From an optimization exercise on the open Yosys and OpenROAD flow, aimed at small area and a short achievable clock period; shortcuts taken in it are not production practice.
At most, simulation tests tie the RTL to the original design; equivalence was not proved.
Not every run is shown, and edits may drop behaviour that the tests do not exercise.
Only the layout flow was run in run 2; the RTL was not checked for function there.
Power and IR drop assume default switching activity.

## design/flow/constraint.sdc

```tcl
create_clock -name core_clock -period 14.0 [get_ports {clock}]
set_input_delay 2.8000 -clock core_clock [delete_from_list [all_inputs] [get_ports {clock}]]
set_output_delay 2.8000 -clock core_clock [all_outputs]
set_load 0.01 [all_outputs]
```

## design/flow/design.v

```verilog
module register_wen #(parameter W=8) (clock, rst, enable, reg_in, reg_out);
	input clock, rst, enable;
	input [W-1:0] reg_in;
	output reg [W-1:0] reg_out;
	always @(posedge clock)
	begin
		if (~rst) 
		begin
			if (enable) 
			begin
				reg_out <= reg_in;
			end 
		end
		else 
		begin
			reg_out <= 0;
		end
	end
endmodule
module DECODER4_16(
input wire [3:0] dec_in,
output [15:0] dec_out
);
assign dec_out[15] = dec_in[3] & dec_in[2] & dec_in[1] & dec_in[0],
		 dec_out[14] = dec_in[3] & dec_in[2] & dec_in[1] & ~dec_in[0],
		 dec_out[13] = dec_in[3] & dec_in[2] & ~dec_in[1] & dec_in[0],
		 dec_out[12] = dec_in[3] & dec_in[2] & ~dec_in[1] & ~dec_in[0],
		 dec_out[11] = dec_in[3] & ~dec_in[2] & dec_in[1] & dec_in[0],
		 dec_out[10] = dec_in[3] & ~dec_in[2] & dec_in[1] & ~dec_in[0],
		 dec_out[9] = dec_in[3] & ~dec_in[2] & ~dec_in[1] & dec_in[0],
		 dec_out[8] = dec_in[3] & ~dec_in[2] & ~dec_in[1] & ~dec_in[0],
		 dec_out[7] = ~dec_in[3] & dec_in[2] & dec_in[1] & dec_in[0],
		 dec_out[6] = ~dec_in[3] & dec_in[2] & dec_in[1] & ~dec_in[0],
		 dec_out[5] = ~dec_in[3] & dec_in[2] & ~dec_in[1] & dec_in[0],
		 dec_out[4] = ~dec_in[3] & dec_in[2] & ~dec_in[1] & ~dec_in[0],
		 dec_out[3] = ~dec_in[3] & ~dec_in[2] & dec_in[1] & dec_in[0],
		 dec_out[2] = ~dec_in[3] & ~dec_in[2] & dec_in[1] & ~dec_in[0],
		 dec_out[1] = ~dec_in[3] & ~dec_in[2] & ~dec_in[1] & dec_in[0],
		 dec_out[0] = ~dec_in[3] & ~dec_in[2] & ~dec_in[1] & ~dec_in[0];
endmodule
module MUX16to1 #(parameter W = 32)(
input [3:0] select,
input wire [W-1:0] mux_in_0,
input wire [W-1:0] mux_in_1,
input wire [W-1:0] mux_in_2,
input wire [W-1:0] mux_in_3,
input wire [W-1:0] mux_in_4,
input wire [W-1:0] mux_in_5,
input wire [W-1:0] mux_in_6,
input wire [W-1:0] mux_in_7,
input wire [W-1:0] mux_in_8,
input wire [W-1:0] mux_in_9,
input wire [W-1:0] mux_in_10,
input wire [W-1:0] mux_in_11,
input wire [W-1:0] mux_in_12,
input wire [W-1:0] mux_in_13,
input wire [W-1:0] mux_in_14,
input wire [W-1:0] mux_in_15,
output [W-1:0] mux_out
);
reg [W-1:0] mux_sel;
always @*
begin
case(select)
4'b0000: mux_sel = mux_in_0;
4'b0001: mux_sel = mux_in_1;
4'b0010: mux_sel = mux_in_2;
4'b0011: mux_sel = mux_in_3;
4'b0100: mux_sel = mux_in_4;
4'b0101: mux_sel = mux_in_5;
4'b0110: mux_sel = mux_in_6;
4'b0111: mux_sel = mux_in_7;
4'b1000: mux_sel = mux_in_8;
4'b1001: mux_sel = mux_in_9;
4'b1010: mux_sel = mux_in_10;
4'b1011: mux_sel = mux_in_11;
4'b1100: mux_sel = mux_in_12;
4'b1101: mux_sel = mux_in_13;
4'b1110: mux_sel = mux_in_14;
default: mux_sel = mux_in_15;
endcase
end
assign mux_out = mux_sel;
endmodule
module register_file #(parameter W=32)(
input clock,
input rst,
input [3:0] A3,
input [3:0] A2,
input [3:0] A1,
input [W-1:0] WD3,
input [W-1:0] R15,
input enable,
output [W-1:0] RD1,
output [W-1:0] RD2
); 
wire [15:0] decoder_out;
wire wen_0,wen_1,wen_2,wen_3,wen_4,wen_5,wen_6,wen_7,wen_8,wen_9,wen_10,wen_11,wen_12,wen_13,wen_14,wen_15;
wire [W-1:0] register0,register1,register2,register3,register4,register5,register6,register7,register8,register9,register10,register11,register12,register13,register14,register15;
assign wen_0 = decoder_out[0] & enable,
		 wen_1 = decoder_out[1] & enable,
		 wen_2 = decoder_out[2] & enable,
		 wen_3 = decoder_out[3] & enable,
		 wen_4 = decoder_out[4] & enable,
		 wen_5 = decoder_out[5] & enable,
		 wen_6 = decoder_out[6] & enable,
		 wen_7 = decoder_out[7] & enable,
		 wen_8 = decoder_out[8] & enable,
		 wen_9 = decoder_out[9] & enable,
		 wen_10 = decoder_out[10] & enable,
		 wen_11 = decoder_out[11] & enable,
		 wen_12 = decoder_out[12] & enable,
		 wen_13 = decoder_out[13] & enable,
		 wen_14 = decoder_out[14] & enable,
		 wen_15 = decoder_out[15] & enable;
MUX16to1 mux1(A1,register0,register1,register2,register3,register4,register5,register6,register7,register8,register9,register10,register11,register12,register13,register14,register15,RD1);
MUX16to1 mux2(A2,register0,register1,register2,register3,register4,register5,register6,register7,register8,register9,register10,register11,register12,register13,register14,register15,RD2);
register_wen  #(W) register_0(clock,rst,wen_0,WD3,register0);
register_wen  #(W) register_1(clock,rst,wen_1,WD3,register1);
register_wen  #(W) register_2(clock,rst,wen_2,WD3,register2);
register_wen  #(W) register_3(clock,rst,wen_3,WD3,register3);
register_wen  #(W) register_4(clock,rst,wen_4,WD3,register4);
register_wen  #(W) register_5(clock,rst,wen_5,WD3,register5);
register_wen  #(W) register_6(clock,rst,wen_6,WD3,register6);
register_wen  #(W) register_7(clock,rst,wen_7,WD3,register7);
register_wen  #(W) register_8(clock,rst,wen_8,WD3,register8);
register_wen  #(W) register_9(clock,rst,wen_9,WD3,register9);
register_wen  #(W) register_10(clock,rst,wen_10,WD3,register10);
register_wen  #(W) register_11(clock,rst,wen_11,WD3,register11);
register_wen  #(W) register_12(clock,rst,wen_12,WD3,register12);
register_wen  #(W) register_13(clock,rst,wen_13,WD3,register13);
register_wen  #(W) register_14(clock,rst,wen_14,WD3,register14);
assign register15 = R15;  
DECODER4_16 dec(A3,decoder_out);
endmodule
module ADDER_FOUR(
input [31:0] ADDER_FOUR_IN,
output [31:0] ADDER_FOUR_OUT
);
assign  ADDER_FOUR_OUT = ADDER_FOUR_IN + 4;
endmodule
module EXTEND(
input [23:0] ext_in,
input [1:0] imm_src,
output reg [31:0] ext_out
);
always @*
begin
case(imm_src)
2'b00: ext_out = {24'b0, ext_in[7:0]};
2'b01: ext_out = {20'b0, ext_in[11:0]};
default: ext_out = {24'b0, ext_in[7:0]};
endcase
end
endmodule
module ALU #(parameter W = 3)(A, B, I, F, C_out, OVF, Z, N);
	input [W-1:0] A;
	input [W-1:0] B;
	input [2:0] I;
	output reg C_out, OVF, Z, N;
	output reg [W-1:0] F;
always @(A, B, I)
	begin
	case(I)
		3'b000:	begin						 
					{C_out, F} = A + B;
					if (A[W-1] ~^ B[W-1])
						OVF = F[W-1] ^ A[W-1];
					else
						OVF = 0;
					end
		3'b001:	begin						 
					{C_out, F} = A - B;
					if ((A[W-1] ^ B[W-1]))
						OVF = F[W-1] ^ A[W-1];
					else
						OVF = 0;
					end
		3'b010:	begin						 
					{C_out, F} = B - A;
					if ((A[W-1] ^ B[W-1]))
						OVF = F[W-1] ^ B[W-1];
					else
						OVF = 0;
					end
		3'b011:	begin					 
					F = A & ~B;
					C_out = 0;
					OVF = 0;
					end
		3'b100:	begin					 
					F = A & B;
					C_out = 0;
					OVF = 0;
					end
		3'b101:	begin					 
					F = A | B;
					C_out = 0;
					OVF = 0;
					end
		3'b110:	begin					 
					F = A ^ B;
					C_out = 0;
					OVF = 0;				
					end
		3'b111:	begin					 
					F = A ~^ B;
					C_out = 0;
					OVF = 0;
					end
	endcase			
	N = F[W-1];
	Z = (F == 0);
	end
endmodule
module MUX2to1 #(parameter W = 2)(
input wire [W-1:0] mux_in_1,
input select,
input wire [W-1:0] mux_in_0,
output reg [W-1:0] mux_out
);
always@(mux_in_1 or mux_in_0 or select)
begin
	if(select)
		mux_out[W-1:0] = mux_in_1[W-1:0];
	else
		mux_out[W-1:0] = mux_in_0[W-1:0];
end
endmodule
module MUX4to1 #(parameter W = 2)(
input [1:0] select,
input wire [W-1:0] mux_in_0,
input wire [W-1:0] mux_in_1,
input wire [W-1:0] mux_in_2,
input wire [W-1:0] mux_in_3,
output reg [W-1:0] mux_out
);
always @*
begin
	case (select)
	2'b00: mux_out[W-1:0] = mux_in_0[W-1:0];
	2'b01: mux_out[W-1:0] = mux_in_1[W-1:0];
	2'b10: mux_out[W-1:0] = mux_in_2[W-1:0];
	default: mux_out[W-1:0] = mux_in_3[W-1:0];
	endcase
end
endmodule
module SHIFTER(
input [31:0] data_in, 
input [31:0] shift_amount, 
input shift_direction, 
output reg [31:0] shifter_output 
);
always @*
begin
if(shift_direction) 
	shifter_output = data_in >> shift_amount;
else
	shifter_output = data_in << shift_amount;
end
endmodule
module MAIN_DECODER(
input [5:0] FUNCT,
input [1:0] Op,
output reg [1:0] Result_Src,
output reg  Reg_Write, Mem_Write, ALU_Src, Reg_Src, ALU_Op, Shift_Dir
);
always @ (FUNCT, Op)
	begin
		Result_Src = 2'b00;
		Reg_Write = 0;
		Mem_Write = 0;
		ALU_Src = 0;
		Reg_Src = 0;
		ALU_Op = 0;
		Shift_Dir = 0;
		if(Op[1:0] == 2'b00) begin
			if(FUNCT[5] == 0 & (FUNCT[4:1] == 4'b0100 | FUNCT[4:1] == 4'b0010 | FUNCT[4:1] == 4'b0000 | FUNCT[4:1] == 4'b1100)) 
			begin
				Result_Src = 2'b01;
				Mem_Write = 0;
				ALU_Src = 0; 
				Reg_Write = 1;
				Reg_Src = 0;
				ALU_Op = 1;
			end 
			else if(FUNCT[5] == 1 & FUNCT[4:1] == 4'b0001) 
			begin
				Result_Src = 2'b10;
				Mem_Write = 0; 
				Reg_Write = 1;
				ALU_Op = 0;
				Shift_Dir = 1;
			end 
			else if(FUNCT[5] == 1 & FUNCT[4:1] == 4'b0011) 
			begin
				Result_Src = 2'b10;
				Mem_Write = 0; 
				Reg_Write = 1;
				ALU_Op = 0;
				Shift_Dir = 0;
			end else if(FUNCT[5] == 0 & FUNCT[4:1] == 4'b1010) 
			begin
				Mem_Write = 0;
				ALU_Src = 0;
				Reg_Write = 0;
				Reg_Src = 0;
				ALU_Op = 1;
			end
		end 
		else if(Op[1:0] == 2'b01) 
		begin
			if(FUNCT[0] == 1 & FUNCT[5] == 0) 
			begin
				Result_Src = 2'b00;
				Mem_Write = 0;
				ALU_Src = 1; 
				Reg_Write = 1;
				ALU_Op = 0;
			end 
			else if(FUNCT[0] == 0 & FUNCT[5] == 0) 
			begin
				Mem_Write = 1;
				ALU_Src = 1; 
				Reg_Write = 0;
				Reg_Src = 1;
				ALU_Op = 0;
			end
		end
	end
endmodule
module ALU_DECODER(
input [4:0] FUNCT,
input ALU_Op,
output reg [2:0] 	ALU_Ctrl,
output reg [1:0] 	Flag_Write,
output reg 	No_Write
);
always @ (FUNCT or ALU_Op)
	begin
		ALU_Ctrl = 3'b000;
		No_Write = 0;
		Flag_Write = 2'b00;
		if(!ALU_Op)  
		begin
			ALU_Ctrl = 3'b000;
			No_Write = 0;
			Flag_Write = 2'b00;
		end 
		else 
		begin
			if(FUNCT[4:1] == 4'b0100) 
			begin
				ALU_Ctrl = 3'b000;
				No_Write = 0;
				Flag_Write = FUNCT[0] ? 2'b11 : 2'b00;
			end 
			else if(FUNCT[4:1] == 4'b0010) 
			begin
				ALU_Ctrl = 3'b001;
				No_Write = 0;
				Flag_Write = FUNCT[0] ? 2'b11 : 2'b00;
			end 
			else if(FUNCT[4:1] == 4'b0000) 
			begin
				ALU_Ctrl = 3'b100;
				No_Write = 0;
				Flag_Write = FUNCT[0] ? 2'b10 : 2'b00;
			end 
			else if(FUNCT[4:1] == 4'b1100) 
			begin
				ALU_Ctrl = 3'b101;
				No_Write = 0;
				Flag_Write = FUNCT[0] ? 2'b10 : 2'b00;
			end 
			else if(FUNCT[4:1] == 4'b1010) 
			begin
				ALU_Ctrl = 3'b001;
				No_Write = 1;
				Flag_Write = 2'b11;
			end
		end
	end	
endmodule
module CONDITION_LOGIC(
input [3:0] cond, 
input [3:0] ALU_Flags,
input [1:0] FlagW,
input clk, rst, Memory_Wr, NoWrite, PCS, Register_Wr, 
output wire PCSrc, Register_Write, Memory_Write
);
wire [1:0] Flags_NZ, Flags_CV, FW;
reg CondEx;
always @ (cond or Flags_NZ[1]) 
begin
	if(cond[3:0] == 4'b1110) 
	begin
		CondEx = 1;
	end 
	else if((cond[3:0] == 4'b0000) & Flags_NZ[1] == 1) 
	begin
		CondEx = 1;
		end 
		else 
		begin
		CondEx = 0;
	end
end
and a1(FW[1], FlagW[1], CondEx);
and a2(FW[0], FlagW[0], CondEx);
register_wen #(2) Flags_NZ_reg(clk, rst, FW[1], ALU_Flags[3:2], Flags_NZ[1:0]);
register_wen #(2) Flags_CV_reg(clk, rst, FW[0], ALU_Flags[1:0], Flags_CV[1:0]);
and a3(PCSrc, PCS, CondEx);
and a4(Memory_Write, Memory_Wr, CondEx);
and a5(Register_Write, ~NoWrite, Register_Wr, CondEx);
endmodule
module Single_Cycle_Datapath(
input clock,
input reset,
input Reg_Src,
input [2:0] ALU_Ctrl,
input Mem_Write,
input Reg_Write,
input [1:0] Result_Src,
input [1:0] Imm_Src,
input shift_dir,
input ALU_Source,
output [3:0] Cond,
output [1:0] Op,
output [5:0] Funct,
output [3:0] R,
output [31:0] Instr,
output [3:0] ALU_FLAGS,
output [31:0] PC_out,
input [31:0] instr_in,
output [31:0] DataAdr,
output [31:0] WriteData,
output MemWrite,
input [31:0] ReadData
);
wire [31:0] instr;
wire [31:0] pc, pc_plus4, pc_plus8, pc_next;
wire [31:0] rd1, rd2, ext_imm, src_b, alu_result, shift_result, result;
wire [3:0] ra2;
wire [3:0] alu_flag;
assign instr = instr_in;
assign Cond = instr[31:28];
assign Op = instr[27:26];
assign Funct = instr[25:20];
assign R = instr[15:12];
assign Instr = instr;
assign ALU_FLAGS = alu_flag;
assign PC_out = pc;
assign DataAdr = alu_result;
assign WriteData = rd2;
assign MemWrite = Mem_Write;
register_wen #(32) PC(clock, reset, 1'b1, pc_next, pc);
ADDER_FOUR inst2(pc, pc_plus4);
ADDER_FOUR inst3(pc_plus4, pc_plus8);
MUX2to1 #(32) PCMUX(result, 1'b0, pc_plus4, pc_next);
MUX2to1 #(4) inst13(instr[15:12], Reg_Src, instr[3:0], ra2);
register_file #(32) inst9(clock, reset, instr[15:12], ra2, instr[19:16], result, pc_plus8, Reg_Write, rd1, rd2);
EXTEND inst7(instr[23:0], Imm_Src, ext_imm);
MUX2to1 #(32) inst11(ext_imm, ALU_Source, rd2, src_b);
ALU #(32) inst5(rd1, src_b, ALU_Ctrl, alu_result, alu_flag[1], alu_flag[0], alu_flag[3], alu_flag[2]);
SHIFTER inst14(rd1, ext_imm, shift_dir, shift_result);
MUX4to1 #(32) inst15(Result_Src, ReadData, alu_result, shift_result, 32'b0, result);
endmodule
module Single_Cycle_CPU(
input clock,
input reset,
output [31:0] pc,
input [31:0] instr,
output [31:0] dmem_addr,
output [31:0] dmem_wdata,
output dmem_we,
input [31:0] dmem_rdata
);
wire [3:0] cond;
wire [1:0] op;
wire [5:0] funct;
wire [3:0] r;
wire [31:0] instr_unused;
wire [3:0] alu_flags;
wire alu_op, no_write, reg_write_d, mem_write_d, alu_src, reg_src, shift_dir;
wire [2:0] alu_ctrl;
wire [1:0] flag_write, result_src;
wire pc_src, register_write, memory_write;
ALU_DECODER inst(funct[4:0], alu_op, alu_ctrl, flag_write, no_write);
CONDITION_LOGIC inst1(cond, alu_flags, flag_write, clock, reset, mem_write_d, no_write, 1'b0, reg_write_d,
                      pc_src, register_write, memory_write);
MAIN_DECODER inst2(funct, op, result_src, reg_write_d, mem_write_d, alu_src, reg_src, alu_op, shift_dir);
Single_Cycle_Datapath inst4(clock, reset, reg_src, alu_ctrl, memory_write, register_write, result_src, 2'b00,
                            shift_dir, alu_src, cond, op, funct, r, instr_unused, alu_flags,
                            pc, instr, dmem_addr, dmem_wdata, dmem_we, dmem_rdata);
endmodule
```

## design/flow/run.sh

```bash
#!/bin/bash
# synth_recipe.tcl (not shown) runs the flow's synth.tcl, then flattens the netlist and writes it again
# the make line also repeats each setting of config.mk as NAME=value (left out here)
make -C /OpenROAD-flow-scripts/flow DESIGN_CONFIG=/design/flow/config.mk WORK_HOME=/design/flow/orfs CLKGATE_MAP_FILE= SYNTH_SCRIPT=/design/flow/synth_recipe.tcl finish
```

## design/flow/config.mk

```make
export PLATFORM = sky130hd
export DESIGN_NAME = Single_Cycle_CPU
export DESIGN_NICKNAME = Single_Cycle_CPU
export VERILOG_FILES = /design/flow/design.v
export SDC_FILE = /design/flow/constraint.sdc
export NUM_CORES = 4
export LEC_CHECK = 0
export CAP_MARGIN = 20
export CORE_MARGIN = 2
export CORE_UTILIZATION = 30
export SLEW_MARGIN = 20
```

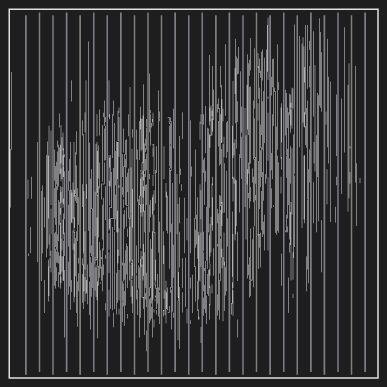
Run 1: signal wires on met4
(1 px per um) Supply wires on this layer in grey.
- share of all routed wire: 9.7%
- wire length on this layer: 25.3 mm
- longest straight run: 214 um
routed wire length: 261000 um
Vias: 48800

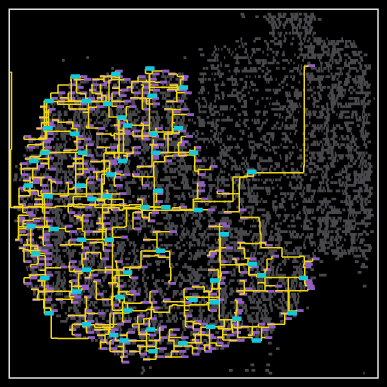
Run 1: clock network drawn from the DEF
(1 px per um)
- purple: flip-flops (count 511)
- yellow: clock wires (length 8020 um)
- cyan: clock-net drivers (count 61)
- routed clock nets: 62
clock latency (worst-skew pair): 0.75 ns
skew final: 0.0792 ns
Clk power: 1930 uW

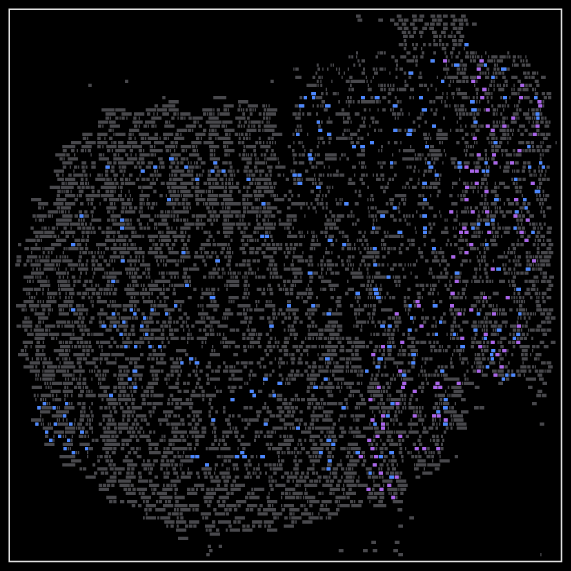
Run 1: gate families picked out
(1.5 px per um)
- blue: non-inverting ao/oa cells (cells 233)
- purple: xor and xnor cells (cells 110)
commonest non-fill, non-tap cell in the layout: nor2_1
Non-Filler Instances: 7208
multi-input combinational area share: 57.5%

==> results.yml, run 1 <==
power:
  power_density_nw_per_um2: 92.1
  irDropWorstVdd_mv: 0.113
  pwr-share-seq_pct: 33.3
  power.total_uw: 4380
  power_leader: "the clock network"
logic_synthesis:
  synth_top_area_cell: "dfxtp_1"
  yosysSeqAreaShare_pct: 25.9
  netlist_area_um2: 39600
  post_synth_num_cell_types: 115
floorplanning:
  num_tap_cells: 1755
  die_w_um: 367
  io_pins: 163
cts:
  cts_tree: "built"
  cts_buffers: 61
  cts_sinks: 511
  cts_max_path_buffers: 3
  cts_setup_buffers: 0
setup_path:
  critical_path_buf_inv_count: 8
  ff2ff_path_depth: 27
  start_kind: "primary input"
  r2r_setup_slack_ns: 4.90
  critical_path_class: "primary input to primary output"
timing:
  max_freq_mhz: 73.4
  fin_ws_ns: 0.381
  period_minus_slack_ns: 13.62
  rsz0062_at_grt: "no"
  maxSlewViolCount: 0
  hold_ws_ns: 0.474
layout:
  clockBufferCount: 80
  n_all_buffers: 584
  fin_util_pct: 36.2
  area_growth_pct: 20.1
  bufAreaShareNonClock_pct: 10.3
place:
  gp_congestion: 1.10
  dp_cells: 7070
  io_buffers: 156
  place_ws_ns: 0.313
  dpl-instance-area_um2: 45000
  place_hpwl_um: 190000
grt:
  grt_max_degree: 168
  grt_pass1_vias: 44200
run_status:
  outcome: "finished clean"
routing:
  wl_met3_um: 39300
## Run 2: what changed since run 1
==> design/flow/design.v (replaced) <==
module Single_Cycle_CPU(
input clock,
input reset,
output [31:0] pc,
input [31:0] instr,
output [31:0] dmem_addr,
output [31:0] dmem_wdata,
output dmem_we,
input [31:0] dmem_rdata
);
wire [3:0] cond = instr[31:28];
wire [1:0] op   = instr[27:26];
wire       I    = instr[25];
wire [3:0] cmd  = instr[24:21];
wire       S    = instr[20];
wire [3:0] rn   = instr[19:16];
wire [3:0] rd   = instr[15:12];
wire [3:0] rm   = instr[3:0];
wire [7:0] imm8 = instr[7:0];
reg [31:2] pcr;
reg z;
wire [32*15-1:0] rf;
assign pc = {pcr, 2'b00};
wire [31:0] pc8 = {pcr[31:3] + 29'd1, pcr[2], 2'b00};
wire dp     = (op == 2'b00);
wire mem    = (op == 2'b01);
wire is_add = dp & ~I & (cmd == 4'b0100);
wire is_sub = dp & ~I & (cmd == 4'b0010);
wire is_and = dp & ~I & (cmd == 4'b0000);
wire is_orr = dp & ~I & (cmd == 4'b1100);
wire is_cmp = dp & ~I & (cmd == 4'b1010);
wire is_lsr = dp &  I & (cmd == 4'b0001);
wire is_lsl = dp &  I & (cmd == 4'b0011);
wire is_ldr = mem & ~I &  S;
wire is_str = mem & ~I & ~S;
wire cond_ok = (cond == 4'b1110) | ((cond == 4'b0000) & z);
wire [3:0] ra2 = op[0] ? rd : rm;
reg [31:0] rd1, rd2;
integer k;
always @* begin
  rd1 = pc8 & {32{rn == 4'd15}};
  rd2 = pc8 & {32{ra2 == 4'd15}};
  for (k = 0; k < 15; k = k + 1) begin
    rd1 = rd1 | (rf[32*k +: 32] & {32{rn == k}});
    rd2 = rd2 | (rf[32*k +: 32] & {32{ra2 == k}});
  end
end
wire sub = is_sub | is_cmp;
wire [31:0] sum = rd1 + (rd2 ^ {32{sub}}) + {31'd0, sub};
wire [31:0] alu = is_and ? (rd1 & rd2) : is_orr ? (rd1 | rd2) : sum;
wire [31:0] sh_in;
wire [31:0] sh_r = (imm8[7:5] != 3'd0) ? 32'd0 : (sh_in >> imm8[4:0]);
wire [31:0] shres;
genvar g;
generate
  for (g = 0; g < 32; g = g + 1) begin : rev
    assign sh_in[g] = is_lsr ? rd1[g] : rd1[31-g];
    assign shres[g] = is_lsr ? sh_r[g] : sh_r[31-g];
  end
endgenerate
wire [31:0] result = is_ldr ? dmem_rdata : (is_lsr | is_lsl) ? shres : alu;
wire wr = cond_ok & (is_add | is_sub | is_and | is_orr | is_lsr | is_lsl | is_ldr);
wire [31:0] wdata = result & {32{~reset}};
generate
  for (g = 0; g < 15; g = g + 1) begin : regs
    reg [31:0] q;
    always @(posedge clock)
      if (reset | (wr & (rd == g))) q <= wdata;
    assign rf[32*g +: 32] = q;
  end
endgenerate
wire zw = cond_ok & ((S & (is_add | is_sub | is_and | is_orr)) | is_cmp);
always @(posedge clock) begin
  if (reset) begin
    pcr <= 30'd0;
    z <= 1'b0;
  end else begin
    pcr <= pcr + 30'd1;
    if (zw) z <= (alu == 32'd0);
  end
end
assign dmem_addr  = rd1 + {24'd0, imm8};
assign dmem_wdata = rd2;
assign dmem_we    = cond_ok & is_str;
endmodule
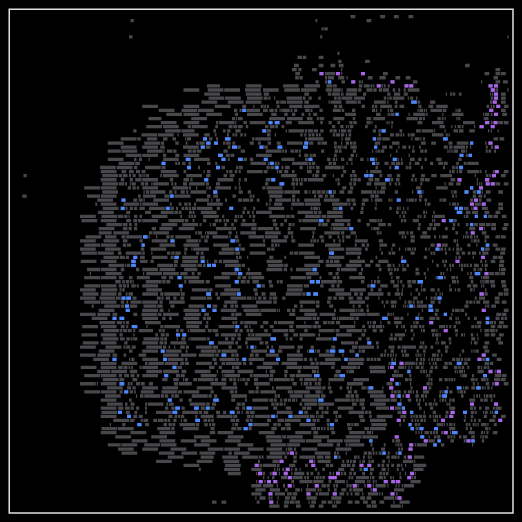
Run 2: gate families picked out
(1.5 px per um)
- purple: xor and xnor cells (cells 106)
- blue: non-inverting ao/oa cells (cells 198)
multi-input combinational area share: 44.0%
Non-Filler Instances: 4747
commonest non-fill, non-tap cell in the layout: edfxtp_1

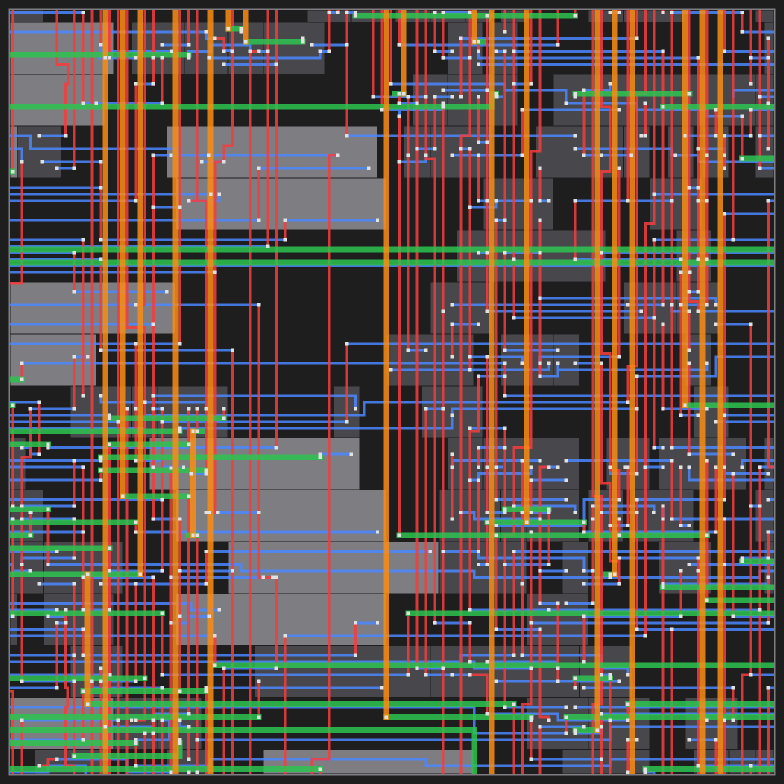
Run 2: layout detail
Region (231, 64) to (271, 104) um. Cells in grey, sequential cells in the stronger grey; small squares are vias.
- blue: M1
- green: M3
- red: M2
- orange: M4
- sequential cells in the window: 7
- most frequent: edfxtp_1 (7), nand2_1 (6)
- cells with their middle in the window: 72
- netlist names of flops here include: regs.q (7)

==> run 2 against run 1 <==
Against the previous run:
- die area is 17% lower
- highest routed layer unchanged
- largest power group is now sequential cells
- synthesized area shrank 17%
- via count down 32%
==> results.yml, run 2 <==
setup_path:
  critical_path_buf_inv_count: 3
  ff2ff_path_depth: 18
  r2r_setup_slack_ns: 5.63
  critical_path_class: "primary input to primary output"
  start_kind: "primary input"
layout:
  area_growth_pct: 17.5
  clockBufferCount: 67
  fin_util_pct: 35.5
logic_synthesis:
  yosysSeqAreaShare_pct: 45.8
  synth_top_area_cell: "edfxtp_1"
  netlist_area_um2: 32800
  post_synth_num_cell_types: 105
timing:
  maxSlewViolCount: 0
  fin_ws_ns: 1.94
  skew_ns: 0.0326
  hold_ws_ns: 0.536
  period_minus_slack_ns: 12.06
  max_freq_mhz: 82.9
floorplanning:
  die_w_um: 335
  num_tap_cells: 1414
  io_pins: 163
routing:
  wl_met3_um: 29000
  routed_wl_um: 187000
  vias: 33000
place:
  place_ws_ns: 2.32
  io_buffers: 156
  place_hpwl_um: 129000
  dpl-instance-area_um2: 36800
power:
  power_leader: "sequential cells"
  pwr-share-seq_pct: 39.0
  irDropWorstVdd_mv: 0.0895
  power_clock_uw: 1430
  power_density_nw_per_um2: 160
  power.total_uw: 6190
grt:
  grt_pass1_vias: 30400
cts:
  cts_max_path_buffers: 3
  insertion_delay_ns: 0.64
run_status:
  outcome: "finished clean"
## Run 3: what changed since run 2
--- a/design/flow/design.v
+++ b/design/flow/design.v
@@ -1 +1,48 @@
+module MUX16to1(
+input [3:0] select,
+input [32*15-1:0] regs,
+input [31:0] r15,
+output [31:0] mux_out
+);
+wire [32*16-1:0] all = {r15, regs};
+assign mux_out = all[32*select +: 32];
+endmodule
+module ADDER_FOUR(
+input [31:0] base,
+input [7:0] offset,
+output [31:0] addr
+);
+assign addr = base + {24'd0, offset};
+endmodule
+module ALU(
+input [31:0] A,
+input [31:0] B,
+input sub,
+input is_and,
+input is_orr,
+output [31:0] F,
+output Z
+);
+wire [31:0] sum = A + (B ^ {32{sub}}) + {31'd0, sub};
+assign F = is_and ? (A & B) : is_orr ? (A | B) : sum;
+assign Z = (F == 32'd0);
+endmodule
+module SHIFTER(
+input [31:0] data_in,
+input [7:0] amount,
+input is_lsr,
+output [31:0] shifter_output
+);
+wire [4:0] n = amount[4:0];
+wire [4:0] ra = is_lsr ? (5'd0 - n) : n;
+wire [63:0] rot2 = {data_in, data_in} << ra;
+wire [31:0] rot = rot2[63:32];
+reg [31:0] keep;
+integer j;
+always @* begin
+  for (j = 0; j < 32; j = j + 1)
+    keep[j] = (amount[7:5] == 3'd0) & (is_lsr ? ({1'b0, n} + j <= 31) : (j >= n));
+end
+assign shifter_output = rot & keep;
+endmodule
 module Single_Cycle_CPU(
@@ -37,26 +84,12 @@
 wire [3:0] ra2 = op[0] ? rd : rm;
-reg [31:0] rd1, rd2;
-integer k;
-always @* begin
-  rd1 = pc8 & {32{rn == 4'd15}};
-  rd2 = pc8 & {32{ra2 == 4'd15}};
-  for (k = 0; k < 15; k = k + 1) begin
-    rd1 = rd1 | (rf[32*k +: 32] & {32{rn == k}});
-    rd2 = rd2 | (rf[32*k +: 32] & {32{ra2 == k}});
-  end
-end
-wire sub = is_sub | is_cmp;
-wire [31:0] sum = rd1 + (rd2 ^ {32{sub}}) + {31'd0, sub};
-wire [31:0] alu = is_and ? (rd1 & rd2) : is_orr ? (rd1 | rd2) : sum;
-wire [31:0] sh_in;
-wire [31:0] sh_r = (imm8[7:5] != 3'd0) ? 32'd0 : (sh_in >> imm8[4:0]);
+wire [31:0] rd1, rd2;
+MUX16to1 read1(rn, rf, pc8, rd1);
+MUX16to1 read2(ra2, rf, pc8, rd2);
+wire [31:0] alu;
+wire alu_z;
+ALU alu0(rd1, rd2, is_sub | is_cmp, is_and, is_orr, alu, alu_z);
 wire [31:0] shres;
+SHIFTER shift0(rd1, imm8, is_lsr, shres);
+wire [31:0] result = is_ldr ? dmem_rdata : (is_lsr | is_lsl) ? shres : alu;
 genvar g;
-generate
-  for (g = 0; g < 32; g = g + 1) begin : rev
-    assign sh_in[g] = is_lsr ? rd1[g] : rd1[31-g];
-    assign shres[g] = is_lsr ? sh_r[g] : sh_r[31-g];
-  end
-endgenerate
-wire [31:0] result = is_ldr ? dmem_rdata : (is_lsr | is_lsl) ? shres : alu;
 wire wr = cond_ok & (is_add | is_sub | is_and | is_orr | is_lsr | is_lsl | is_ldr);
@@ -78,6 +111,6 @@
     pcr <= pcr + 30'd1;
-    if (zw) z <= (alu == 32'd0);
+    if (zw) z <= alu_z;
   end
 end
-assign dmem_addr  = rd1 + {24'd0, imm8};
+ADDER_FOUR agu(rd1, imm8, dmem_addr);
 assign dmem_wdata = rd2;
--- a/design/flow/config.mk
+++ b/design/flow/config.mk
@@ -9,3 +9,5 @@
 export CORE_MARGIN = 2
-export CORE_UTILIZATION = 30
+export CORE_UTILIZATION = 50
+export SETUP_SLACK_MARGIN = 5
 export SLEW_MARGIN = 20
+export SYNTH_HIERARCHICAL = 1
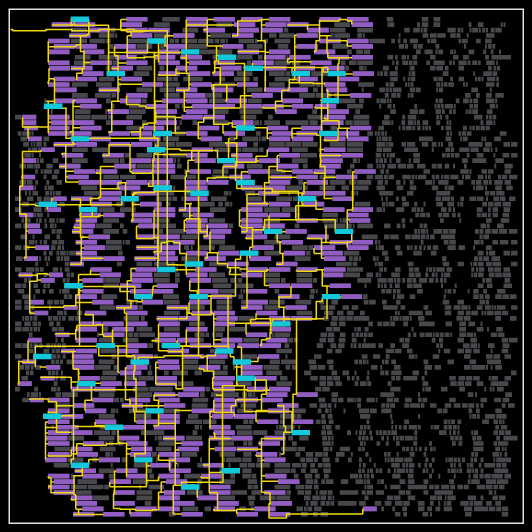
Run 3: clock network drawn from the DEF
(2 px per um)
- yellow: clock wires (length 5910 um)
- cyan: clock-net drivers (count 49)
- purple: flip-flops (count 511)
- routed clock nets: 50
clock latency (worst-skew pair): 0.59 ns
Clk power: 1320 uW
clock power share: 20.9%
skew final: 0.0345 ns

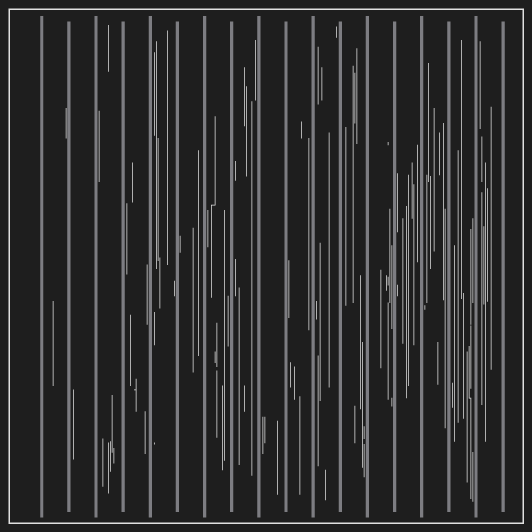
Run 3: signal wires on met4
(2 px per um) Supply wires on this layer in grey.
- main direction: vertical
- nets with wire on the layer: 87
- wire length on this layer: 5240 um
- longest straight run: 187 um
- share of all routed wire: 4.5%
routed wire length: 117000 um
Vias: 24400

==> run 3 against run 2 <==
Against the previous run:
- non-clock buffer count down 78
- maximum frequency rose by 35%
- critical path type unchanged
- still clean
- synthesized area decreased by 3.1%
- die area shrank 41%
- sequential power rose by 2%
==> results.yml, run 3 <==
cts:
  cts_max_path_buffers: 3
  cts_buffers: 49
power:
  pwr-share-seq_pct: 39.1
  power_leader: "combinational cells"
  power_density_nw_per_um2: 171
  power.total_uw: 6310
  irDropWorstVdd_mv: 0.0858
setup_path:
  r2r_setup_slack_ns: 6.72
  critical_path_buf_inv_count: 5
  crit_required_ns: 11.20
  critical_path_class: "primary input to primary output"
  cp_max_fo: 16
  start_kind: "primary input"
layout:
  stdcell_count: 3427
  non_clock_inverter_count: 51
  fin_util_pct: 58.5
  final_common_cell: "edfxtp_1"
  multi_input_area_share_pct: 44.0
  final_cell_mix: "480 x edfxtp_1, 258 x mux4_2, 143 x nand2_1"
logic_synthesis:
  post_synth_num_cell_types: 96
  yosysSeqAreaShare_pct: 47.3
  synth_top_area_cell: "edfxtp_1"
place:
  place_ws_ns: 2.82
  dpl-instance-area_um2: 34200
  io_buffers: 156
  place_hpwl_um: 73400
grt:
  grt-ovfl-total: 0
  grt_pass1_vias: 23700
timing:
  max_freq_mhz: 112
  maxSlewViolCount: 0
  hold_ws_ns: 0.524
  period_minus_slack_ns: 8.95
  fin_ws_ns: 5.05
run_status:
  outcome: "finished clean"
routing:
  wl_met3_um: 12900
floorplanning:
  die_w_um: 256
  num_tap_cells: 846
  io_pins: 163
## Run 4: what changed since run 3
--- a/design/flow/design.v
+++ b/design/flow/design.v
@@ -1,9 +1,13 @@
 module MUX16to1(
-input [3:0] select,
+input [15:0] select,
 input [32*15-1:0] regs,
 input [31:0] r15,
-output [31:0] mux_out
+output reg [31:0] mux_out
 );
-wire [32*16-1:0] all = {r15, regs};
-assign mux_out = all[32*select +: 32];
+integer k;
+always @* begin
+  mux_out = r15 & {32{select[15]}};
+  for (k = 0; k < 15; k = k + 1)
+    mux_out = mux_out | (regs[32*k +: 32] & {32{select[k]}});
+end
 endmodule
@@ -85,4 +89,6 @@
 wire [31:0] rd1, rd2;
-MUX16to1 read1(rn, rf, pc8, rd1);
-MUX16to1 read2(ra2, rf, pc8, rd2);
+wire [15:0] sel1 = 16'd1 << rn;
+wire [15:0] sel2 = 16'd1 << ra2;
+MUX16to1 read1(sel1, rf, pc8, rd1);
+MUX16to1 read2(sel2, rf, pc8, rd2);
 wire [31:0] alu;
==> design/flow/flow/run.sh (new file) <==
#!/bin/bash
set -euo pipefail
bash standard.sh \
  SETUP_SLACK_MARGIN=6.5 \
  MATCH_CELL_FOOTPRINT=0 \
  'BUFFER_PORTS_ARGS=-buffer_cell sky130_fd_sc_hd__buf_2' \
  finish > standard_flow.log 2>&1
==> design/flow/standard.sh (new file) <==
#!/bin/bash
# synth_recipe.tcl (not shown) runs the flow's synth.tcl, then flattens the netlist and writes it again
# the make line also repeats each setting of config.mk as NAME=value (left out here)
make -C /OpenROAD-flow-scripts/flow DESIGN_CONFIG=/design/flow/config.mk WORK_HOME=/design/flow/orfs CLKGATE_MAP_FILE= SYNTH_SCRIPT=/design/flow/synth_recipe.tcl "${@:-finish}"
--- a/design/flow/config.mk
+++ b/design/flow/config.mk
@@ -10,3 +10,2 @@
 export CORE_UTILIZATION = 50
-export SETUP_SLACK_MARGIN = 5
 export SLEW_MARGIN = 20
removed: design/flow/run.sh
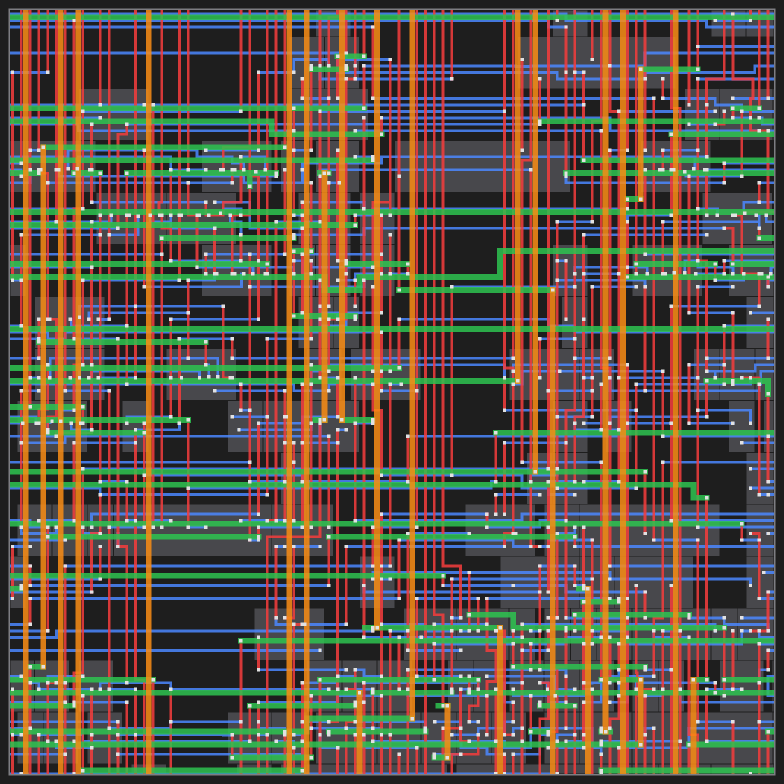
Run 4: layout detail
Region (168, 43) to (208, 83) um. Cells in grey, sequential cells in the stronger grey; small squares are vias.
- blue: M1
- orange: M4
- red: M2
- green: M3
- most frequent: nand2_1 (20), a21oi_1 (18), nand3_1 (14)
- sequential cells in the window: 0
- cells with their middle in the window: 105

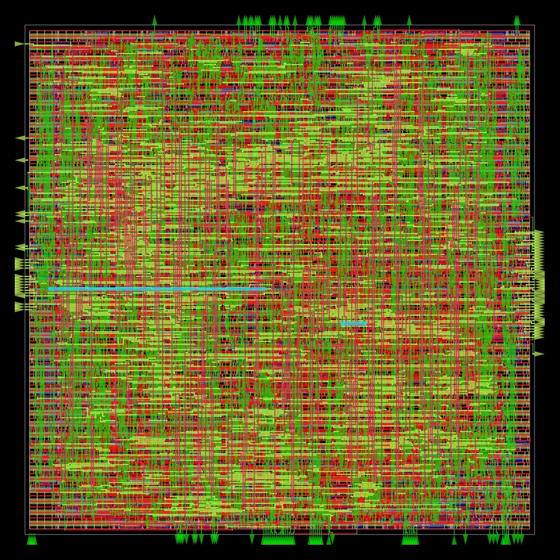
Run 4: signal routing as the flow saved it
routed wl met2: 60400 um
routed wire length: 142000 um
WL per Instance: 37.5 um

==> run 4 against run 3 <==
Against the previous run:
- combinational power decreased by 8.3%
- largest cell class unchanged
- first-iteration DRC count increased by 35%
- clock-buffer cell count increased by 5
- maximum frequency increased by 2.5%
- cell area increased by 7.1%
- critical endpoint is now dmem_addr[14]
- highest routed layer unchanged
- sequential share of layout area decreased by 2.7 points
- non-clock buffer count increased by 257
- worst hold slack got worse by 0.031 ns
==> results.yml, run 4 <==
routing:
  wl_met3_um: 19200
  vias: 28800
place:
  place_ws_ns: 3.52
  place_hpwl_um: 76800
  io_buffers: 156
logic_synthesis:
  post_synth_num_cell_types: 106
  yosysSeqAreaShare_pct: 49.5
run_status:
  outcome: "finished clean"
layout:
  fin_util_pct: 65.6
  final_common_cell: "edfxtp_1"
  non_clock_inverter_count: 50
  multi_input_area_share_pct: 41.7
  top_regs: "regs.q: 480 flops, pcr: 30 flops, z: 1 flops"
  stdcell_count: 3799
  final_cell_mix: "480 x edfxtp_1, 253 x a22o_1, 216 x buf_4"
power:
  power.total_uw: 6190
  power_clock_uw: 1450
  irDropWorstVdd_mv: 0.141
  pwr-share-seq_pct: 39.4
  power_leader: "sequential cells"
timing:
  fin_ws_ns: 5.27
  maxSlewViolCount: 0
  max_freq_mhz: 115
  hold_ws_ns: 0.493
  skew_ns: 0.0714
  period_minus_slack_ns: 8.73
setup_path:
  crit_required_ns: 11.20
  cp_max_fo: 32
  critical_path_class: "primary input to primary output"
floorplanning:
  num_tap_cells: 782
  die_w_um: 250
  io_pins: 163
grt:
  grt_pass1_vias: 26800
cts:
  cts_buffers: 53
  cts_max_path_buffers: 3
## Run 5: what changed since run 4
==> design/flow/flow/run.sh (replaced) <==
#!/bin/bash
set -euo pipefail
bash standard.sh \
  'BUFFER_PORTS_ARGS=-buffer_cell sky130_fd_sc_hd__buf_2' \
  finish > standard_flow.log 2>&1
--- a/design/flow/config.mk
+++ b/design/flow/config.mk
@@ -10,2 +10,5 @@
 export CORE_UTILIZATION = 50
+export CTS_BUF_LIST = sky130_fd_sc_hd__clkbuf_8
+export CTS_CLUSTER_SIZE = 20
+export SETUP_SLACK_MARGIN = 5
 export SLEW_MARGIN = 20
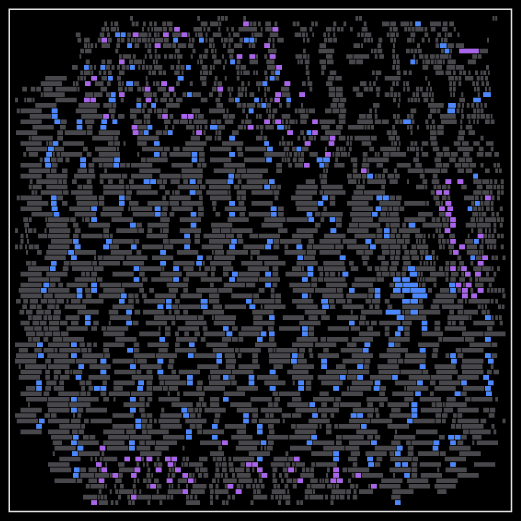
Run 5: gate families picked out
(2 px per um)
- purple: xor and xnor cells (cells 114; where spread over the die)
- blue: non-inverting ao/oa cells (cells 328; where spread over the die)
Non-Filler Instances: 3647
multi-input combinational area share: 42.1%

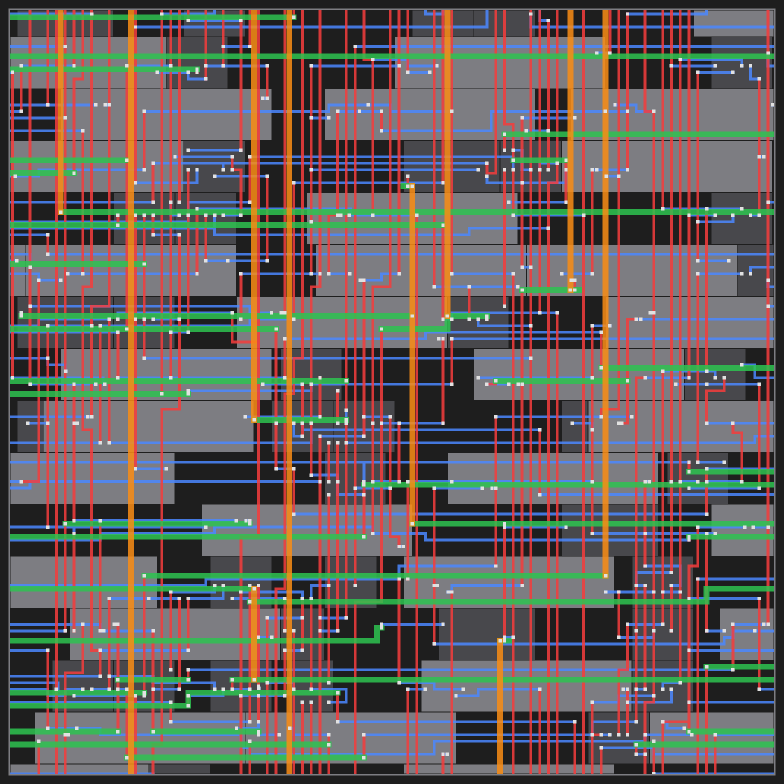
Run 5: layout detail
Region (168, 43) to (208, 83) um. Cells in grey, sequential cells in the stronger grey; small squares are vias.
- red: M2
- green: M3
- orange: M4
- blue: M1
- sequential cells in the window: 27
- netlist names of flops here include: regs.q (27)
- most frequent: edfxtp_1 (27), a22o_1 (18), a221oi_1 (9)
- cells with their middle in the window: 64

==> run 5 against run 4 <==
Against the previous run:
- still clean on timing, DRC and antenna
- core utilization down 8.5 points
- via count down 5.7%
- setup slack worse by 0.25 ns
- clock skew down 0.042 ns
- global-route usage down 4.5 points
- cell count down 4.0%
- combinational power down 19%
- critical path type unchanged
- largest power group unchanged
==> results.yml, run 5 <==
timing:
  hold_ws_ns: 0.520
  period_minus_slack_ns: 8.98
  skew_ns: 0.0292
  tns_ns: 0
  maxSlewViolCount: 0
  fin_ws_ns: 5.02
  max_freq_mhz: 111
power:
  pwr-share-seq_pct: 43.3
  power_clock_uw: 1270
  irDropWorstVdd_mv: 0.0969
  power_leader: "sequential cells"
layout:
  area_growth_pct: 13.0
  seq_cell_count: 511
  largest_reg_flops: 480
  non_clock_inverter_count: 50
  final_cell_mix: "480 x edfxtp_1, 255 x a221oi_1, 253 x a22o_1"
  fin_util_pct: 57.0
  n_all_buffers: 305
place:
  place_hpwl_um: 79000
  io_buffers: 156
  place_ws_ns: 3.43
routing:
  wl_met3_um: 18800
  vias: 27200
  dr_wl_met2_um: 54000
  routed_wl_um: 127000
  post_drt_wl_per_cell_um: 34.7
cts:
  cts_setup_buffers: 28
  cts_buffers: 85
  cts_max_path_buffers: 3
  clk_pin_slew_ns: 0.07
setup_path:
  critical_path_class: "primary input to primary output"
  start_kind: "primary input"
  crit_required_ns: 11.20
  cp_max_fo: 32
grt:
  grtUsageTotal_pct: 39.3
  grt_pass1_vias: 25300
  antenna_found_initial: 2
floorplanning:
  die_w_um: 250
  num_tap_cells: 782
  io_pins: 163
run_status:
  outcome: "finished clean"
logic_synthesis:
  post_synth_num_cell_types: 106
  yosysSeqAreaShare_pct: 49.5
  syn_area_per_cell_um2: 11.6
  netlist_instances: 2612
## Run 6: what changed since run 5
--- a/design/flow/config.mk
+++ b/design/flow/config.mk
@@ -9,5 +9,6 @@
 export CORE_MARGIN = 2
-export CORE_UTILIZATION = 50
-export CTS_BUF_LIST = sky130_fd_sc_hd__clkbuf_8
-export CTS_CLUSTER_SIZE = 20
+export CORE_UTILIZATION = 60
+export CTS_BUF_LIST = sky130_fd_sc_hd__clkbuf_16
+export CTS_CLUSTER_DIAMETER = 80
+export CTS_CLUSTER_SIZE = 24
 export SETUP_SLACK_MARGIN = 5
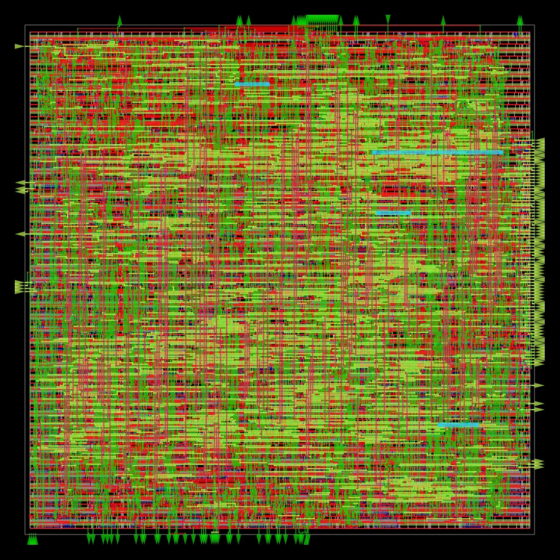
Run 6: signal routing as the flow saved it
WL per Instance: 35.3 um
Vias: 27000

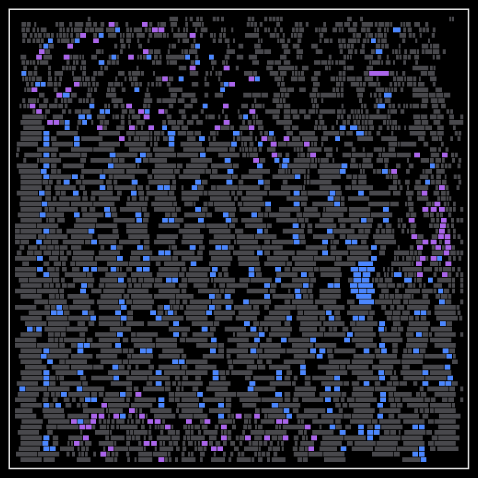
Run 6: gate families picked out
(2 px per um)
- blue: non-inverting ao/oa cells (cells 328; where spread over the die)
- purple: xor and xnor cells (cells 114; where spread over the die)
Non-Filler Instances: 3399
multi-input combinational area share: 43.7%

==> run 6 against run 5 <==
Against the previous run:
- still clean
- sequential share of layout area rose by 1.4 points
- wire length down 5.2%
- combinational power grew 3%
- non-clock buffer count shrank 28
- setup slack worse by 0.0029 ns
- sequential power hardly changed
- clock skew up 0.010 ns
- die area is 16% lower
- worst hold slack gained 0.028 ns
- critical path type unchanged
- largest cell class unchanged
- largest power group unchanged
- highest routed layer unchanged
==> results.yml, run 6 <==
grt:
  grtUsageTotal_pct: 44.2
  grt_pass1_vias: 24600
  antenna_found_initial: 6
floorplanning:
  io_pins: 163
  die_w_um: 229
  core_region_area_um2: 50100
  chipHeight_um: 229
  num_tap_cells: 672
setup_path:
  critical_path_class: "primary input to primary output"
  cp_max_fo: 32
  crit_required_ns: 11.20
  crit_cells: 15
  start_kind: "primary input"
power:
  pwr-share-seq_pct: 46.8
  power_clock_uw: 811
  power_leader: "sequential cells"
  powerSeq_uw: 2400
  irDropWorstVdd_mv: 0.142
run_status:
  outcome: "finished clean"
place:
  place_ws_ns: 3.28
  io_buffers: 156
  dpl-instance-area_um2: 31600
  place_hpwl_um: 75300
timing:
  maxSlewViolCount: 0
  period_minus_slack_ns: 8.98
  max_freq_mhz: 111
  fin_ws_ns: 5.02
  hold_ws_ns: 0.548
  skew_ns: 0.0396
  fin_crit_sh_pct: 64.2
layout:
  multi_input_gates: 1842
  final_cell_mix: "480 x edfxtp_1, 254 x a221oi_1, 253 x a22o_1"
  n_all_buffers: 277
  largest_reg_flops: 480
  non_clock_inverter_count: 50
  sh_seq_area_pct: 45.2
  seq_cell_count: 511
  area_growth_pct: 9.58
cts:
  cts_resized: 39
  cts_max_path_buffers: 3
  cts_buffers: 25
  clk_pin_slew_ns: 0.10
  cts_setup_buffers: 23
logic_synthesis:
  netlist_instances: 2612
  synth_top_area_share_pct: 47.5
  syn_area_per_cell_um2: 11.6
  post_synth_num_cell_types: 106
  synth_common_cells: "480 x edfxtp_1, 259 x a221oi_1, 253 x a22o_1, 139 x nor2_1, 124 x a21oi_1"
  yosysSeqAreaShare_pct: 49.5
routing:
  final_antenna_net_count: 0
  wl_met3_um: 19000
  routed_wl_um: 120000
  dr_wl_met2_um: 49900
## Run 7: what changed since run 6
--- a/design/flow/config.mk
+++ b/design/flow/config.mk
@@ -9,3 +9,3 @@
 export CORE_MARGIN = 2
-export CORE_UTILIZATION = 60
+export CORE_UTILIZATION = 65
 export CTS_BUF_LIST = sky130_fd_sc_hd__clkbuf_16
@@ -13,2 +13,3 @@
 export CTS_CLUSTER_SIZE = 24
+export PLACE_DENSITY = 0.75
 export SETUP_SLACK_MARGIN = 5
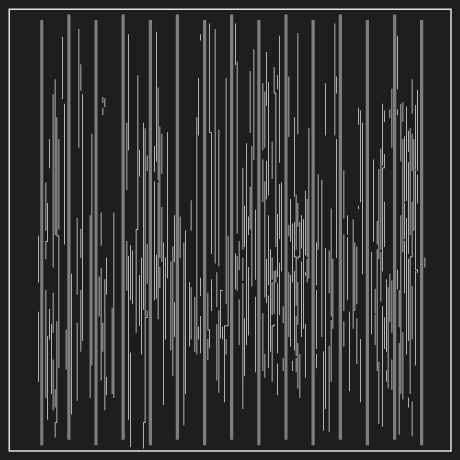
Run 7: signal wires on met4
(2 px per um) Supply wires on this layer in grey.
- longest straight run: 123 um
- wire length on this layer: 9710 um
- share of all routed wire: 8.2%
- nets with wire on the layer: 146
- main direction: vertical
Vias: 27400
routed wire length: 119000 um

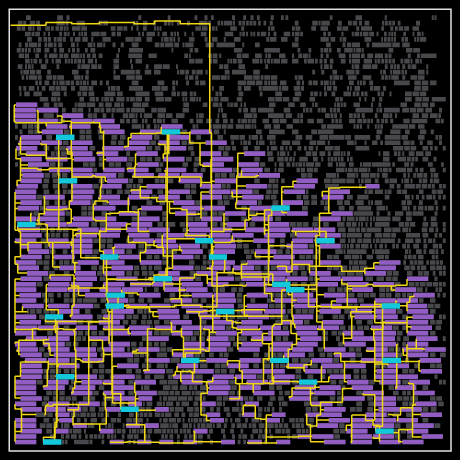
Run 7: clock network drawn from the DEF
(2 px per um)
- yellow: clock wires (length 4930 um)
- purple: flip-flops (count 511)
- cyan: clock-net drivers (count 25)
- routed clock nets: 26
skew final: 0.0206 ns
clock power share: 15.9%
Clk power: 806 uW

==> run 7 against run 6 <==
Against the previous run:
- synthesized cell count unchanged
- sequential share of layout area increased by 0.30 points
- clock-buffer cell count unchanged
- synthesized area unchanged
- sequential power about the same
- clock power decreased by 0.6%
- largest power group unchanged
- critical path depth increased by 10
- sequential cell count unchanged
- highest routed layer unchanged
==> results.yml, run 7 <==
layout:
  largest_reg_flops: 480
  sh_seq_area_pct: 45.5
  multi_input_area_share_pct: 43.9
  stdcell_count: 3332
  area_growth_pct: 8.86
power:
  powerSeq_uw: 2410
  irDropWorstVdd_mv: 0.167
  pwr-share-seq_pct: 47.4
cts:
  clk_pin_slew_ns: 0.10
  cts_max_path_buffers: 3
timing:
  maxSlewViolCount: 0
  max_freq_mhz: 109
routing:
  dr_wl_met2_um: 49700
  wl_met3_um: 19200
  post_drt_wl_per_cell_um: 35.8
  final_antenna_net_count: 0
logic_synthesis:
  netlist_instances: 2612
  syn_area_per_cell_um2: 11.6
  yosysSeqAreaShare_pct: 49.5
setup_path:
  cp_max_fo: 24
  crit_cells: 25
  crit_required_ns: 14.52
  start_kind: "primary input"
floorplanning:
  num_tap_cells: 607
  die_w_um: 220
run_status:
  outcome: "finished clean"
grt:
  grt_pass1_vias: 25200
  grtUsageTotal_pct: 48.0
## Run 8: what changed since run 7
--- a/design/flow/design.v
+++ b/design/flow/design.v
@@ -31,3 +31,3 @@
 assign F = is_and ? (A & B) : is_orr ? (A | B) : sum;
-assign Z = (F == 32'd0);
+ALU_DECODER zero(F, Z);
 endmodule
@@ -50,2 +50,8 @@
 assign shifter_output = rot & keep;
+endmodule
+module ALU_DECODER(
+input [31:0] value,
+output is_zero
+);
+assign is_zero = (value == 32'd0);
 endmodule
--- a/design/flow/config.mk
+++ b/design/flow/config.mk
@@ -9,3 +9,3 @@
 export CORE_MARGIN = 2
-export CORE_UTILIZATION = 65
+export CORE_UTILIZATION = 60
 export CTS_BUF_LIST = sky130_fd_sc_hd__clkbuf_16
@@ -13,3 +13,2 @@
 export CTS_CLUSTER_SIZE = 24
-export PLACE_DENSITY = 0.75
 export SETUP_SLACK_MARGIN = 5
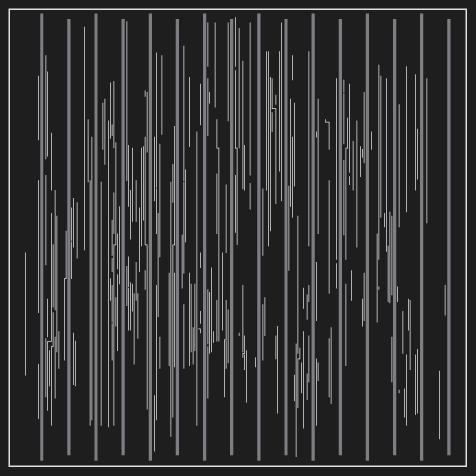
Run 8: signal wires on met4
(2 px per um) Supply wires on this layer in grey.
- share of all routed wire: 7.0%
- longest straight run: 153 um
- wire length on this layer: 8160 um
- nets with wire on the layer: 126
routed wire length: 116000 um
Vias: 26400

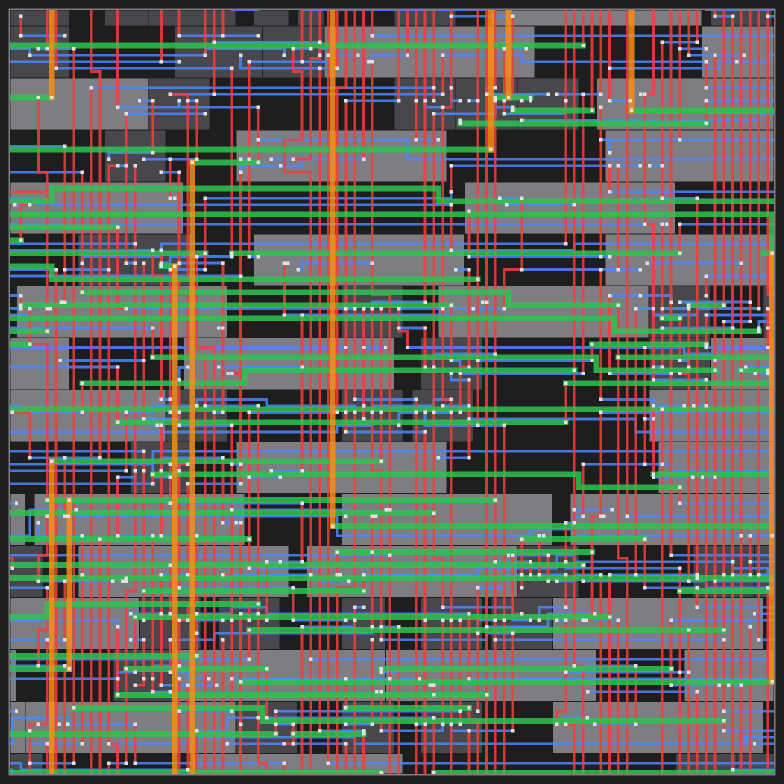
Run 8: layout detail
Region (151, 37) to (191, 77) um. Cells in grey, sequential cells in the stronger grey; small squares are vias.
- green: M3
- orange: M4
- blue: M1
- red: M2
- sequential cells in the window: 27
- cells with their middle in the window: 57
- most frequent: edfxtp_1 (27), a22o_1 (13), a221oi_1 (10)
- netlist names of flops here include: regs.q (27)

==> run 8 against run 7 <==
Against the previous run:
- still clean on timing, DRC and antenna
- non-clock buffer count fell by 7
- cell area is 0.82% lower
- register-to-register slack improved by 0.85 ns
- first-iteration DRC count shrank 9.2%
- critical path depth fell by 1
- sequential cell count unchanged
- clock skew grew 0.021 ns
- synthesized area decreased by 0.98%
- core utilization down 5.4 points
- combinational power shrank 5%
- wire length fell by 2.9%
- sequential share of layout area grew 0.38 points
- critical endpoint unchanged
- largest power group unchanged
- highest routed layer unchanged
==> results.yml, run 8 <==
layout:
  multi_input_area_share_pct: 43.3
  stdcell_count: 3343
  sh_seq_area_pct: 45.9
  final_common_cell: "edfxtp_1"
  largest_reg_flops: 480
  bufAreaShareNonClock_pct: 5.17
  area_growth_pct: 9.03
  top_register: "regs.q"
floorplanning:
  num_tap_cells: 672
  die_w_um: 228
  num_rows: 82
logic_synthesis:
  synth-compound-area-share_pct: 25.3
  yosysSeqAreaShare_pct: 50.0
  netlist_area_um2: 30100
  syn_area_per_cell_um2: 11.7
  yosys-top-cells-area: "edfxtp_1 48%, a221oi_1 7.5%, a22o_1 7.4%, a21oi_1 2.6%, mux2i_1 2.3%"
  synth_common_cells: "480 x edfxtp_1, 256 x a221oi_1, 253 x a22o_1, 154 x a21oi_1, 113 x nor2_1"
  netlist_instances: 2574
timing:
  max_freq_mhz: 112
  tns_ns: 0
  skew_ns: 0.0418
  maxSlewViolCount: 0
  setup_violations: 0
  slew_headroom_pct: 16.6
grt:
  met2_usage_pct: 64.7
  use_met3_pct: 9.73
  grt_pass1_vias: 24800
  grtUsageTotal_pct: 43.3
setup_path:
  crit_cells: 24
  start_kind: "primary input"
  arrival_ns: 9.48
  cp_max_fo: 48
  crit_required_ns: 14.53
  crit_path_end_kind: "register"
  critical_path_class: "primary input to register"
  ff2ff_path_depth: 20
  r2r_setup_slack_ns: 6.80
cts:
  cts_max_path_buffers: 3
  cts_tree: "built"
  clk_pin_slew_ns: 0.09
power:
  power_clock_uw: 861
  irDropWorstVdd_mv: 0.137
  power.share.clock_pct: 17.0
  pwr-share-seq_pct: 47.9
  powerSeq_uw: 2420
routing:
  dr_wl_met2_um: 49800
  final_antenna_net_count: 0
  post_drt_wl_per_cell_um: 34.6
  wl_met3_um: 15600
  first_iter_violations: 4614
run_status:
  outcome: "finished clean"
place:
  io_buffers: 156
  dp_cells: 3284
## Run 9: what changed since run 8
==> design/flow/flow/run.sh (replaced) <==
#!/bin/bash
set -euo pipefail
bash standard.sh \
  'BUFFER_PORTS_ARGS=-buffer_cell sky130_fd_sc_hd__buf_2' \
  SETUP_SLACK_MARGIN=5.3 \
  finish > standard_flow.log 2>&1
--- a/design/flow/config.mk
+++ b/design/flow/config.mk
@@ -13,3 +13,2 @@
 export CTS_CLUSTER_SIZE = 24
-export SETUP_SLACK_MARGIN = 5
 export SLEW_MARGIN = 20
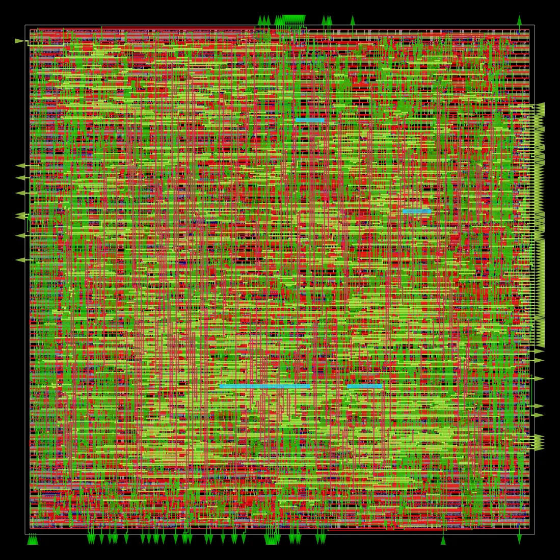
Run 9: signal routing as the flow saved it
DRT met1 WL: 42200 um
routed wire length: 118000 um

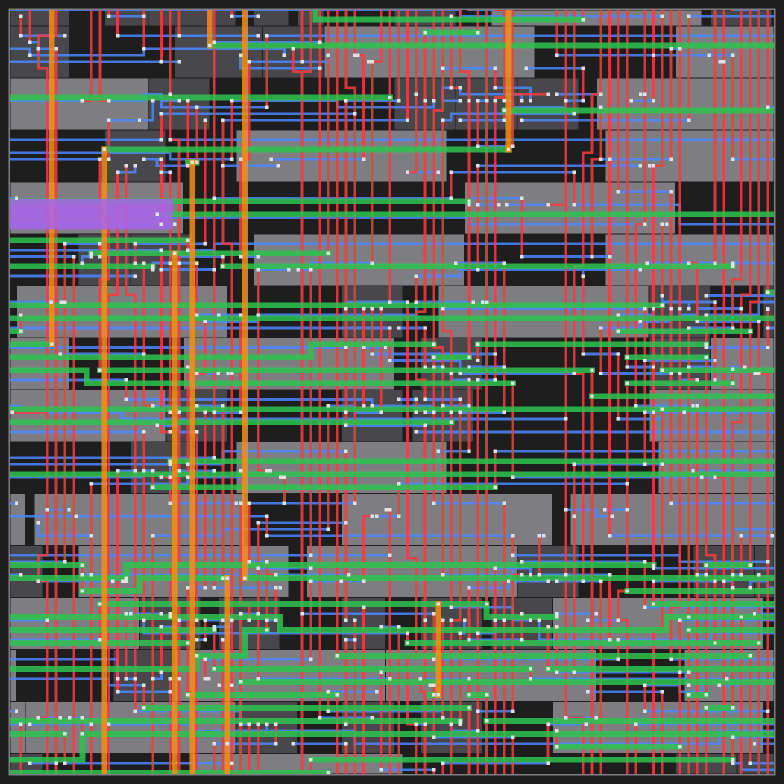
Run 9: layout detail
Region (151, 37) to (191, 77) um. Cells in grey, sequential cells in the stronger grey; small squares are vias.
- red: M2
- blue: M1
- orange: M4
- green: M3
- purple: M5
- cells with their middle in the window: 57
- sequential cells in the window: 27
- netlist names of flops here include: regs.q (27)
- most frequent: edfxtp_1 (27), a22o_1 (13), a221oi_1 (10)

==> run 9 against run 8 <==
Against the previous run:
- largest power group unchanged
- combinational power up 4%
- global-route usage up 0.17 points
- critical path type is now primary input to primary output
- sequential cell count unchanged
- setup slack better by 0.26 ns
==> results.yml, run 9 <==
run_status:
  outcome: "finished clean"
setup_path:
  ff2ff_path_depth: 20
  r2r_setup_slack_ns: 7.01
  cp_max_fo: 32
  start_kind: "primary input"
routing:
  first_iter_violations: 4641
  post_drt_wl_per_cell_um: 34.9
  vias: 26600
logic_synthesis:
  synth-compound-area-share_pct: 25.3
  syn_area_per_cell_um2: 11.7
  netlist_area_um2: 30100
layout:
  area_growth_pct: 11.3
  final_common_cell: "edfxtp_1"
  multi_input_area_share_pct: 43.0
  bufAreaShareNonClock_pct: 6.51
  largest_reg_flops: 480
timing:
  skew_ns: 0.0487
  maxSlewViolCount: 0
place:
  dp_cells: 3284
power:
  powerSeq_uw: 2430
  irDropWorstVdd_mv: 0.137
  power.share.clock_pct: 16.7
  power_clock_uw: 859
cts:
  cts_max_path_buffers: 3
  cts_tree: "built"
grt:
  met2_usage_pct: 65.2
  grt_pass1_vias: 24900
floorplanning:
  die_w_um: 228
## Run 10: what changed since run 9
==> design/flow/flow/run.sh (replaced) <==
#!/bin/bash
set -euo pipefail
bash standard.sh \
  'BUFFER_PORTS_ARGS=-buffer_cell sky130_fd_sc_hd__buf_2' \
  SETUP_SLACK_MARGIN=5.6 \
  finish > standard_flow.log 2>&1
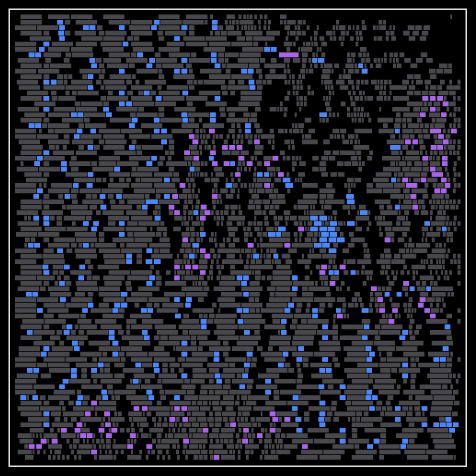
Run 10: gate families picked out
(2 px per um)
- blue: non-inverting ao/oa cells (cells 312; where spread over the die)
- purple: xor and xnor cells (cells 122; where spread over the die)
Non-Filler Instances: 3409
multi-input combinational area share: 42.9%

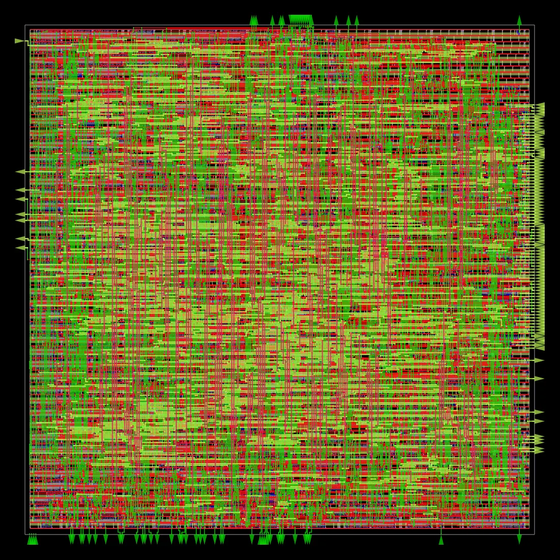
Run 10: signal routing as the flow saved it
all-layer global routing usage: 44.4%
Vias: 27100
top routing layer used: met4

==> run 10 against run 9 <==
Against the previous run:
- still clean on timing, DRC and antenna
- maximum frequency increased by 1.5%
- synthesized cell count unchanged
- cell count increased by 0.74%
- die area unchanged
- setup slack improved by 0.13 ns
- global-route usage increased by 0.93 points
- combinational power increased by 5%
- critical path type unchanged
- critical endpoint unchanged
- largest power group unchanged
==> results.yml, run 10 <==
run_status:
  outcome: "finished clean"
logic_synthesis:
  netlist_area_um2: 30100
  syn_area_per_cell_um2: 11.7
floorplanning:
  die_w_um: 228
  io_pins: 163
timing:
  skew_ns: 0.0294
  maxSlewViolCount: 0
power:
  irDropWorstVdd_mv: 0.168
  power.share.clock_pct: 16.7
  powerSeq_uw: 2430
  power.total_uw: 5240
  pg_comb_uw: 1930
  power_clock_uw: 875
routing:
  routed_wl_um: 120000
  met1_length_um: 41900
  wl_met3_um: 18900
  post_drt_wl_per_cell_um: 35.3
  first_iter_violations: 4666
setup_path:
  critical_path_class: "primary input to primary output"
  start_kind: "primary input"
  ff2ff_path_depth: 23
  r2r_setup_slack_ns: 6.88
layout:
  largest_reg_flops: 480
  final_common_cell: "edfxtp_1"
  bufAreaShareNonClock_pct: 7.72
  area_growth_pct: 13.9
place:
  dp_cells: 3284
cts:
  cts_tree: "built"
  cts_sinks: 511
  cts_max_path_buffers: 3
grt:
  met2_usage_pct: 65.1
  grt_pass1_vias: 25200
## Run 11: what changed since run 10
==> design/flow/flow/run.sh (replaced) <==
#!/bin/bash
set -euo pipefail
bash standard.sh \
  'BUFFER_PORTS_ARGS=-buffer_cell sky130_fd_sc_hd__buf_2' \
  SETUP_SLACK_MARGIN=5.45 \
  finish > standard_flow.log 2>&1
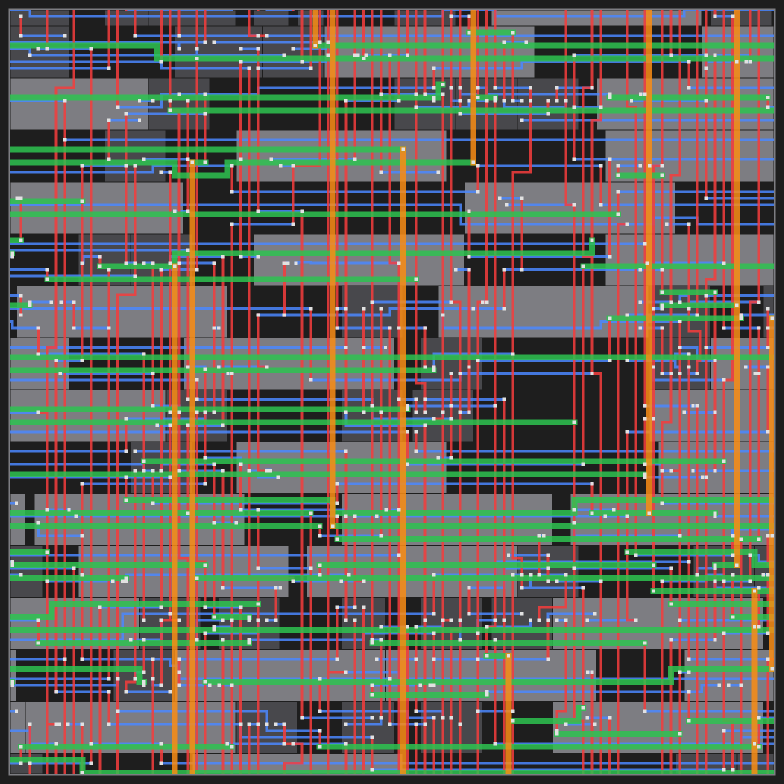
Run 11: layout detail
Region (151, 37) to (191, 77) um. Cells in grey, sequential cells in the stronger grey; small squares are vias.
- blue: M1
- orange: M4
- green: M3
- red: M2
- netlist names of flops here include: regs.q (27)
- sequential cells in the window: 27
- cells with their middle in the window: 57
- most frequent: edfxtp_1 (27), a22o_1 (13), a221oi_1 (10)

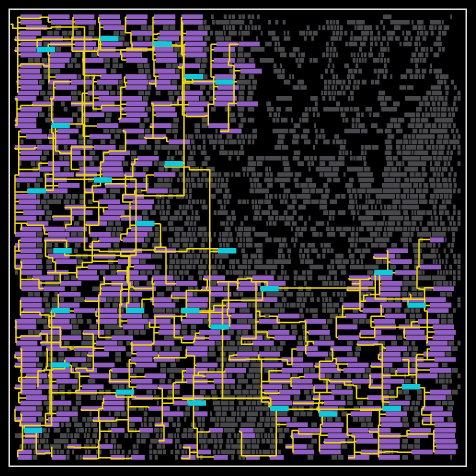
Run 11: clock network drawn from the DEF
(2 px per um)
- purple: flip-flops (count 511)
- yellow: clock wires (length 5110 um)
- cyan: clock-net drivers (count 27)
- routed clock nets: 28
Clk power: 857 uW
clock power share: 16.5%
clock latency (worst-skew pair): 0.61 ns
skew final: 0.0387 ns

==> run 11 against run 10 <==
Against the previous run:
- critical path depth is 8 higher
- core utilization decreased by 0.13 points
- via count fell by 0.95%
- cell area down 0.19%
- critical path type is now primary input to register
- highest routed layer is now met5
==> results.yml, run 11 <==
layout:
  final_common_cell: "edfxtp_1"
  stdcell_count: 3412
  area_growth_pct: 13.7
  largest_reg_flops: 480
  bufAreaShareNonClock_pct: 7.86
  register_area_um2: 15000
  drive_gt1_share_pct: 20.8
  multi_input_area_share_pct: 42.7
power:
  sw_frac_of_total_pct: 37.6
  irDropWorstVdd_mv: 0.138
  powerSeq_uw: 2430
  leakage_uw: 0.0124
routing:
  highest_layer: "met5"
  met1_length_um: 42200
  drcViolationCount: 0
  wl_met3_um: 17600
  post_drt_wl_per_cell_um: 35.3
  first_iter_violations: 4703
  vias: 26900
timing:
  slew_headroom_pct: 17.6
  maxSlewViolCount: 0
logic_synthesis:
  syn_area_per_cell_um2: 11.7
  synth_mux_area_share_pct: 3.69
  yosys-top-cells-area: "edfxtp_1 48%, a221oi_1 7.5%, a22o_1 7.4%, a21oi_1 2.6%, mux2i_1 2.3%"
  synth_top_family_by_area: "compound AO/OA/AOI/OAI gates"
  netlist_area_um2: 30100
  yosys.area_share.adder_pct: 2.42
place:
  dp_cells: 3284
  io_buffers: 156
worst_hold_path:
  holdCritPathClass: "register to register"
grt:
  busiest_layer: "met2"
  grt_pass1_vias: 25100
  met1_usage_pct: 59.1
  met2_usage_pct: 65.2
  use_met3_pct: 10.7
  grtUsageTotal_pct: 44.1
setup_path:
  cp_slowest_cell: "nor4_1"
  start_kind: "primary input"
  critical_path_class: "primary input to register"
  ff2ff_path_depth: 22
floorplanning:
  die_w_um: 228
  start_util_pct: 60.4
cts:
  cts_max_path_buffers: 3
  cts_tree: "built"
  cts_sinks: 511
  cts_buffers: 27
run_status:
  outcome: "finished clean"

==> notes/layouts.md <==
Pictures saved along the way, in no particular order.

Signal wires on met4.
panel A
(2 px per um) Supply wires on this layer in grey.
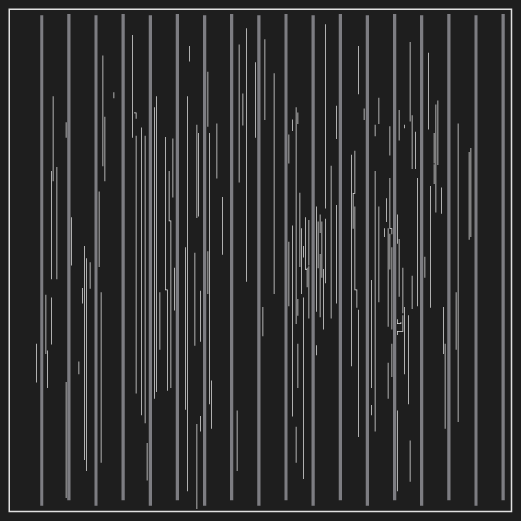
panel B
(1.5 px per um) Supply wires on this layer in grey.
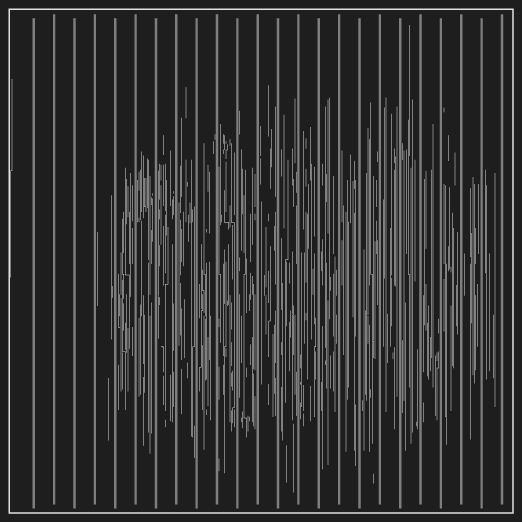
panel C
(2 px per um) Supply wires on this layer in grey.
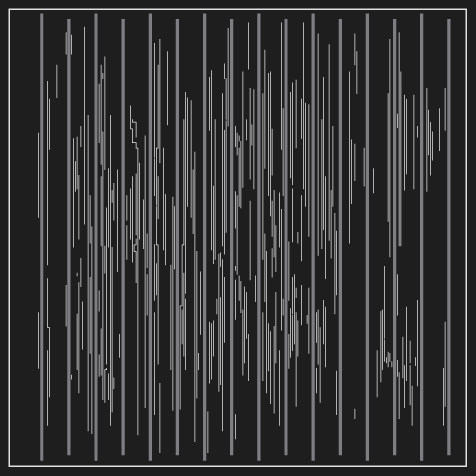
panel D
(2 px per um) Supply wires on this layer in grey.
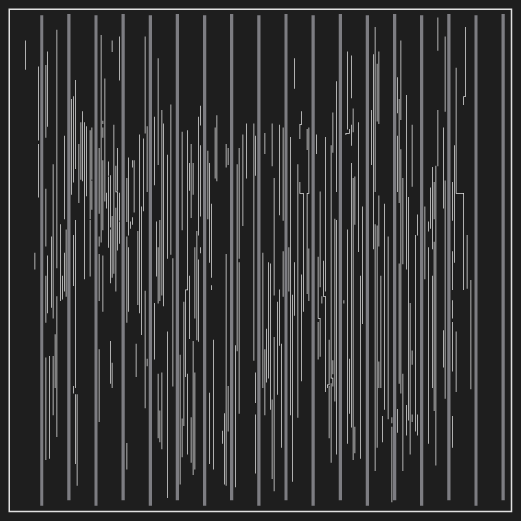
- panel C = run 10
- panel B = run 2
- panel D = run 4
- panel A = run 5

Key to panel C:
- nets with wire on the layer: 158
- longest straight run: 158 um
- main direction: vertical
- share of all routed wire: 7.5%

[afterwards: timing with drivers on the ports]
The results above use ideal ports. As a check the final layouts listed here were re-extracted and re-timed, cells and wires unchanged.
Step 1 sets driving cells, clkbuf_16 on the clock port and buf_2 on the other inputs (assumed; they add their load-dependent delay and slew).
Step 2 also shifts input and output timing later by t, the mid clock arrival at the registers, as if the neighbouring blocks saw the same clock.
Three values: no drivers, after step 1, after step 2; two values: the first two.
| run | t, ns | slack for setup (ns) | clock arrival spread, ns | worst register clock-pin slew, ns |
|---|---|---|---|---|
| run 1 | 0.778 | 0.381 / 0.359 / 0.359 | 0.079 / 0.079 | 0.09 / 0.09 |
| run 2 | 0.686 | 1.940 / 1.878 / 1.878 | 0.032 / 0.033 | 0.07 / 0.07 |
| run 3 | 0.627 | 5.051 / 4.864 / 4.541 | 0.034 / 0.035 | 0.07 / 0.07 |
| run 4 | 0.691 | 5.271 / 5.224 / 4.955 | 0.072 / 0.071 | 0.07 / 0.07 |
| run 5 | 0.752 | 5.020 / 4.992 / 4.398 | 0.029 / 0.029 | 0.07 / 0.07 |
| run 6 | 0.665 | 5.017 / 4.995 / 4.525 | 0.040 / 0.039 | 0.10 / 0.10 |
| run 7 | 0.649 | 4.857 / 4.897 / 4.248 | 0.020 / 0.021 | 0.10 / 0.10 |
| run 8 | 0.659 | 5.053 / 5.070 / 4.439 | 0.042 / 0.042 | 0.10 / 0.10 |
| run 9 | 0.657 | 5.310 / 5.272 / 4.882 | 0.049 / 0.048 | 0.10 / 0.10 |
| run 10 | 0.682 | 5.437 / 5.380 / 4.981 | 0.029 / 0.030 | 0.10 / 0.10 |
| run 11 | 0.657 | 5.295 / 5.337 / 4.680 | 0.039 / 0.038 | 0.10 / 0.10 |
After both steps every run listed still meets setup and hold. For run 5, which loses most, drivers alone change the setup slack by -0.028 ns; drivers and shift together by -0.622 ns.
